What follows belongs to an exercise in optimizing a design on an open flow for small area, a short achievable clock period and few clock cycles per item; a production flow would make more cautious choices.
Function was checked by simulation only, so behaviour that the tests miss may differ from the original.
The series may have gaps, and a smaller design here may also do less where the tests do not look.
With no activity given, the tool overestimates toggling in this design, so its power and IR-drop figures are unreliable.

### Placement by cell class, run 1

Scale bar: 200 um.
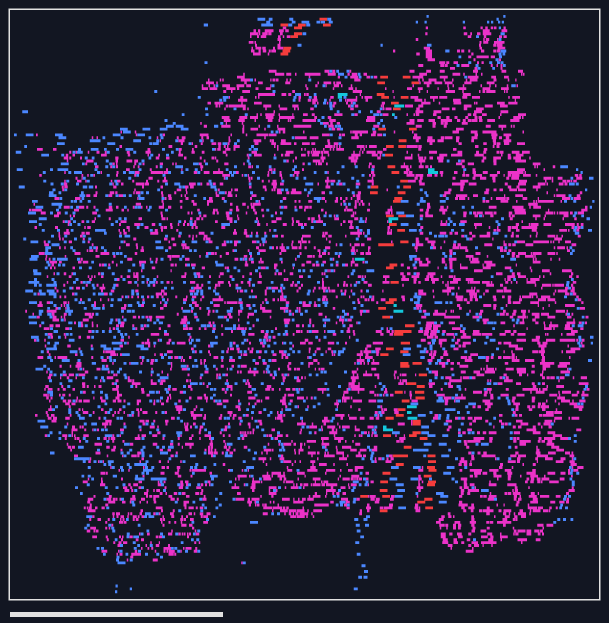
### Static IR drop, run 1

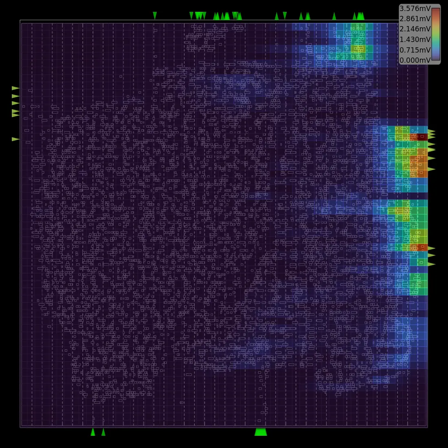
### I/O nets highlighted, run 1

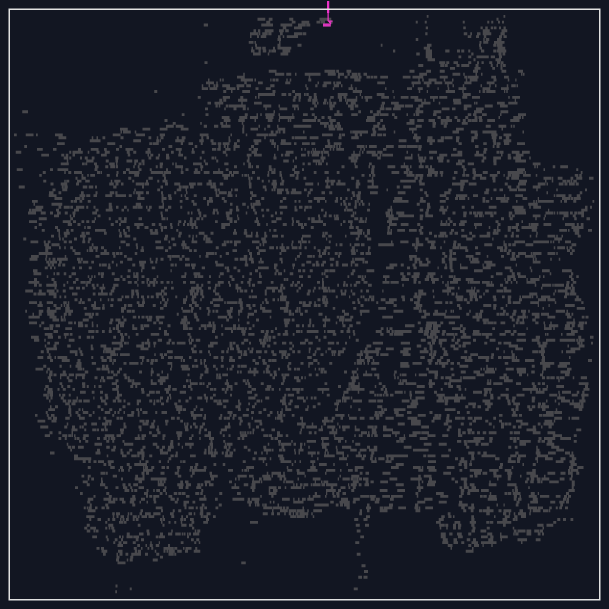
--- flow/design.v: outline only ---
// module fsqrt0: 1613 lines
// module fsqrt1: 1625 lines
// module fsqrt2: 1021 lines
// module fsqrt: 48 lines
module fsqrt (
  input wire clk,
  input wire ready,
  input wire [31:0] x1,
  output reg [31:0] y_reg,
  output reg valid
  );
  // ...
==> flow/run.sh <==
#!/bin/bash
# synth_recipe.tcl (not shown) runs the flow's synth.tcl, then flattens the netlist and writes it again
# the make line also repeats each setting of config.mk as NAME=value (left out here)
make -C /OpenROAD-flow-scripts/flow DESIGN_CONFIG=/design/flow/config.mk WORK_HOME=/design/flow/orfs CLKGATE_MAP_FILE= SYNTH_SCRIPT=/design/flow/synth_recipe.tcl finish
==> flow/config.mk <==
export PLATFORM = sky130hd
export DESIGN_NAME = fsqrt
export DESIGN_NICKNAME = fsqrt
export VERILOG_FILES = /design/flow/design.v
export SDC_FILE = /design/flow/constraint.sdc
export NUM_CORES = 4
export LEC_CHECK = 0
export CAP_MARGIN = 40
export CORE_MARGIN = 2
export CORE_UTILIZATION = 12
export PLACE_DENSITY = 0.2
export SLEW_MARGIN = 40
export SYNTH_MEMORY_MAX_BITS = 262144
==> flow/constraint.sdc <==
create_clock -name core_clock -period 8.0 [get_ports {clk}]
set_input_delay 1.6000 -clock core_clock [delete_from_list [all_inputs] [get_ports {clk}]]
set_output_delay 1.6000 -clock core_clock [all_outputs]
set_load 0.01 [all_outputs]
==> flow_metrics.tcl, run 1 <==
set metrics [dict create \
    wl_met2_um 147000 \
    first_pass_iters 6 \
    synthArstFlopShare_pct 0 \
    final_hold_viol_count 0 \
    final_common_cell "buf_4" \
    cts_sinks 95 \
    setup_viol 8 \
    yosysUniqueCellTypes 90 \
    fin_crit_sh_pct 101 \
    crit_arrival_ns 6.50 \
    seqAreaFraction_pct 3.48 \
    crit_path_max_incr_delay_ns 0.58 \
    clock_buffers 9 \
    cp_num_buf_inv 10 \
    synth_adder_area_share_pct 28.4 \
    synthMuxAreaShare_pct 1.55 \
    synth_common_cells "558 x inv_1, 388 x fa_1, 374 x o21ai_0, 361 x nand2_1, 354 x a21oi_1" \
    place_ws_ns -1.33 \
    via_count 44700 \
    yosys.area_share.simple_pct 14.8 \
    grt_util_met2_pct 33.5 \
    synth_top_area_share_pct 21.4 \
    tap_cells 3958 \
    die_w_um 554 \
    worstMarginPinSlew_ns 0.989 \
    critPathKind "flip-flop to primary output" \
    cts-buffers-inserted 9 \
    max_clock_freq_ghz 0.123 \
    cts.reportedPaths.clkPinSlew_ns 0.08 \
    routed_via_density 4.42 \
    yosysMostFrequentCell "inv_1" \
    wl_met3_um 14400 \
    die_h_um 554 \
    n_all_buffers 1675 \
    grt_usage_pct 20.6 \
    htreeDepth 3 \
    syn_area_per_cell_um2 7.33 \
    cts_setup_buffers 7 \
    boundaryPins 67 \
    clock-root-buffer "clkbuf_16" \
    drc_errors 0 \
    ys.flop_type "dfxtp_1" \
    path_depth 28 \
    slowest_stage "fa_2" \
    fin_util_pct 18.6 \
    synth_xor_area_share_pct 9.02 \
    fill_cells 34000 \
    wl_um 326000 \
    synth.net_count 5578 \
    synth_edf_count 0 \
    grt_pass1_wl_um 434000 \
    multi_input_area_mm2 0.0321 \
    final-nonclk-buf-share_pct 25.9 \
    highest_layer "met5" \
    outcome "failed layout checks" \
    seq_area_frac_synth_pct 5.24 \
    hold_class "primary input to flip-flop" \
    place_area_mm2 0.0532 \
    fin_ws_ns -0.0993 \
    ctsHoldBuffers 0 \
    synth_top_family_by_area "compound AO/OA/AOI/OAI gates" \
    final_layout_size_suffix_gt1_share_pct 33.9 \
    clk_share_pct 0.532 \
    check-failures "negative setup slack" \
    clock_path_buffers 2 \
    busiest_layer "met2" \
]
Testbench counts for the RTL of run 1, summed over its fixed seeds: cycles 12,000, items 12,000.
Back to the opening pictures, 'Placement by cell class':
colour	class	cells	share of their area
red	sequential cells	95	3.8%
blue	remaining buffers and delay cells	1675	28%
magenta	combinational and other logic	4367	67%
cyan	clock drivers and dummy loads	16	0.58%

Back to the opening pictures, 'Static IR drop':

Back to the opening pictures, 'I/O nets highlighted':
colour	port	bits	direction	end cells	wire
magenta	`valid`	1	output	1	17.6 um

### Clock distribution, run 1

Scale bar: 200 um.
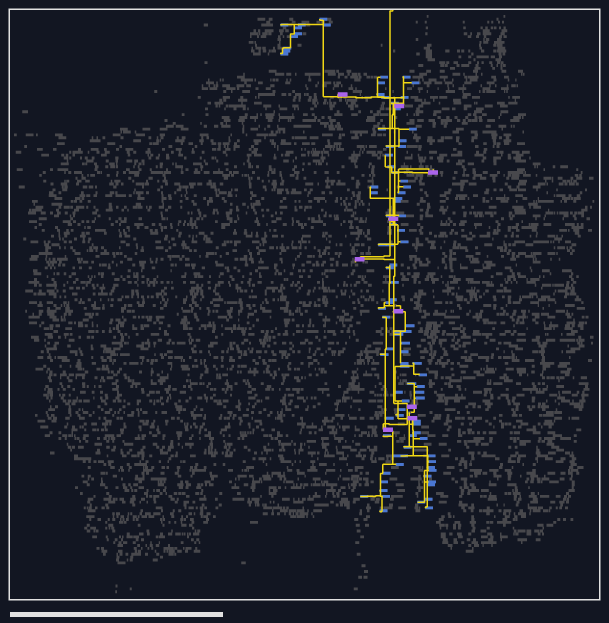

==> inputs of run 2 (changes only) <==
--- a/flow/config.mk
+++ b/flow/config.mk
@@ -7,7 +7,7 @@
 export LEC_CHECK = 0
 export CAP_MARGIN = 40
 export CORE_MARGIN = 2
-export CORE_UTILIZATION = 12
-export PLACE_DENSITY = 0.2
+export CORE_UTILIZATION = 25
+export PLACE_DENSITY = 0.35
 export SLEW_MARGIN = 40
 export SYNTH_MEMORY_MAX_BITS = 262144
### Clock distribution, run 2

Scale bar: 100 um.
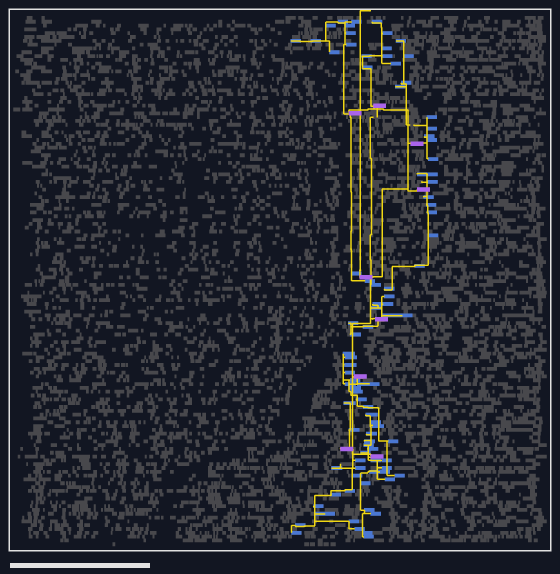
[yellow] clock wires | length: 1970 um
[purple] clock drivers | count: 9
[blue] flip-flops | count: 95
routed clock nets	10

### Static IR drop, run 2

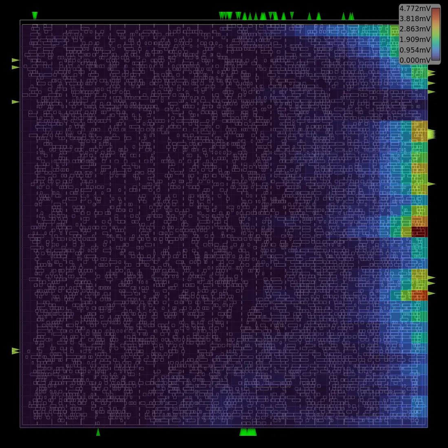

### Placement by cell class, run 2

Scale bar: 100 um.
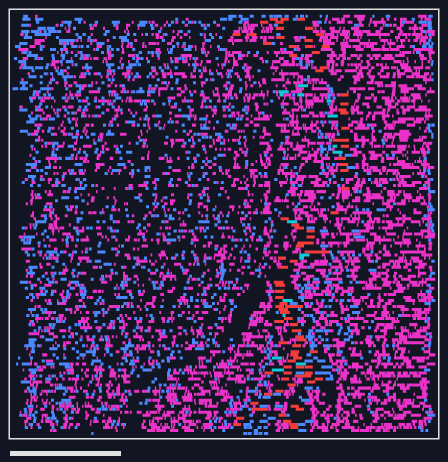
colour	class	cells	share of their area
cyan	clock drivers and dummy loads	16	0.66%
magenta	combinational and other logic	4367	69%
red	sequential cells	95	4.0%
blue	remaining buffers and delay cells	1513	27%

==> run 2 against run 1 <==
Against the previous run: the layout still fails its checks (negative setup slack); count of clock-buffer cells in the layout stayed put; critical endpoint is now y_reg[16]; setup slack worse by 0.21 ns; die area is 52% lower; design area is 8.1% lower; first-iteration DRC count is 20% higher; critical path type unchanged.
==> flow_metrics.tcl, run 2 <==
set metrics [dict create \
    grt_pass1_wl_um 386000 \
    place_ws_ns -1.61 \
    cts.reportedPaths.clkPinSlew_ns 0.09 \
    multi_input_area_mm2 0.0316 \
    worstMarginPinSlew_ns 0.957 \
    crit_arrival_ns 6.71 \
    critPathKind "flip-flop to primary output" \
    fin_crit_sh_pct 104 \
    cts_setup_buffers 11 \
    place_area_mm2 0.0492 \
    routed_via_density 5.65 \
    synth_edf_count 0 \
    setup_viol 14 \
    check-failures "negative setup slack" \
    seqAreaFraction_pct 3.78 \
    fill_cells 15500 \
    clock_path_buffers 2 \
    boundaryPins 67 \
    slowest_stage "fa_1" \
    grt_util_met2_pct 59.1 \
    fin_util_pct 35.8 \
    wl_met2_um 125000 \
    yosys.area_share.simple_pct 14.8 \
    synthMuxAreaShare_pct 1.55 \
    synth.net_count 5578 \
    synth_top_area_share_pct 21.4 \
    drc_errors 0 \
    synthArstFlopShare_pct 0 \
    final_layout_size_suffix_gt1_share_pct 30.4 \
    ys.flop_type "dfxtp_1" \
    n_all_buffers 1513 \
    tap_cells 1903 \
    cp_num_buf_inv 9 \
    crit_path_max_incr_delay_ns 0.63 \
    busiest_layer "met2" \
    yosysUniqueCellTypes 90 \
    final_hold_viol_count 0 \
    fin_ws_ns -0.307 \
    htreeDepth 3 \
    cts-buffers-inserted 9 \
    wl_um 286000 \
    ctsHoldBuffers 0 \
    outcome "failed layout checks" \
    highest_layer "met5" \
    hold_class "primary input to flip-flop" \
    synth_xor_area_share_pct 9.02 \
    clock_buffers 9 \
    wl_met3_um 20400 \
    die_w_um 385 \
    synth_adder_area_share_pct 28.4 \
    cts_sinks 95 \
    seq_area_frac_synth_pct 5.24 \
    syn_area_per_cell_um2 7.33 \
    final_common_cell "buf_4" \
    synth_top_family_by_area "compound AO/OA/AOI/OAI gates" \
]
### Drive-strength map, run 2

Scale bar: 100 um.
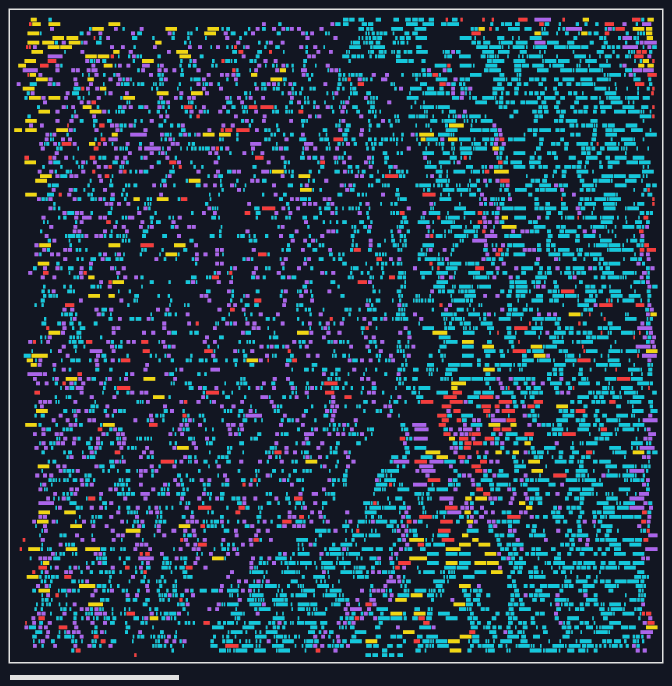

==> inputs of run 3 (changes only) <==
--- a/flow/config.mk
+++ b/flow/config.mk
@@ -5,9 +5,9 @@
 export SDC_FILE = /design/flow/constraint.sdc
 export NUM_CORES = 4
 export LEC_CHECK = 0
-export CAP_MARGIN = 40
+export CAP_MARGIN = 10
 export CORE_MARGIN = 2
 export CORE_UTILIZATION = 25
 export PLACE_DENSITY = 0.35
-export SLEW_MARGIN = 40
+export SLEW_MARGIN = 10
 export SYNTH_MEMORY_MAX_BITS = 262144
### Drive-strength map, run 3

Scale bar: 100 um.
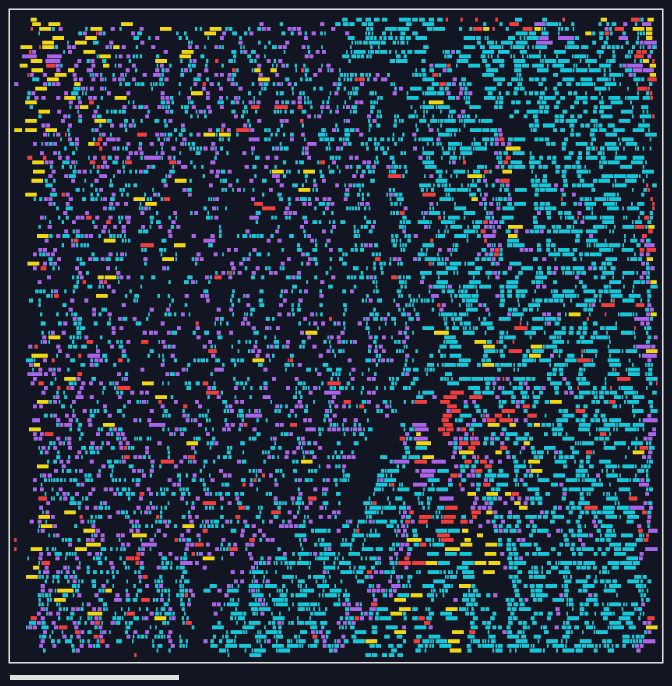
colour	size	cells	share	most used
cyan	_0 and _1 cells	4179	70%	inv_1
yellow	_6 and larger	170	2.8%	buf_12
red	_2 cells	267	4.5%	a21oi_2
purple	_3 and _4 cells	1367	23%	buf_4

### I/O nets highlighted, run 3

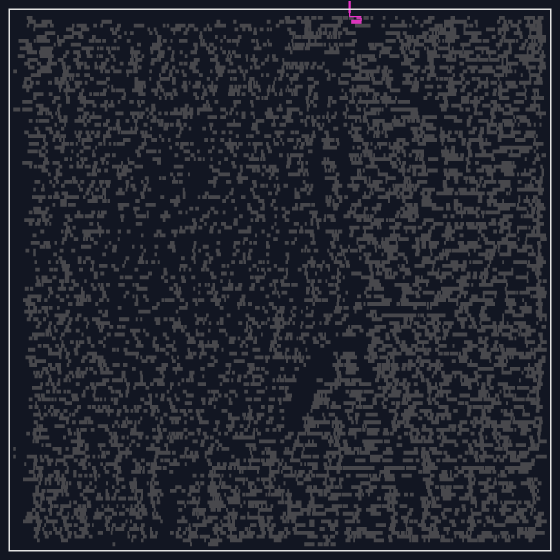
I/O Buffers: 66
boundary pin count: 67

### Placement by cell class, run 3

Scale bar: 100 um.
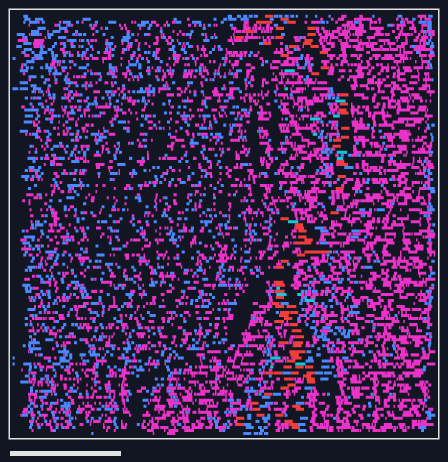
colour	class	cells	share of their area
blue	remaining buffers and delay cells	1505	26%
magenta	combinational and other logic	4367	69%
red	sequential cells	95	4.0%
cyan	clock drivers and dummy loads	16	0.62%

==> run 3 against run 2 <==
Against the previous run: hold slack better by 0.0053 ns; final cell count shrank 0.11%; the layout still fails its checks (negative setup slack); highest routed layer unchanged; synthesized cell count stayed put; die area did not move.
==> flow_metrics.tcl, run 3 <==
set metrics [dict create \
    yosysUniqueCellTypes 90 \
    grt_usage_pct 37.7 \
    cts_sinks 95 \
    wl_um 286000 \
    path_depth 28 \
    grt_pass1_wl_um 386000 \
    check-failures "negative setup slack" \
    final-nonclk-buf-share_pct 25.2 \
    yosys.area_share.simple_pct 14.8 \
    drc_errors 0 \
    synth_common_cells "558 x inv_1, 388 x fa_1, 374 x o21ai_0, 361 x nand2_1, 354 x a21oi_1" \
    antenna_found_initial 18 \
    final_hold_viol_count 0 \
    wl_met3_um 18800 \
    crit_arrival_ns 6.71 \
    syn_area_per_cell_um2 7.33 \
    cts-buffers-inserted 9 \
    fin_crit_sh_pct 104 \
    seqAreaFraction_pct 3.79 \
    hold_class "primary input to flip-flop" \
    clock_buffers 9 \
    htreeDepth 3 \
    setup_viol 14 \
    cp_num_buf_inv 11 \
    die_w_um 385 \
    fin_util_pct 35.7 \
    place_ws_ns -1.60 \
    wl_met2_um 126000 \
    crit_path_max_incr_delay_ns 0.55 \
    synth_xor_area_share_pct 9.02 \
    synthArstFlopShare_pct 0 \
    dp_hpwl_um 237000 \
    busiest_layer "met2" \
    synth_edf_count 0 \
    n_all_buffers 1505 \
    synth_adder_area_share_pct 28.4 \
    crit_fanout 5 \
    highest_layer "met5" \
    clock_path_buffers 2 \
    slowest_stage "fa_1" \
    cts_setup_buffers 7 \
    worstMarginPinSlew_ns 1.31 \
    ys.flop_type "dfxtp_1" \
    min_period_ns 8.31 \
    yosysMostFrequentCell "inv_1" \
    multi_input_area_mm2 0.0316 \
    via_count 44800 \
    outcome "failed layout checks" \
    synth.net_count 5578 \
    clock-root-buffer "clkbuf_16" \
    grt_max_degree 68 \
    seq_area_frac_synth_pct 5.24 \
    synth_top_area_share_pct 21.4 \
    layout_common_cells "1293 x buf_4, 543 x inv_1, 376 x fa_1" \
    die_h_um 385 \
    synth_top_family_by_area "compound AO/OA/AOI/OAI gates" \
    critPathKind "flip-flop to primary output" \
    tap_cells 1903 \
    ctsHoldBuffers 0 \
    place_area_mm2 0.0492 \
    fin_ws_ns -0.311 \
    routed_via_density 5.68 \
    first_pass_iters 7 \
    clk_share_pct 0.590 \
    synthMuxAreaShare_pct 1.55 \
    max_clock_freq_ghz 0.120 \
    final_common_cell "buf_4" \
    cts.repair.resized 249 \
    final_layout_size_suffix_gt1_share_pct 30.2 \
    fill_cells 15600 \
    cts.reportedPaths.clkPinSlew_ns 0.08 \
    grt_util_met2_pct 59.1 \
]
### Static IR drop, run 3

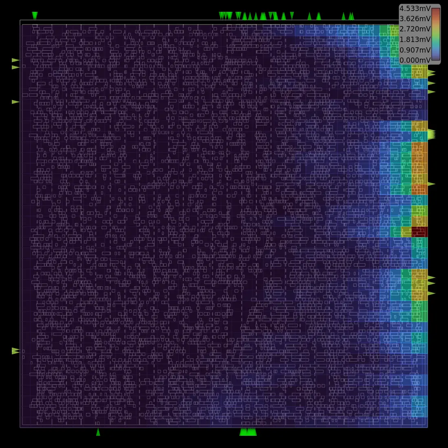

## Run 4: large edit since run 3, in outline
flow/design.v: 4315 -> 4760 lines; modules unchanged: 0
  fsqrt0: edited, 1613 -> 1844 lines
  fsqrt1: edited, 1625 -> 1781 lines
  fsqrt2: edited, 1021 -> 1075 lines
  fsqrt: edited, 48 -> 52 lines
==> module fsqrt as of run 4 <==
module fsqrt (
  input wire clk,
  input wire ready,
  input wire [31:0] x1,
  output reg [31:0] y_reg,
  output reg valid
  );
  wire [9:0] idx = {x1[23], x1[22:14]};
  wire sh24 = x1[23] & (|x1[22:14]);
  wire [24:0] mp = sh24 ? {2'b01, x1[22:0]} : {1'b1, x1[22:0], 1'b0};
  wire [26:0] m3 = {2'b00, mp} + {1'b0, mp, 1'b0};
  wire [23:0] y1m;
  wire [22:0] t2;
  fsqrt0 u0(idx, mp[23:0], y1m);
  fsqrt1 u1(idx, t2);
  wire [7:0] e1 = x1[30:23];
  wire [7:0] eabs = e1[7] ? e1 - 8'd127 : 8'd128 - e1;
  wire [7:0] ehalf = eabs >> 1;
  wire [7:0] e = e1[7] ? 8'd127 + ehalf : 8'd127 - ehalf;
  reg s_r, sat_r;
  reg [7:0] e_r;
  reg [24:0] m1_r;
  reg [26:0] m3_r;
  reg [23:0] y1m_r;
  reg [22:0] y2_r;
  always @(posedge clk) begin
    valid <= ready;
    s_r <= x1[31];
    e_r <= e;
    sat_r <= ~x1[23] & (&x1[22:2]) & (x1[1] | x1[0]);
    m1_r <= mp;
    m3_r <= m3;
    y1m_r <= y1m;
    y2_r <= t2;
  end
  wire [24:0] yb = {1'b1, y2_r, 1'b0};
  reg [7:0] ng, x1s, x2s, x3s, x4s;
  integer j;
  always @* begin
    for (j = 0; j < 8; j = j + 1) begin
      ng[j] = yb[3*j+3];
      x1s[j] = (yb[3*j+1] ^ yb[3*j]) & ~(yb[3*j+2] ^ yb[3*j+3]);
      x2s[j] = ~(yb[3*j+1] ^ yb[3*j]) & (yb[3*j+2] ^ yb[3*j+1]);
      x3s[j] = (yb[3*j+1] ^ yb[3*j]) & (yb[3*j+2] ^ yb[3*j+3]);
      x4s[j] = ~(yb[3*j+1] ^ yb[3*j]) & ~(yb[3*j+2] ^ yb[3*j+1]) & (yb[3*j+3] ^ yb[3*j+2]);
    end
  end
  wire [22:0] sm;
  fsqrt2 u2(ng, x1s, x2s, x3s, x4s, m1_r, m3_r, y1m_r, sm);
  wire [22:0] r = sm | {23{sat_r}};
  always @* y_reg = {s_r, e_r, r};
endmodule
### Static IR drop, run 4

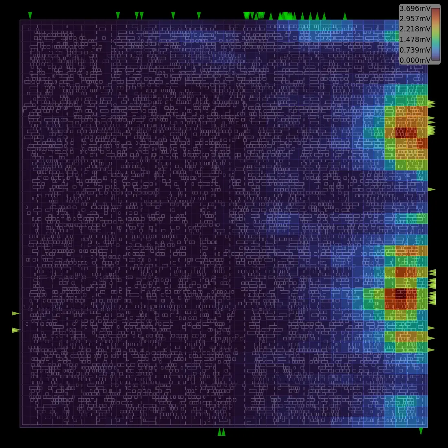

### Placement by cell class, run 4

Scale bar: 100 um.
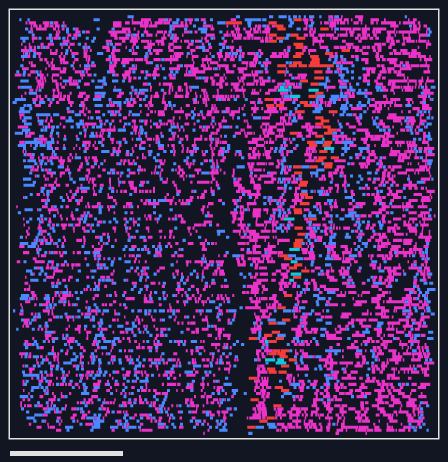
Final Util: 36.6%
fin area: 0.0512 mm2

==> run 4 against run 3 <==
Against the previous run: the layout still fails its checks (negative setup slack); hold slack lost 0.0049 ns; highest routed layer unchanged; synthesized area shrank 2.7%.
==> flow_metrics.tcl, run 4 <==
set metrics [dict create \
    grt_max_degree 71 \
    place_ws_ns -1.04 \
    yosys.area_share.simple_pct 15.1 \
    cts_sinks 109 \
    boundaryPins 67 \
    synth_xor_area_share_pct 7.51 \
    yosysMostFrequentCell "nand2_1" \
    seqAreaFraction_pct 4.32 \
    nMultiInputCombCells 3928 \
    first_pass_iters 6 \
    clock_path_buffers 2 \
    cp_num_buf_inv 8 \
    fin_setup_tns_ns -1.50 \
    busiest_layer "met2" \
    crit_arrival_ns 6.66 \
    fin_crit_sh_pct 103 \
    wl_um 290000 \
    yosysUniqueCellTypes 92 \
    synth_common_cells "481 x nand2_1, 461 x inv_1, 430 x o21ai_0, 400 x clkbuf_1, 357 x a21oi_1" \
    wl_met2_um 131000 \
    min_period_ns 8.26 \
    first_global_vias 46700 \
    hold_class "primary input to flip-flop" \
    cts.repair.resized 278 \
    tap_cells 1876 \
    crit_fanout 5 \
    clock-root-buffer "clkbuf_16" \
    via_count 47000 \
    synthArstFlopShare_pct 0 \
    multi_input_area_mm2 0.0308 \
    die_h_um 380 \
    n_all_buffers 1631 \
    final-nonclk-buf-share_pct 26.9 \
    cts.reportedPaths.clkPinSlew_ns 0.09 \
    port_buffers 66 \
    nFlopsAndLatches 109 \
    area_delta_synth_final_pct 44.9 \
    fin_ws_ns -0.261 \
    fin_cells 8035 \
    critPathKind "flip-flop to primary output" \
    synth_edf_count 0 \
    layout_common_cells "1426 x buf_4, 464 x nand2_1, 445 x inv_1" \
    die_w_um 380 \
    synth_adder_area_share_pct 21.4 \
    grt_usage_pct 38.9 \
    routed_via_density 5.85 \
    htreeDepth 3 \
    final_layout_size_suffix_gt1_share_pct 31.8 \
    seq_area_frac_synth_pct 6.17 \
    drc_errors 0 \
    crit_path_max_incr_delay_ns 0.51 \
    cts_setup_buffers 29 \
    clk_share_pct 0.591 \
    synth.net_count 5524 \
    path_depth 28 \
    check-failures "negative setup slack" \
    dp_hpwl_um 239000 \
    grt_util_met2_pct 63.1 \
    fill_cells 15300 \
    synth_top_area_share_pct 13.7 \
    grt_pass1_wl_um 394000 \
    highest_layer "met5" \
    ys.flop_type "dfxtp_1" \
    syn_area_per_cell_um2 7.02 \
    clock_buffers 9 \
    cts-buffers-inserted 9 \
    place_area_mm2 0.0490 \
    outcome "failed layout checks" \
    critical_path_required_ns 6.40 \
    final_common_cell "buf_4" \
    setup_viol 11 \
]
Testbench counts for the RTL of run 4, summed over its fixed seeds: cycles 12,000, items 12,000.
### I/O nets highlighted, run 4

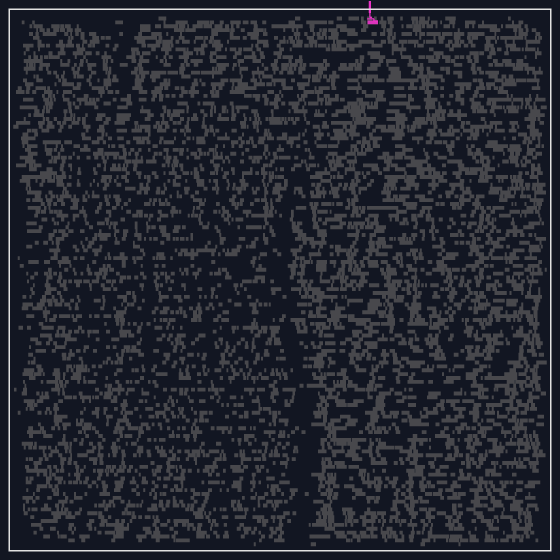

### Drive-strength map, run 4

Scale bar: 100 um.
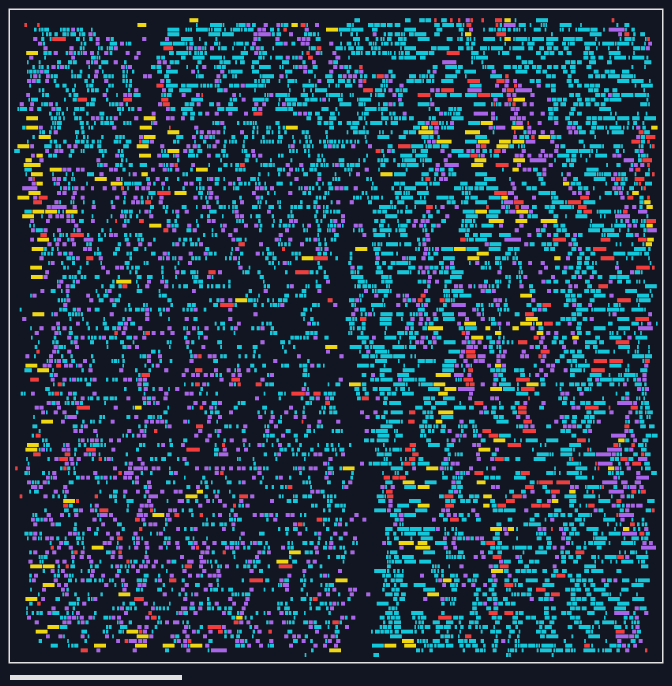

==> inputs of run 5 (changes only) <==
--- a/flow/config.mk
+++ b/flow/config.mk
@@ -5,9 +5,13 @@
 export SDC_FILE = /design/flow/constraint.sdc
 export NUM_CORES = 4
 export LEC_CHECK = 0
-export CAP_MARGIN = 10
+export ABC_AREA = 1
+export CAP_MARGIN = 20
 export CORE_MARGIN = 2
 export CORE_UTILIZATION = 25
+export CTS_CLUSTER_DIAMETER = 150
+export CTS_CLUSTER_SIZE = 40
 export PLACE_DENSITY = 0.35
-export SLEW_MARGIN = 10
+export SETUP_SLACK_MARGIN = 0.2
+export SLEW_MARGIN = 20
 export SYNTH_MEMORY_MAX_BITS = 262144
### Drive-strength map, run 5

Scale bar: 100 um.
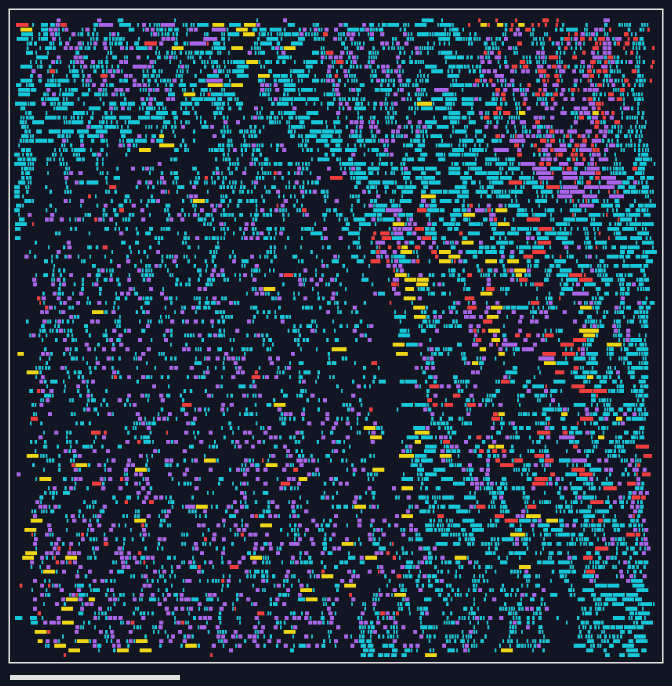
colour	size	cells	share	most used
purple	_3 and _4 cells	1399	20%	buf_4
yellow	_6 and larger	129	1.8%	buf_12
red	_2 cells	353	5.0%	inv_2
cyan	_0 and _1 cells	5205	73%	nand2_1

### I/O nets highlighted, run 5

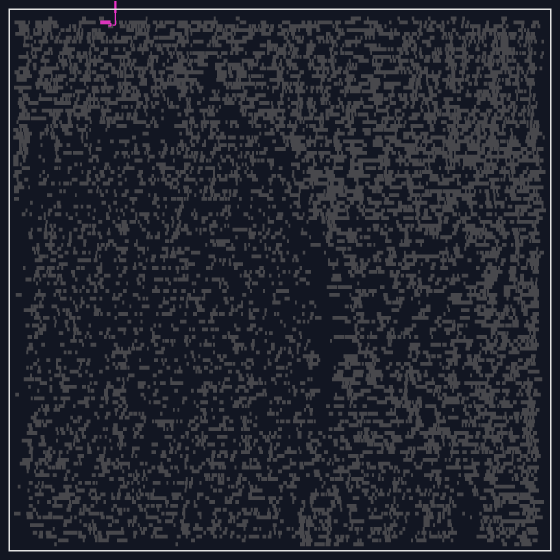
colour	port	bits	direction	end cells	wire
magenta	`valid`	1	output	1	16.2 um

==> run 5 against run 4 <==
Against the previous run: now clean on timing, DRC and antenna; routed wire length increased by 16%; design area increased by 0.34%.
==> flow_metrics.tcl, run 5 <==
set metrics [dict create \
    synth_adder_area_share_pct 21.0 \
    ys.flop_type "dfxtp_1" \
    final-nonclk-buf-share_pct 24.1 \
    dp_hpwl_um 275000 \
    cts-buffers-inserted 9 \
    critPathKind "flip-flop to primary output" \
    synth_common_cells "1385 x nand2_1, 906 x inv_1, 448 x nor2_1, 437 x a21oi_1, 397 x o21ai_0" \
    final_common_cell "nand2_1" \
    place_area_mm2 0.0488 \
    path_depth 32 \
    first_global_vias 50500 \
    grt_util_met2_pct 69.3 \
    busiest_layer "met2" \
    clock-root-buffer "clkbuf_16" \
    worstMarginPinSlew_ns 1.19 \
    cts.repair.resized 271 \
    synth_edf_count 0 \
    grt_pass1_wl_um 446000 \
    clock_path_buffers 2 \
    fin_cells 8987 \
    ctsHoldBuffers 0 \
    multi_input_area_mm2 0.0305 \
    clock_buffers 9 \
    drc_errors 0 \
    n_all_buffers 1473 \
    antenna_found_initial 29 \
    die_w_um 383 \
    yosysMostFrequentCell "nand2_1" \
    fin_ws_ns 0.200 \
    outcome "timing/DRC/antenna clean" \
    max_clock_freq_ghz 0.128 \
    area_delta_synth_final_pct 43.3 \
    layout_common_cells "1347 x nand2_1, 1297 x buf_4, 860 x inv_1" \
    fin_crit_sh_pct 97.5 \
    crit_fanout 3 \
    yosysUniqueCellTypes 72 \
    die_h_um 383 \
    clk_share_pct 0.533 \
    seqAreaFraction_pct 4.30 \
    wl_met2_um 144000 \
    boundaryPins 67 \
    first_pass_iters 8 \
    yosys.area_share.simple_pct 26.1 \
    final_hold_viol_count 0 \
    htreeDepth 3 \
    tap_cells 1890 \
    synthArstFlopShare_pct 0 \
    hold_class "primary input to flip-flop" \
    fill_cells 15900 \
    design_area_mm2 0.0514 \
    synthMuxAreaShare_pct 0.0279 \
    place_ws_ns -0.707 \
    critical_path_required_ns 6.40 \
    cts_sinks 109 \
    cts_setup_buffers 28 \
    synth_xor_area_share_pct 7.08 \
    fin_setup_tns_ns 0 \
    final_layout_size_suffix_gt1_share_pct 26.5 \
    cp_num_buf_inv 11 \
    seq_area_frac_synth_pct 6.08 \
    port_buffers 66 \
    nMultiInputCombCells 4543 \
]
### Clock distribution, run 5

Scale bar: 100 um.
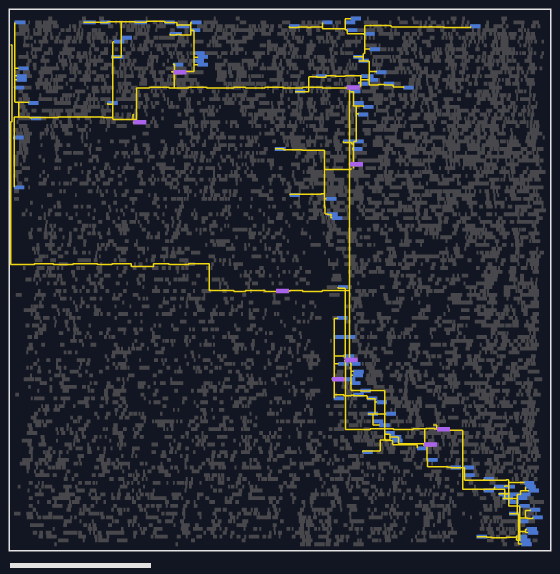
[blue] flip-flops | count: 109
[purple] clock drivers | count: 9
[yellow] clock wires | length: 2780 um
routed clock nets	10

==> inputs of run 6 (changes only) <==
--- a/flow/config.mk
+++ b/flow/config.mk
@@ -8,10 +8,10 @@
 export ABC_AREA = 1
 export CAP_MARGIN = 20
 export CORE_MARGIN = 2
-export CORE_UTILIZATION = 25
+export CORE_UTILIZATION = 40
 export CTS_CLUSTER_DIAMETER = 150
 export CTS_CLUSTER_SIZE = 40
-export PLACE_DENSITY = 0.35
+export PLACE_DENSITY = 0.55
 export SETUP_SLACK_MARGIN = 0.2
 export SLEW_MARGIN = 20
 export SYNTH_MEMORY_MAX_BITS = 262144
==> run 6 against run 5 <==
Against the previous run: the run now fails in 5_1_grt; synthesized cell count stayed put; synthesized area did not move.
==> flow_metrics.tcl, run 6 <==
set metrics [dict create \
    outcome "aborted with a tool error" \
    lastStage "5_1_grt" \
    error "[ERROR GRT-0116] Global routing finished with congestion. Check the congestion regions in the DRC Viewer." \
    cts_setup_buffers 9 \
    boundaryPins 67 \
    synth_common_cells "1385 x nand2_1, 906 x inv_1, 448 x nor2_1, 437 x a21oi_1, 397 x o21ai_0" \
    yosysMostFrequentCell "nand2_1" \
    synthArstFlopShare_pct 0 \
    synth_top_family_by_area "simple AND/OR/NAND/NOR gates" \
    port_buffers 66 \
    synth_adder_area_share_pct 21.0 \
    clock-root-buffer "clkbuf_16" \
    syn_area_per_cell_um2 6.06 \
    htreeDepth 3 \
    cts_sinks 109 \
    dp_cells 7777 \
    place_area_mm2 0.0443 \
    place_congestion 1.30 \
    synth_area_mm2 0.0359 \
    ctsHoldBuffers 0 \
    synth.area.top_cells "nand2_1 14%, fa_1 14%, inv_1 9.5%" \
    cts.repair.resized 152 \
    grt_max_degree 79 \
    synth_edf_count 0 \
    synth_top_area_share_pct 14.5 \
    clock_path_buffers 2 \
    die_h_um 303 \
    seq_area_frac_synth_pct 6.08 \
    die_w_um 303 \
    cts-buffers-inserted 9 \
    yosysUniqueCellTypes 72 \
    yosys.area_share.simple_pct 26.1 \
    synthMuxAreaShare_pct 0.0279 \
    postSynthCellCount 5922 \
    synth-compound-area-share_pct 25.9 \
    fp-row-count 109 \
    ys_warn_count 3 \
    synth_seq_cells 109 \
    synth_xor_area_share_pct 7.08 \
    dp_hpwl_um 218000 \
    ys.flop_type "dfxtp_1" \
    place_ws_ns -0.180 \
    start_util_pct 40.5 \
    synth_top_cell_by_area "nand2_1" \
    synth.net_count 6414 \
]
==> inputs of run 7 (changes only) <==
--- a/flow/config.mk
+++ b/flow/config.mk
@@ -8,10 +8,11 @@
 export ABC_AREA = 1
 export CAP_MARGIN = 20
 export CORE_MARGIN = 2
-export CORE_UTILIZATION = 40
+export CORE_UTILIZATION = 33
 export CTS_CLUSTER_DIAMETER = 150
 export CTS_CLUSTER_SIZE = 40
-export PLACE_DENSITY = 0.55
+export GPL_ROUTABILITY_DRIVEN = 1
+export PLACE_DENSITY = 0.45
 export SETUP_SLACK_MARGIN = 0.2
 export SLEW_MARGIN = 20
 export SYNTH_MEMORY_MAX_BITS = 262144
### Clock distribution, run 7

Scale bar: 100 um.
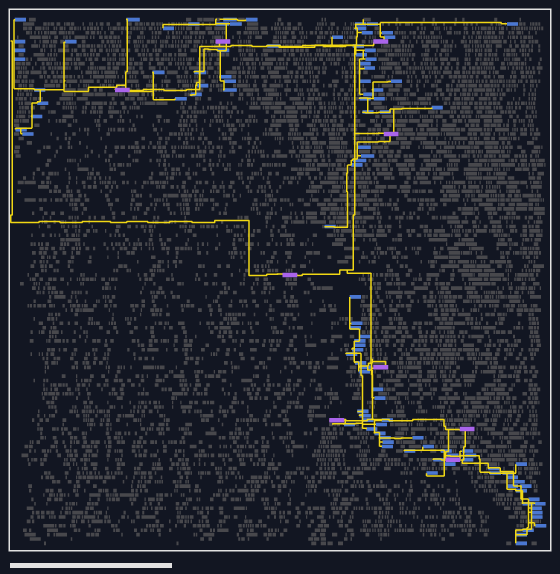
[purple] clock drivers | count: 9
[yellow] clock wires | length: 2430 um
[blue] flip-flops | count: 109
flops lie	all over the die

### Drive-strength map, run 7

Scale bar: 100 um.
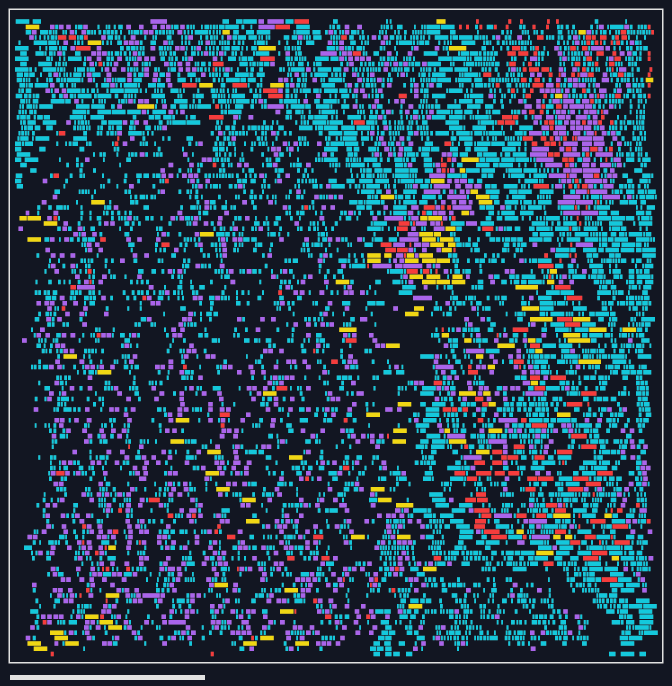
setup ws final: 0.138 ns
Non-clk bufs: 1399

### Static IR drop, run 7

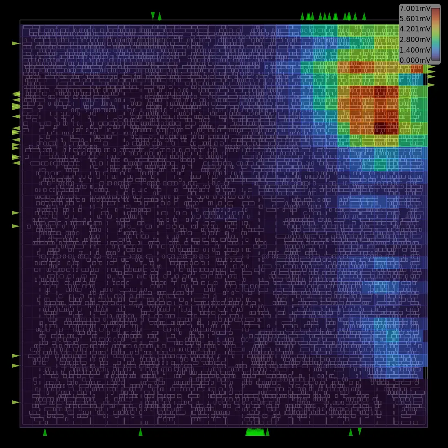

==> run 7 against run 6 <==
Against the previous run: now clean on timing, DRC and antenna; synthesized area unchanged; synthesized cell count unchanged.
==> flow_metrics.tcl, run 7 <==
set metrics [dict create \
    outcome "timing/DRC/antenna clean" \
    critPathKind "flip-flop to primary output" \
    wl_met3_um 42000 \
    yosysMostFrequentCell "nand2_1" \
    yosys.area_share.simple_pct 26.1 \
    final_antenna_net_count 0 \
    synth_top_cell_by_area "nand2_1" \
    fp-row-count 120 \
    path_depth 28 \
    grt_util_met2_pct 79.3 \
    drt_iter0_markers 9415 \
    fin_crit_sh_pct 98.3 \
    cts-buffers-inserted 9 \
    start_util_pct 33.4 \
    first_global_vias 52000 \
    final_common_cell "nand2_1" \
    design_area_mm2 0.0504 \
    busiest_layer "met2" \
    synth_edf_count 0 \
    core_area_mm2 0.108 \
    cp_num_buf_inv 11 \
    postSynthCellCount 5922 \
    drc_errors 0 \
    clock-root-buffer "clkbuf_16" \
    cts.repair.resized 190 \
    slew-limit-headroom_pct 7.64 \
    antenna_found_initial 31 \
    synth_top_area_share_pct 14.5 \
    die_w_um 334 \
    setup_viol 0 \
    grt_pass1_wl_um 424000 \
    crit_arrival_ns 6.26 \
    grt_usage_pct 54.5 \
    synth_xor_area_share_pct 7.08 \
    worstMarginPinSlew_ns 1.37 \
    wl_um 310000 \
    register_area_mm2 0.00222 \
    dp_cells 8322 \
    ctsHoldBuffers 0 \
    slowest_stage "fa_1" \
    crit_path_max_incr_delay_ns 0.49 \
    cts_sinks 109 \
    synth_adder_area_share_pct 21.0 \
    first_pass_iters 10 \
    hold_class "primary input to flip-flop" \
    min_period_ns 7.86 \
    nMultiInputCombCells 4543 \
    final_layout_size_suffix_gt1_share_pct 26.0 \
    synth_common_cells "1385 x nand2_1, 906 x inv_1, 448 x nor2_1, 437 x a21oi_1, 397 x o21ai_0" \
    end_kind "primary output" \
    cts.reportedPaths.clkPinSlew_ns 0.09 \
    htreeDepth 3 \
    multi_input_area_mm2 0.0307 \
    fin_util_pct 46.9 \
    met3_usage_pct 25.9 \
    place_area_mm2 0.0472 \
    final-nonclk-buf-share_pct 23.4 \
    via_count 54500 \
    crit_path_start_kind "flip-flop" \
    place_ws_ns -0.495 \
    fin_setup_tns_ns 0 \
    fill_cells 11200 \
    drv_slew 0 \
    final_hold_viol_count 0 \
    synth_area_mm2 0.0359 \
    port_buffers 66 \
    synthMuxAreaShare_pct 0.0279 \
    cpMostUsedCell "fa_1" \
    clock_path_buffers 2 \
    tap_cells 1403 \
    boundaryPins 67 \
    die_h_um 334 \
    critical_path_required_ns 6.40 \
    seqAreaFraction_pct 4.41 \
    ys.flop_type "dfxtp_1" \
    seq_area_frac_synth_pct 6.08 \
    clk_share_pct 0.583 \
    syn_area_per_cell_um2 6.06 \
    cts_tree "built" \
    crit_fanout 11 \
    num_antenna_cells 20 \
    routed_via_density 6.46 \
    wl_met2_um 126000 \
    yosysUniqueCellTypes 72 \
    synth.net_count 6414 \
    area_delta_synth_final_pct 40.6 \
    synth_seq_cells 109 \
    synth_top_family_by_area "simple AND/OR/NAND/NOR gates" \
    rsz0062_at_grt "true" \
    synth.area.top_cells "nand2_1 14%, fa_1 14%, inv_1 9.5%" \
    synthArstFlopShare_pct 0 \
    fin_cells 8436 \
    synth-compound-area-share_pct 25.9 \
    place_congestion 1.22 \
    clock_buffers 10 \
    cts_setup_buffers 15 \
    max_clock_freq_ghz 0.127 \
    ys_warn_count 3 \
    grt_max_degree 69 \
    dp_hpwl_um 243000 \
    nFlopsAndLatches 109 \
    highest_layer "met5" \
    layout_common_cells "1348 x nand2_1, 1224 x buf_4, 846 x inv_1" \
]
==> inputs of run 8 (changes only) <==
--- a/flow/config.mk
+++ b/flow/config.mk
@@ -8,11 +8,12 @@
 export ABC_AREA = 1
 export CAP_MARGIN = 20
 export CORE_MARGIN = 2
-export CORE_UTILIZATION = 33
+export CORE_UTILIZATION = 30
 export CTS_CLUSTER_DIAMETER = 150
 export CTS_CLUSTER_SIZE = 40
-export GPL_ROUTABILITY_DRIVEN = 1
-export PLACE_DENSITY = 0.45
+export GPL_TIMING_DRIVEN = 0
+export PLACE_DENSITY = 0.42
 export SETUP_SLACK_MARGIN = 0.2
 export SLEW_MARGIN = 20
 export SYNTH_MEMORY_MAX_BITS = 262144
+export TNS_END_PERCENT = 0
==> run 8 against run 7 <==
Against the previous run: the flow now stops in 5_1_grt; synthesized cell count stayed put; synthesized area unchanged.
==> flow_metrics.tcl, run 8 <==
set metrics [dict create \
    grt_max_degree 23 \
    synth_top_family_by_area "simple AND/OR/NAND/NOR gates" \
    cts-buffers-inserted 9 \
    synth_xor_area_share_pct 7.08 \
    ys_warn_count 3 \
    yosys.area_share.simple_pct 26.1 \
    synth_edf_count 0 \
    cts_sinks 109 \
    clock-root-buffer "clkbuf_16" \
    synthMuxAreaShare_pct 0.0279 \
    place_congestion 1.23 \
    synth_area_mm2 0.0359 \
    lastStage "5_1_grt" \
    postSynthCellCount 5922 \
    synthArstFlopShare_pct 0 \
    synth_top_area_share_pct 14.5 \
    htreeDepth 3 \
    port_buffers 64 \
    fp-row-count 126 \
    yosysUniqueCellTypes 72 \
    place_area_mm2 0.0390 \
    error "[ERROR GRT-0116] Global routing finished with congestion. Check the congestion regions in the DRC Viewer." \
    seq_area_frac_synth_pct 6.08 \
    yosysMostFrequentCell "nand2_1" \
    dp_hpwl_um 287000 \
    cts_setup_buffers 108 \
    synth_seq_cells 109 \
    ys.flop_type "dfxtp_1" \
    cts.repair.resized 999 \
    synth_adder_area_share_pct 21.0 \
    place_ws_ns -4.73 \
    synth_common_cells "1385 x nand2_1, 906 x inv_1, 448 x nor2_1, 437 x a21oi_1, 397 x o21ai_0" \
    start_util_pct 30.3 \
    clock_path_buffers 2 \
    die_h_um 350 \
    boundaryPins 67 \
    die_w_um 350 \
    outcome "aborted with a tool error" \
    synth.area.top_cells "nand2_1 14%, fa_1 14%, inv_1 9.5%" \
    synth_top_cell_by_area "nand2_1" \
    dp_cells 7612 \
    synth-compound-area-share_pct 25.9 \
    ctsHoldBuffers 0 \
    syn_area_per_cell_um2 6.06 \
    synth.net_count 6414 \
]
==> inputs of run 9 (changes only) <==
==> flow/config.mk (replaced) <==
export PLATFORM = sky130hd
export DESIGN_NAME = fsqrt
export DESIGN_NICKNAME = fsqrt
export VERILOG_FILES = /design/flow/design.v
export SDC_FILE = /design/flow/constraint.sdc
export NUM_CORES = 4
export LEC_CHECK = 0
export ABC_AREA = 1
export CAP_MARGIN = 25
export CORE_MARGIN = 2
export CORE_UTILIZATION = 36
export CTS_CLUSTER_DIAMETER = 150
export CTS_CLUSTER_SIZE = 40
export GPL_ROUTABILITY_DRIVEN = 1
export PLACE_DENSITY = 0.5
export SETUP_SLACK_MARGIN = 0.15
export SLEW_MARGIN = 25
export SYNTH_MEMORY_MAX_BITS = 262144
export TNS_END_PERCENT = 0
==> run 9 against run 8 <==
Against the previous run: the run again fails in 5_1_grt; synthesized area unchanged; synthesized cell count unchanged.
==> flow_metrics.tcl, run 9 <==
set metrics [dict create \
    postSynthCellCount 5922 \
    synth.area.top_cells "nand2_1 14%, fa_1 14%, inv_1 9.5%" \
    synth_top_family_by_area "simple AND/OR/NAND/NOR gates" \
    yosysMostFrequentCell "nand2_1" \
    lastStage "5_1_grt" \
    dp_cells 8057 \
    place_ws_ns -0.505 \
    port_buffers 66 \
    cts.repair.resized 111 \
    synth_top_area_share_pct 14.5 \
    synth_adder_area_share_pct 21.0 \
    synth-compound-area-share_pct 25.9 \
    place_area_mm2 0.0458 \
    dp_hpwl_um 233000 \
    die_w_um 320 \
    synthMuxAreaShare_pct 0.0279 \
    die_h_um 320 \
    synth.net_count 6414 \
    clock-root-buffer "clkbuf_16" \
    clock_path_buffers 2 \
    yosysUniqueCellTypes 72 \
    htreeDepth 3 \
    synth_area_mm2 0.0359 \
    worst-ep-kind "sequential cell input" \
    outcome "aborted with a tool error" \
    cts_setup_buffers 12 \
    start_util_pct 36.4 \
    syn_area_per_cell_um2 6.06 \
    synth_top_cell_by_area "nand2_1" \
    place_congestion 1.24 \
    grt_max_degree 89 \
    synth_seq_cells 109 \
    ys.flop_type "dfxtp_1" \
    synth_common_cells "1385 x nand2_1, 906 x inv_1, 448 x nor2_1, 437 x a21oi_1, 397 x o21ai_0" \
    seq_area_frac_synth_pct 6.08 \
    yosys.area_share.simple_pct 26.1 \
    boundaryPins 67 \
    cts-buffers-inserted 9 \
    ctsHoldBuffers 0 \
    error "[ERROR GRT-0232] Routing congestion too high. Check the congestion heatmap in the GUI." \
    synth_edf_count 0 \
    synthArstFlopShare_pct 0 \
    cts_sinks 109 \
    fp-row-count 115 \
    synth_xor_area_share_pct 7.08 \
    ys_warn_count 3 \
]
==> inputs of run 10 (changes only) <==
--- a/flow/config.mk
+++ b/flow/config.mk
@@ -8,12 +8,11 @@
 export ABC_AREA = 1
 export CAP_MARGIN = 25
 export CORE_MARGIN = 2
-export CORE_UTILIZATION = 36
+export CORE_UTILIZATION = 25
 export CTS_CLUSTER_DIAMETER = 150
 export CTS_CLUSTER_SIZE = 40
-export GPL_ROUTABILITY_DRIVEN = 1
-export PLACE_DENSITY = 0.5
-export SETUP_SLACK_MARGIN = 0.15
+export PLACE_DENSITY = 0.35
+export SETUP_SLACK_MARGIN = 0.0
 export SLEW_MARGIN = 25
 export SYNTH_MEMORY_MAX_BITS = 262144
 export TNS_END_PERCENT = 0
### I/O nets highlighted, run 10

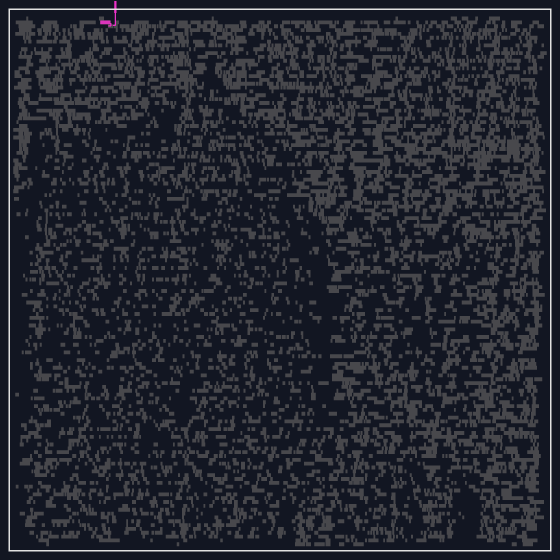
colour	port	bits	direction	end cells	wire
magenta	`valid`	1	output	1	16.6 um

### Drive-strength map, run 10

Scale bar: 100 um.
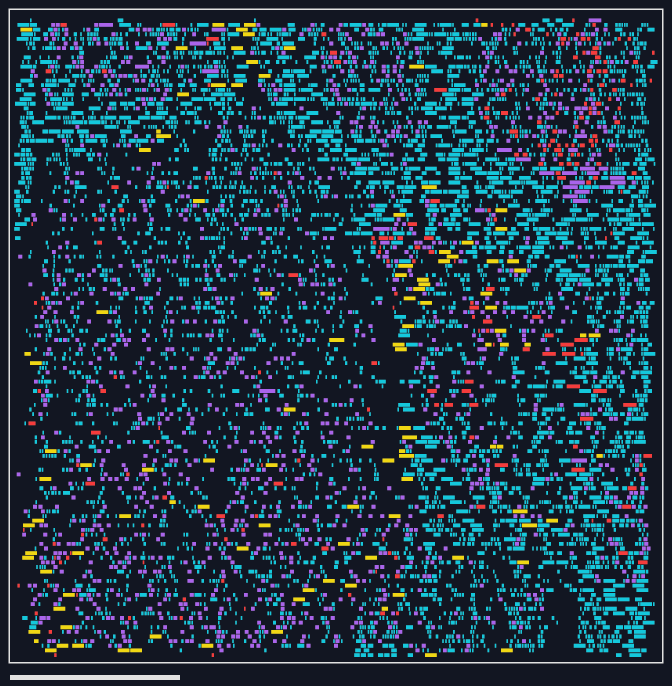
colour	size	cells	share	most used
yellow	_6 and larger	111	1.6%	buf_12
red	_2 cells	232	3.3%	nor2_2
cyan	_0 and _1 cells	5384	76%	nand2_1
purple	_3 and _4 cells	1326	19%	buf_4

### Placement by cell class, run 10

Scale bar: 100 um.
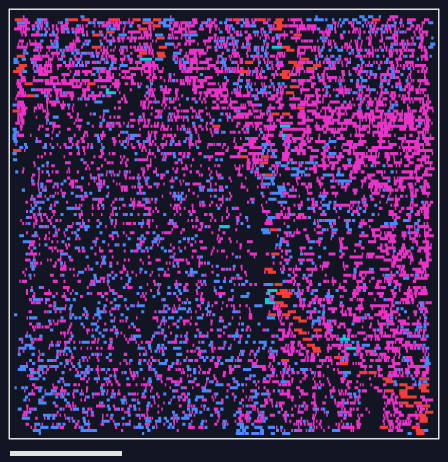
fin area: 0.0503 mm2
core area: 0.142 mm2
Final Util: 35.4%
fraction of area in registers: 4.37%
number of placement rows: 138

==> run 10 against run 9 <==
Against the previous run: the run now finishes clean; synthesized cell count stayed put; synthesized area unchanged.
==> flow_metrics.tcl, run 10 <==
set metrics [dict create \
    min_period_ns 7.87 \
    cts_tree "built" \
    cts_setup_buffers 12 \
    outcome "timing/DRC/antenna clean" \
    tap_cells 1890 \
    yosys.area_share.simple_pct 26.1 \
    grt_util_met2_pct 69.2 \
    cts-buffers-inserted 9 \
    met1_length_um 122000 \
    wl_met2_um 144000 \
    area_delta_synth_final_pct 40.1 \
    synth_seq_cells 109 \
    start_util_pct 25.3 \
    cts.reportedPaths.clkPinSlew_ns 0.09 \
    end_kind "primary output" \
    place_ws_ns -0.744 \
    clock-root-buffer "clkbuf_16" \
    synth-compound-area-share_pct 25.9 \
    synthMuxAreaShare_pct 0.0279 \
    synth.net_count 6414 \
    critical_path_required_ns 6.40 \
    fin_cells 8967 \
    register_area_mm2 0.00220 \
    nFlopsAndLatches 109 \
    num_antenna_cells 24 \
    boundaryPins 67 \
    synth_edf_count 0 \
    cpMostUsedCell "nand2_1" \
    synth.area.top_cells "nand2_1 14%, fa_1 14%, inv_1 9.5%" \
    met3_usage_pct 11.0 \
    final_common_cell "nand2_1" \
    setup_viol 0 \
    synth_top_family_by_area "simple AND/OR/NAND/NOR gates" \
    ctsHoldBuffers 0 \
    clock_path_buffers 2 \
    drv_slew 0 \
    clk_share_pct 0.545 \
    synth_adder_area_share_pct 21.0 \
    final_hold_viol_count 0 \
    synth_top_cell_by_area "nand2_1" \
    ys.flop_type "dfxtp_1" \
    synth_common_cells "1385 x nand2_1, 906 x inv_1, 448 x nor2_1, 437 x a21oi_1, 397 x o21ai_0" \
    final_antenna_net_count 0 \
    layout_common_cells "1371 x nand2_1, 1279 x buf_4, 893 x inv_1" \
    fin_setup_tns_ns 0 \
    place_congestion 1.12 \
    final-nonclk-buf-share_pct 24.0 \
    multi_input_area_mm2 0.0297 \
    drc_errors 0 \
    n_all_buffers 1440 \
    final_layout_size_suffix_gt1_share_pct 23.7 \
    busiest_layer "met2" \
    worstMarginPinSlew_ns 1.25 \
    syn_area_per_cell_um2 6.06 \
    fill_cells 15900 \
    yosysMostFrequentCell "nand2_1" \
    via_count 51800 \
    crit_path_max_incr_delay_ns 0.60 \
    crit_path_start_kind "flip-flop" \
    cts_sinks 109 \
    dieArea_mm2 0.147 \
    slowest_stage "fa_2" \
    crit_fanout 20 \
    maxCapViolations 0 \
    dp_cells 8905 \
    ys_warn_count 3 \
    hold_class "primary input to flip-flop" \
    die_w_um 383 \
    path_depth 26 \
    nMultiInputCombCells 4543 \
    slew-limit-headroom_pct 17.0 \
    max_clock_freq_ghz 0.127 \
    htreeDepth 3 \
    clock_buffers 9 \
    cp_num_buf_inv 7 \
    postSynthCellCount 5922 \
    seq_area_frac_synth_pct 6.08 \
    critPathKind "flip-flop to primary output" \
    drt_iter0_markers 6535 \
    die_h_um 383 \
    synth_top_area_share_pct 14.5 \
    fin_ws_ns 0.126 \
    nNetsFinal 7541 \
    grt_max_degree 81 \
    synth_area_mm2 0.0359 \
    routed_via_density 5.78 \
    wl_um 336000 \
    first_pass_iters 6 \
    dp_hpwl_um 275000 \
    grt_usage_pct 44.8 \
    synth_xor_area_share_pct 7.08 \
    synthArstFlopShare_pct 0 \
    grt_pass1_wl_um 446000 \
    cts.repair.resized 78 \
    fin_crit_sh_pct 98.4 \
    yosysUniqueCellTypes 72 \
    first_global_vias 50400 \
    antenna_found_initial 26 \
    rsz0062_at_grt "true" \
    crit_arrival_ns 6.27 \
]
### Static IR drop, run 10

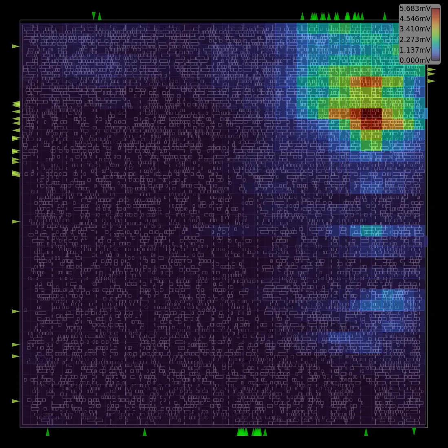

==> inputs of run 11 (changes only) <==
--- a/flow/design.v
+++ b/flow/design.v
@@ -4729,7 +4729,8 @@
   reg [24:0] m1_r;
   reg [26:0] m3_r;
   reg [23:0] y1m_r;
-  reg [22:0] y2_r;
+  reg [23:0] ex_r;    
+  reg [6:0] yn_r;     
   always @(posedge clk) begin
     valid <= ready;
     s_r <= x1[31];
@@ -4738,18 +4739,18 @@
     m1_r <= mp;
     m3_r <= m3;
     y1m_r <= y1m;
-    y2_r <= t2;
+    ex_r <= {1'b1, t2} ^ {t2, 1'b0};
+    yn_r <= {t2[20], t2[17], t2[14], t2[11], t2[8], t2[5], t2[2]};
   end
-  wire [24:0] yb = {1'b1, y2_r, 1'b0};
-  reg [7:0] ng, x1s, x2s, x3s, x4s;
+  wire [7:0] ng = {1'b1, yn_r};
+  reg [7:0] x1s, x2s, x3s, x4s;
   integer j;
   always @* begin
     for (j = 0; j < 8; j = j + 1) begin
-      ng[j] = yb[3*j+3];
-      x1s[j] = (yb[3*j+1] ^ yb[3*j]) & ~(yb[3*j+2] ^ yb[3*j+3]);
-      x2s[j] = ~(yb[3*j+1] ^ yb[3*j]) & (yb[3*j+2] ^ yb[3*j+1]);
-      x3s[j] = (yb[3*j+1] ^ yb[3*j]) & (yb[3*j+2] ^ yb[3*j+3]);
-      x4s[j] = ~(yb[3*j+1] ^ yb[3*j]) & ~(yb[3*j+2] ^ yb[3*j+1]) & (yb[3*j+3] ^ yb[3*j+2]);
+      x1s[j] = ex_r[3*j] & ~ex_r[3*j+2];
+      x2s[j] = ~ex_r[3*j] & ex_r[3*j+1];
+      x3s[j] = ex_r[3*j] & ex_r[3*j+2];
+      x4s[j] = ~ex_r[3*j] & ~ex_r[3*j+1] & ex_r[3*j+2];
     end
   end
   wire [22:0] sm;
### Static IR drop, run 11

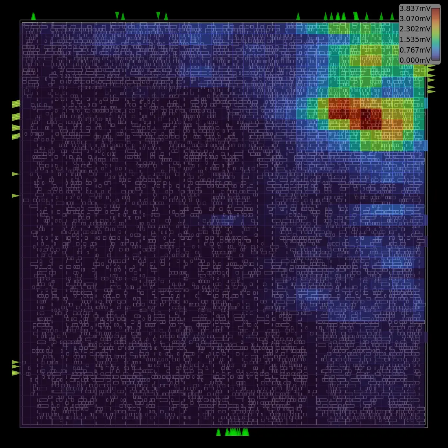

### Placement by cell class, run 11

Scale bar: 100 um.
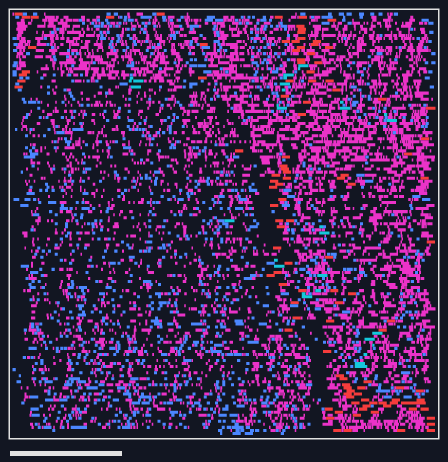
fin area: 0.0496 mm2
core area: 0.143 mm2
number of placement rows: 139

### Drive-strength map, run 11

Scale bar: 100 um.
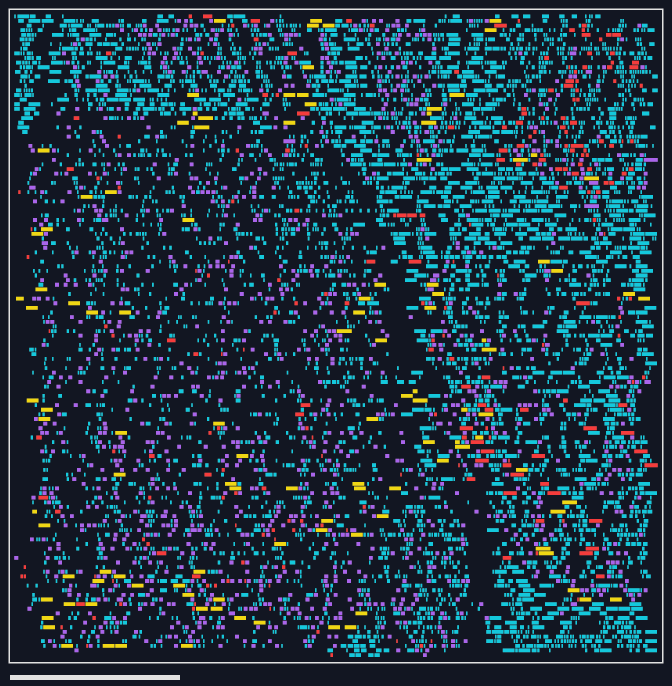
colour	size	cells	share	most used
yellow	_6 and larger	114	1.7%	buf_12
red	_2 cells	233	3.4%	nand2_2
cyan	_0 and _1 cells	5257	76%	inv_1
purple	_3 and _4 cells	1274	19%	buf_4

==> run 11 against run 10 <==
Against the previous run: now fails the layout checks on negative setup slack; sequential share of layout area increased by 0.37 points; final cell count is 1.9% lower; critical path depth fell by 2; non-clock buffer count decreased by 49; setup slack got worse by 0.19 ns.
==> flow_metrics.tcl, run 11 <==
set metrics [dict create \
    multi_input_area_mm2 0.0288 \
    wl_met2_um 150000 \
    htreeDepth 4 \
    port_buffers 66 \
    place_area_mm2 0.0484 \
    slowest_stage "fa_2" \
    antenna_found_initial 33 \
    first_global_vias 50300 \
    crit_fanout 10 \
    end_kind "primary output" \
    ys.flop_type "dfxtp_1" \
    fin_ws_ns -0.0685 \
    nMultiInputCombCells 4331 \
    synthMuxAreaShare_pct 0.0557 \
    critPathKind "flip-flop to primary output" \
    layout_common_cells "1237 x buf_4, 947 x inv_1, 914 x nand2_1" \
    synth_adder_area_share_pct 20.9 \
    seq_area_frac_synth_pct 6.52 \
    synth.area.top_cells "fa_1 13%, inv_1 10%, nand2_1 9.7%" \
    die_h_um 383 \
    grt_util_met2_pct 72.2 \
    seqAreaFraction_pct 4.74 \
    first_pass_iters 8 \
    yosys.area_share.simple_pct 23.7 \
    final_hold_viol_count 0 \
    num_antenna_cells 12 \
    synth_seq_cells 117 \
    place_ws_ns -0.277 \
    worstMarginPinSlew_ns 1.20 \
    synth_top_cell_by_area "fa_1" \
    start_util_pct 25.1 \
    tap_cells 1903 \
    synth_top_family_by_area "compound AO/OA/AOI/OAI gates" \
    hold_class "primary input to flip-flop" \
    cts_tree "built" \
    drt_iter0_markers 6991 \
    routed_via_density 5.84 \
    boundaryPins 67 \
    cts_sinks 117 \
    cp_num_buf_inv 7 \
    dp_hpwl_um 286000 \
    max_clock_freq_ghz 0.124 \
    crit_path_max_incr_delay_ns 0.60 \
    fin_crit_sh_pct 101 \
    final_antenna_net_count 0 \
    synth-compound-area-share_pct 26.8 \
    dp_cells 8737 \
    synth_common_cells "953 x inv_1, 924 x nand2_1, 621 x nor2_1, 509 x o21ai_0, 340 x a21oi_1" \
    cts.repair.resized 100 \
    synth_top_area_share_pct 13.5 \
    path_depth 24 \
    postSynthCellCount 5779 \
    met1_length_um 120000 \
    cpMostUsedCell "inv_1" \
    wl_met3_um 28600 \
    ys_warn_count 3 \
    area_delta_synth_final_pct 38.0 \
    check-failures "negative setup slack" \
    final_layout_size_suffix_gt1_share_pct 23.6 \
    register_area_mm2 0.00235 \
    clock_path_buffers 2 \
    place_congestion 1.12 \
    nFlopsAndLatches 117 \
    grt_usage_pct 46.1 \
    dieArea_mm2 0.147 \
    critical_path_required_ns 6.40 \
    setup_viol 8 \
    outcome "failed layout checks" \
    cts_setup_buffers 7 \
    grt_pass1_wl_um 455000 \
    ctsHoldBuffers 0 \
    clock-root-buffer "clkbuf_16" \
    final_common_cell "buf_4" \
    via_count 51300 \
    synthArstFlopShare_pct 0 \
    synth_area_mm2 0.0359 \
    clock_buffers 19 \
    maxCapViolations 0 \
    slew-limit-headroom_pct 19.3 \
    min_period_ns 8.07 \
    crit_arrival_ns 6.47 \
    wl_um 344000 \
    die_w_um 383 \
    final-nonclk-buf-share_pct 23.5 \
    drc_errors 0 \
    drv_slew 0 \
]
Testbench counts for the RTL of run 11, summed over its fixed seeds: cycles 12,000, items 12,000.
### I/O nets highlighted, run 11

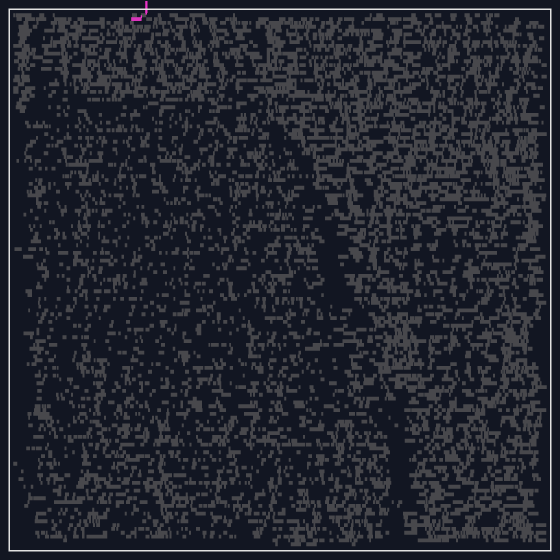

==> inputs of run 12 (changes only) <==
==> flow/config.mk (replaced) <==
export PLATFORM = sky130hd
export DESIGN_NAME = fsqrt
export DESIGN_NICKNAME = fsqrt
export VERILOG_FILES = /design/flow/design.v
export SDC_FILE = /design/flow/constraint.sdc
export NUM_CORES = 4
export LEC_CHECK = 0
export ABC_AREA = 1
export CAP_MARGIN = 20
export CORE_MARGIN = 2
export CORE_UTILIZATION = 25
export CTS_CLUSTER_DIAMETER = 150
export CTS_CLUSTER_SIZE = 40
export PLACE_DENSITY = 0.35
export SETUP_SLACK_MARGIN = 0.2
export SLEW_MARGIN = 20
export SYNTH_MEMORY_MAX_BITS = 262144
### I/O nets highlighted, run 12

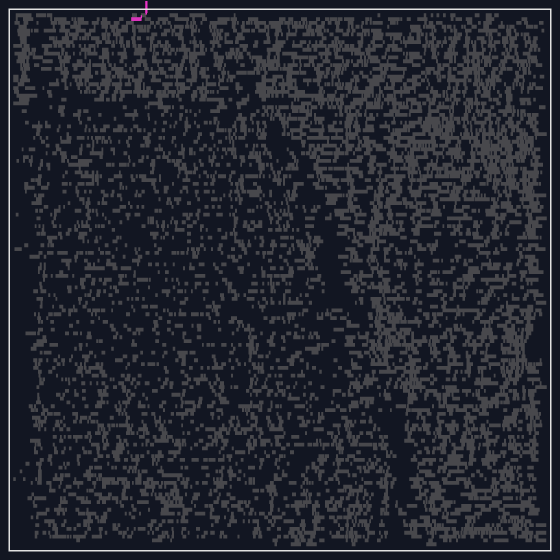

### Static IR drop, run 12

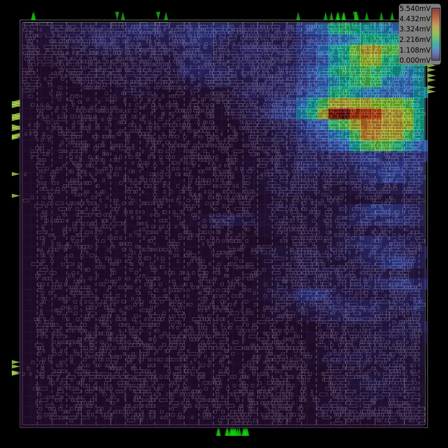

==> run 12 against run 11 <==
Against the previous run: now clean on timing, DRC and antenna; sequential cell count did not move; synthesized cell count did not move; global-route usage barely moved; die area did not move; hold slack improved by 0.012 ns; via count rose by 0.95%; setup slack improved by 0.25 ns.
==> flow_metrics.tcl, run 12 <==
set metrics [dict create \
    outcome "timing/DRC/antenna clean" \
    first_global_vias 50500 \
    cts.repair.resized 193 \
    wl_um 346000 \
    ys.flop_type "dfxtp_1" \
    crit_fanout 6 \
    postSynthCellCount 5779 \
    maxCapViolations 0 \
    grt_usage_pct 46.1 \
    nFlopsAndLatches 117 \
    synth_top_area_share_pct 13.5 \
    clk_share_pct 1.19 \
    drv_slew 0 \
    grt_pass1_wl_um 455000 \
    routed_via_density 5.87 \
    slowest_stage "fa_1" \
    min_period_ns 7.82 \
    die_h_um 383 \
    crit_path_start_kind "primary input" \
    seqAreaFraction_pct 4.63 \
    crit_arrival_ns 8.25 \
    critPathKind "primary input to flip-flop" \
    htreeDepth 4 \
    tap_cells 1903 \
    grt_max_degree 49 \
    worstMarginPinSlew_ns 1.39 \
    cts_sinks 117 \
    drc_errors 0 \
    synth-compound-area-share_pct 26.8 \
    busiest_layer "met2" \
    setup_viol 0 \
    drt_iter0_markers 6602 \
    wl_met2_um 150000 \
    hold_class "primary input to flip-flop" \
    ctsHoldBuffers 0 \
    final_layout_size_suffix_gt1_share_pct 26.7 \
    via_count 51800 \
    synthArstFlopShare_pct 0 \
    nMultiInputCombCells 4331 \
    cts_setup_buffers 17 \
    grt_util_met2_pct 72.8 \
    synth_common_cells "953 x inv_1, 924 x nand2_1, 621 x nor2_1, 509 x o21ai_0, 340 x a21oi_1" \
    fin_crit_sh_pct 97.7 \
    critical_path_required_ns 8.43 \
    yosysMostFrequentCell "inv_1" \
    path_depth 33 \
    final_hold_viol_count 0 \
    cpMostUsedCell "buf_4" \
    synthMuxAreaShare_pct 0.0557 \
    synth_xor_area_share_pct 7.32 \
    place_area_mm2 0.0484 \
    synth_top_cell_by_area "fa_1" \
    cts_tree "built" \
    end_kind "flip-flop" \
    synth_edf_count 0 \
    num_antenna_cells 16 \
    place_ws_ns -0.230 \
    met1_length_um 121000 \
    core_area_mm2 0.143 \
    fin_setup_tns_ns 0 \
    synth_top_family_by_area "compound AO/OA/AOI/OAI gates" \
    fp-row-count 139 \
    final_common_cell "buf_4" \
    ys_warn_count 3 \
    dp_cells 8736 \
    syn_area_per_cell_um2 6.22 \
    n_all_buffers 1429 \
    clock_path_buffers 2 \
    dp_hpwl_um 286000 \
    layout_common_cells "1258 x buf_4, 917 x inv_1, 896 x nand2_1" \
    place_congestion 1.12 \
    area_delta_synth_final_pct 41.8 \
    slew-limit-headroom_pct 6.74 \
]
### Clock distribution, run 12

Scale bar: 100 um.
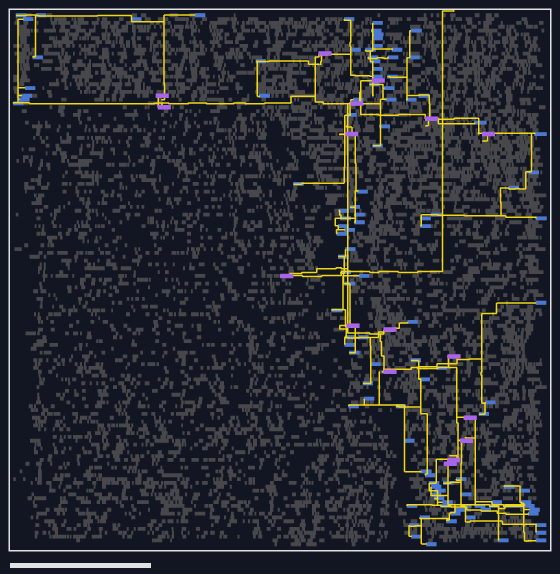
[purple] clock drivers | count: 17
[blue] flip-flops | count: 117
[yellow] clock wires | length: 3830 um
routed clock nets	18

==> port drivers added, routing unchanged <==
How much do the figures lean on ideal ports? The routed layouts below were timed once more, with nothing changed but the port constraints. Step 1 (the two cells are an assumption about what drives the block):
set clk [get_ports {clk}]
set_driving_cell -lib_cell sky130_fd_sc_hd__clkbuf_16 $clk
set_driving_cell -lib_cell sky130_fd_sc_hd__buf_2 [delete_from_list [all_inputs] $clk]
Step 2 moves the port delays by t, midway between the first and last clock arrival at a register: inputs arrive t later, outputs are due t later. That takes back most of the time a late clock gives input paths. Three values: ideal ports, drivers, drivers and shift; two values: the first two.
run | t (ns) | setup slack, ns | hold slack, ns | latest minus earliest clock arrival (ns)
run 1 | 0.452 | -0.099 / -0.167 / -0.309 | 1.645 / 1.601 / 2.053 | 0.020 / 0.020
run 2 | 0.434 | -0.307 / -0.363 / -0.324 | 1.643 / 1.617 / 2.051 | 0.021 / 0.021
run 3 | 0.438 | -0.311 / -0.372 / -0.333 | 1.648 / 1.613 / 2.050 | 0.018 / 0.017
run 4 | 0.446 | -0.261 / -0.324 / -0.334 | 1.643 / 1.604 / 2.050 | 0.028 / 0.027
run 5 | 0.521 | 0.200 / 0.108 / -0.076 | 1.606 / 1.543 / 2.064 | 0.028 / 0.028
run 7 | 0.522 | 0.138 / 0.053 / -0.171 | 1.598 / 1.542 / 2.064 | 0.022 / 0.021
run 10 | 0.516 | 0.126 / 0.038 / -0.267 | 1.603 / 1.548 / 2.064 | 0.024 / 0.023
run 11 | 0.585 | -0.068 / -0.142 / -0.537 | 1.508 / 1.455 / 2.040 | 0.031 / 0.031
run 12 | 0.593 | 0.181 / 0.186 / -0.349 | 1.520 / 1.459 / 2.052 | 0.029 / 0.029
Met with ideal ports but missed after step 2: setup timing in run 5, run 7, run 10 and run 12. The setup slack of run 12, which loses most, moves by +0.005 ns with the drivers and by -0.530 ns with both steps.
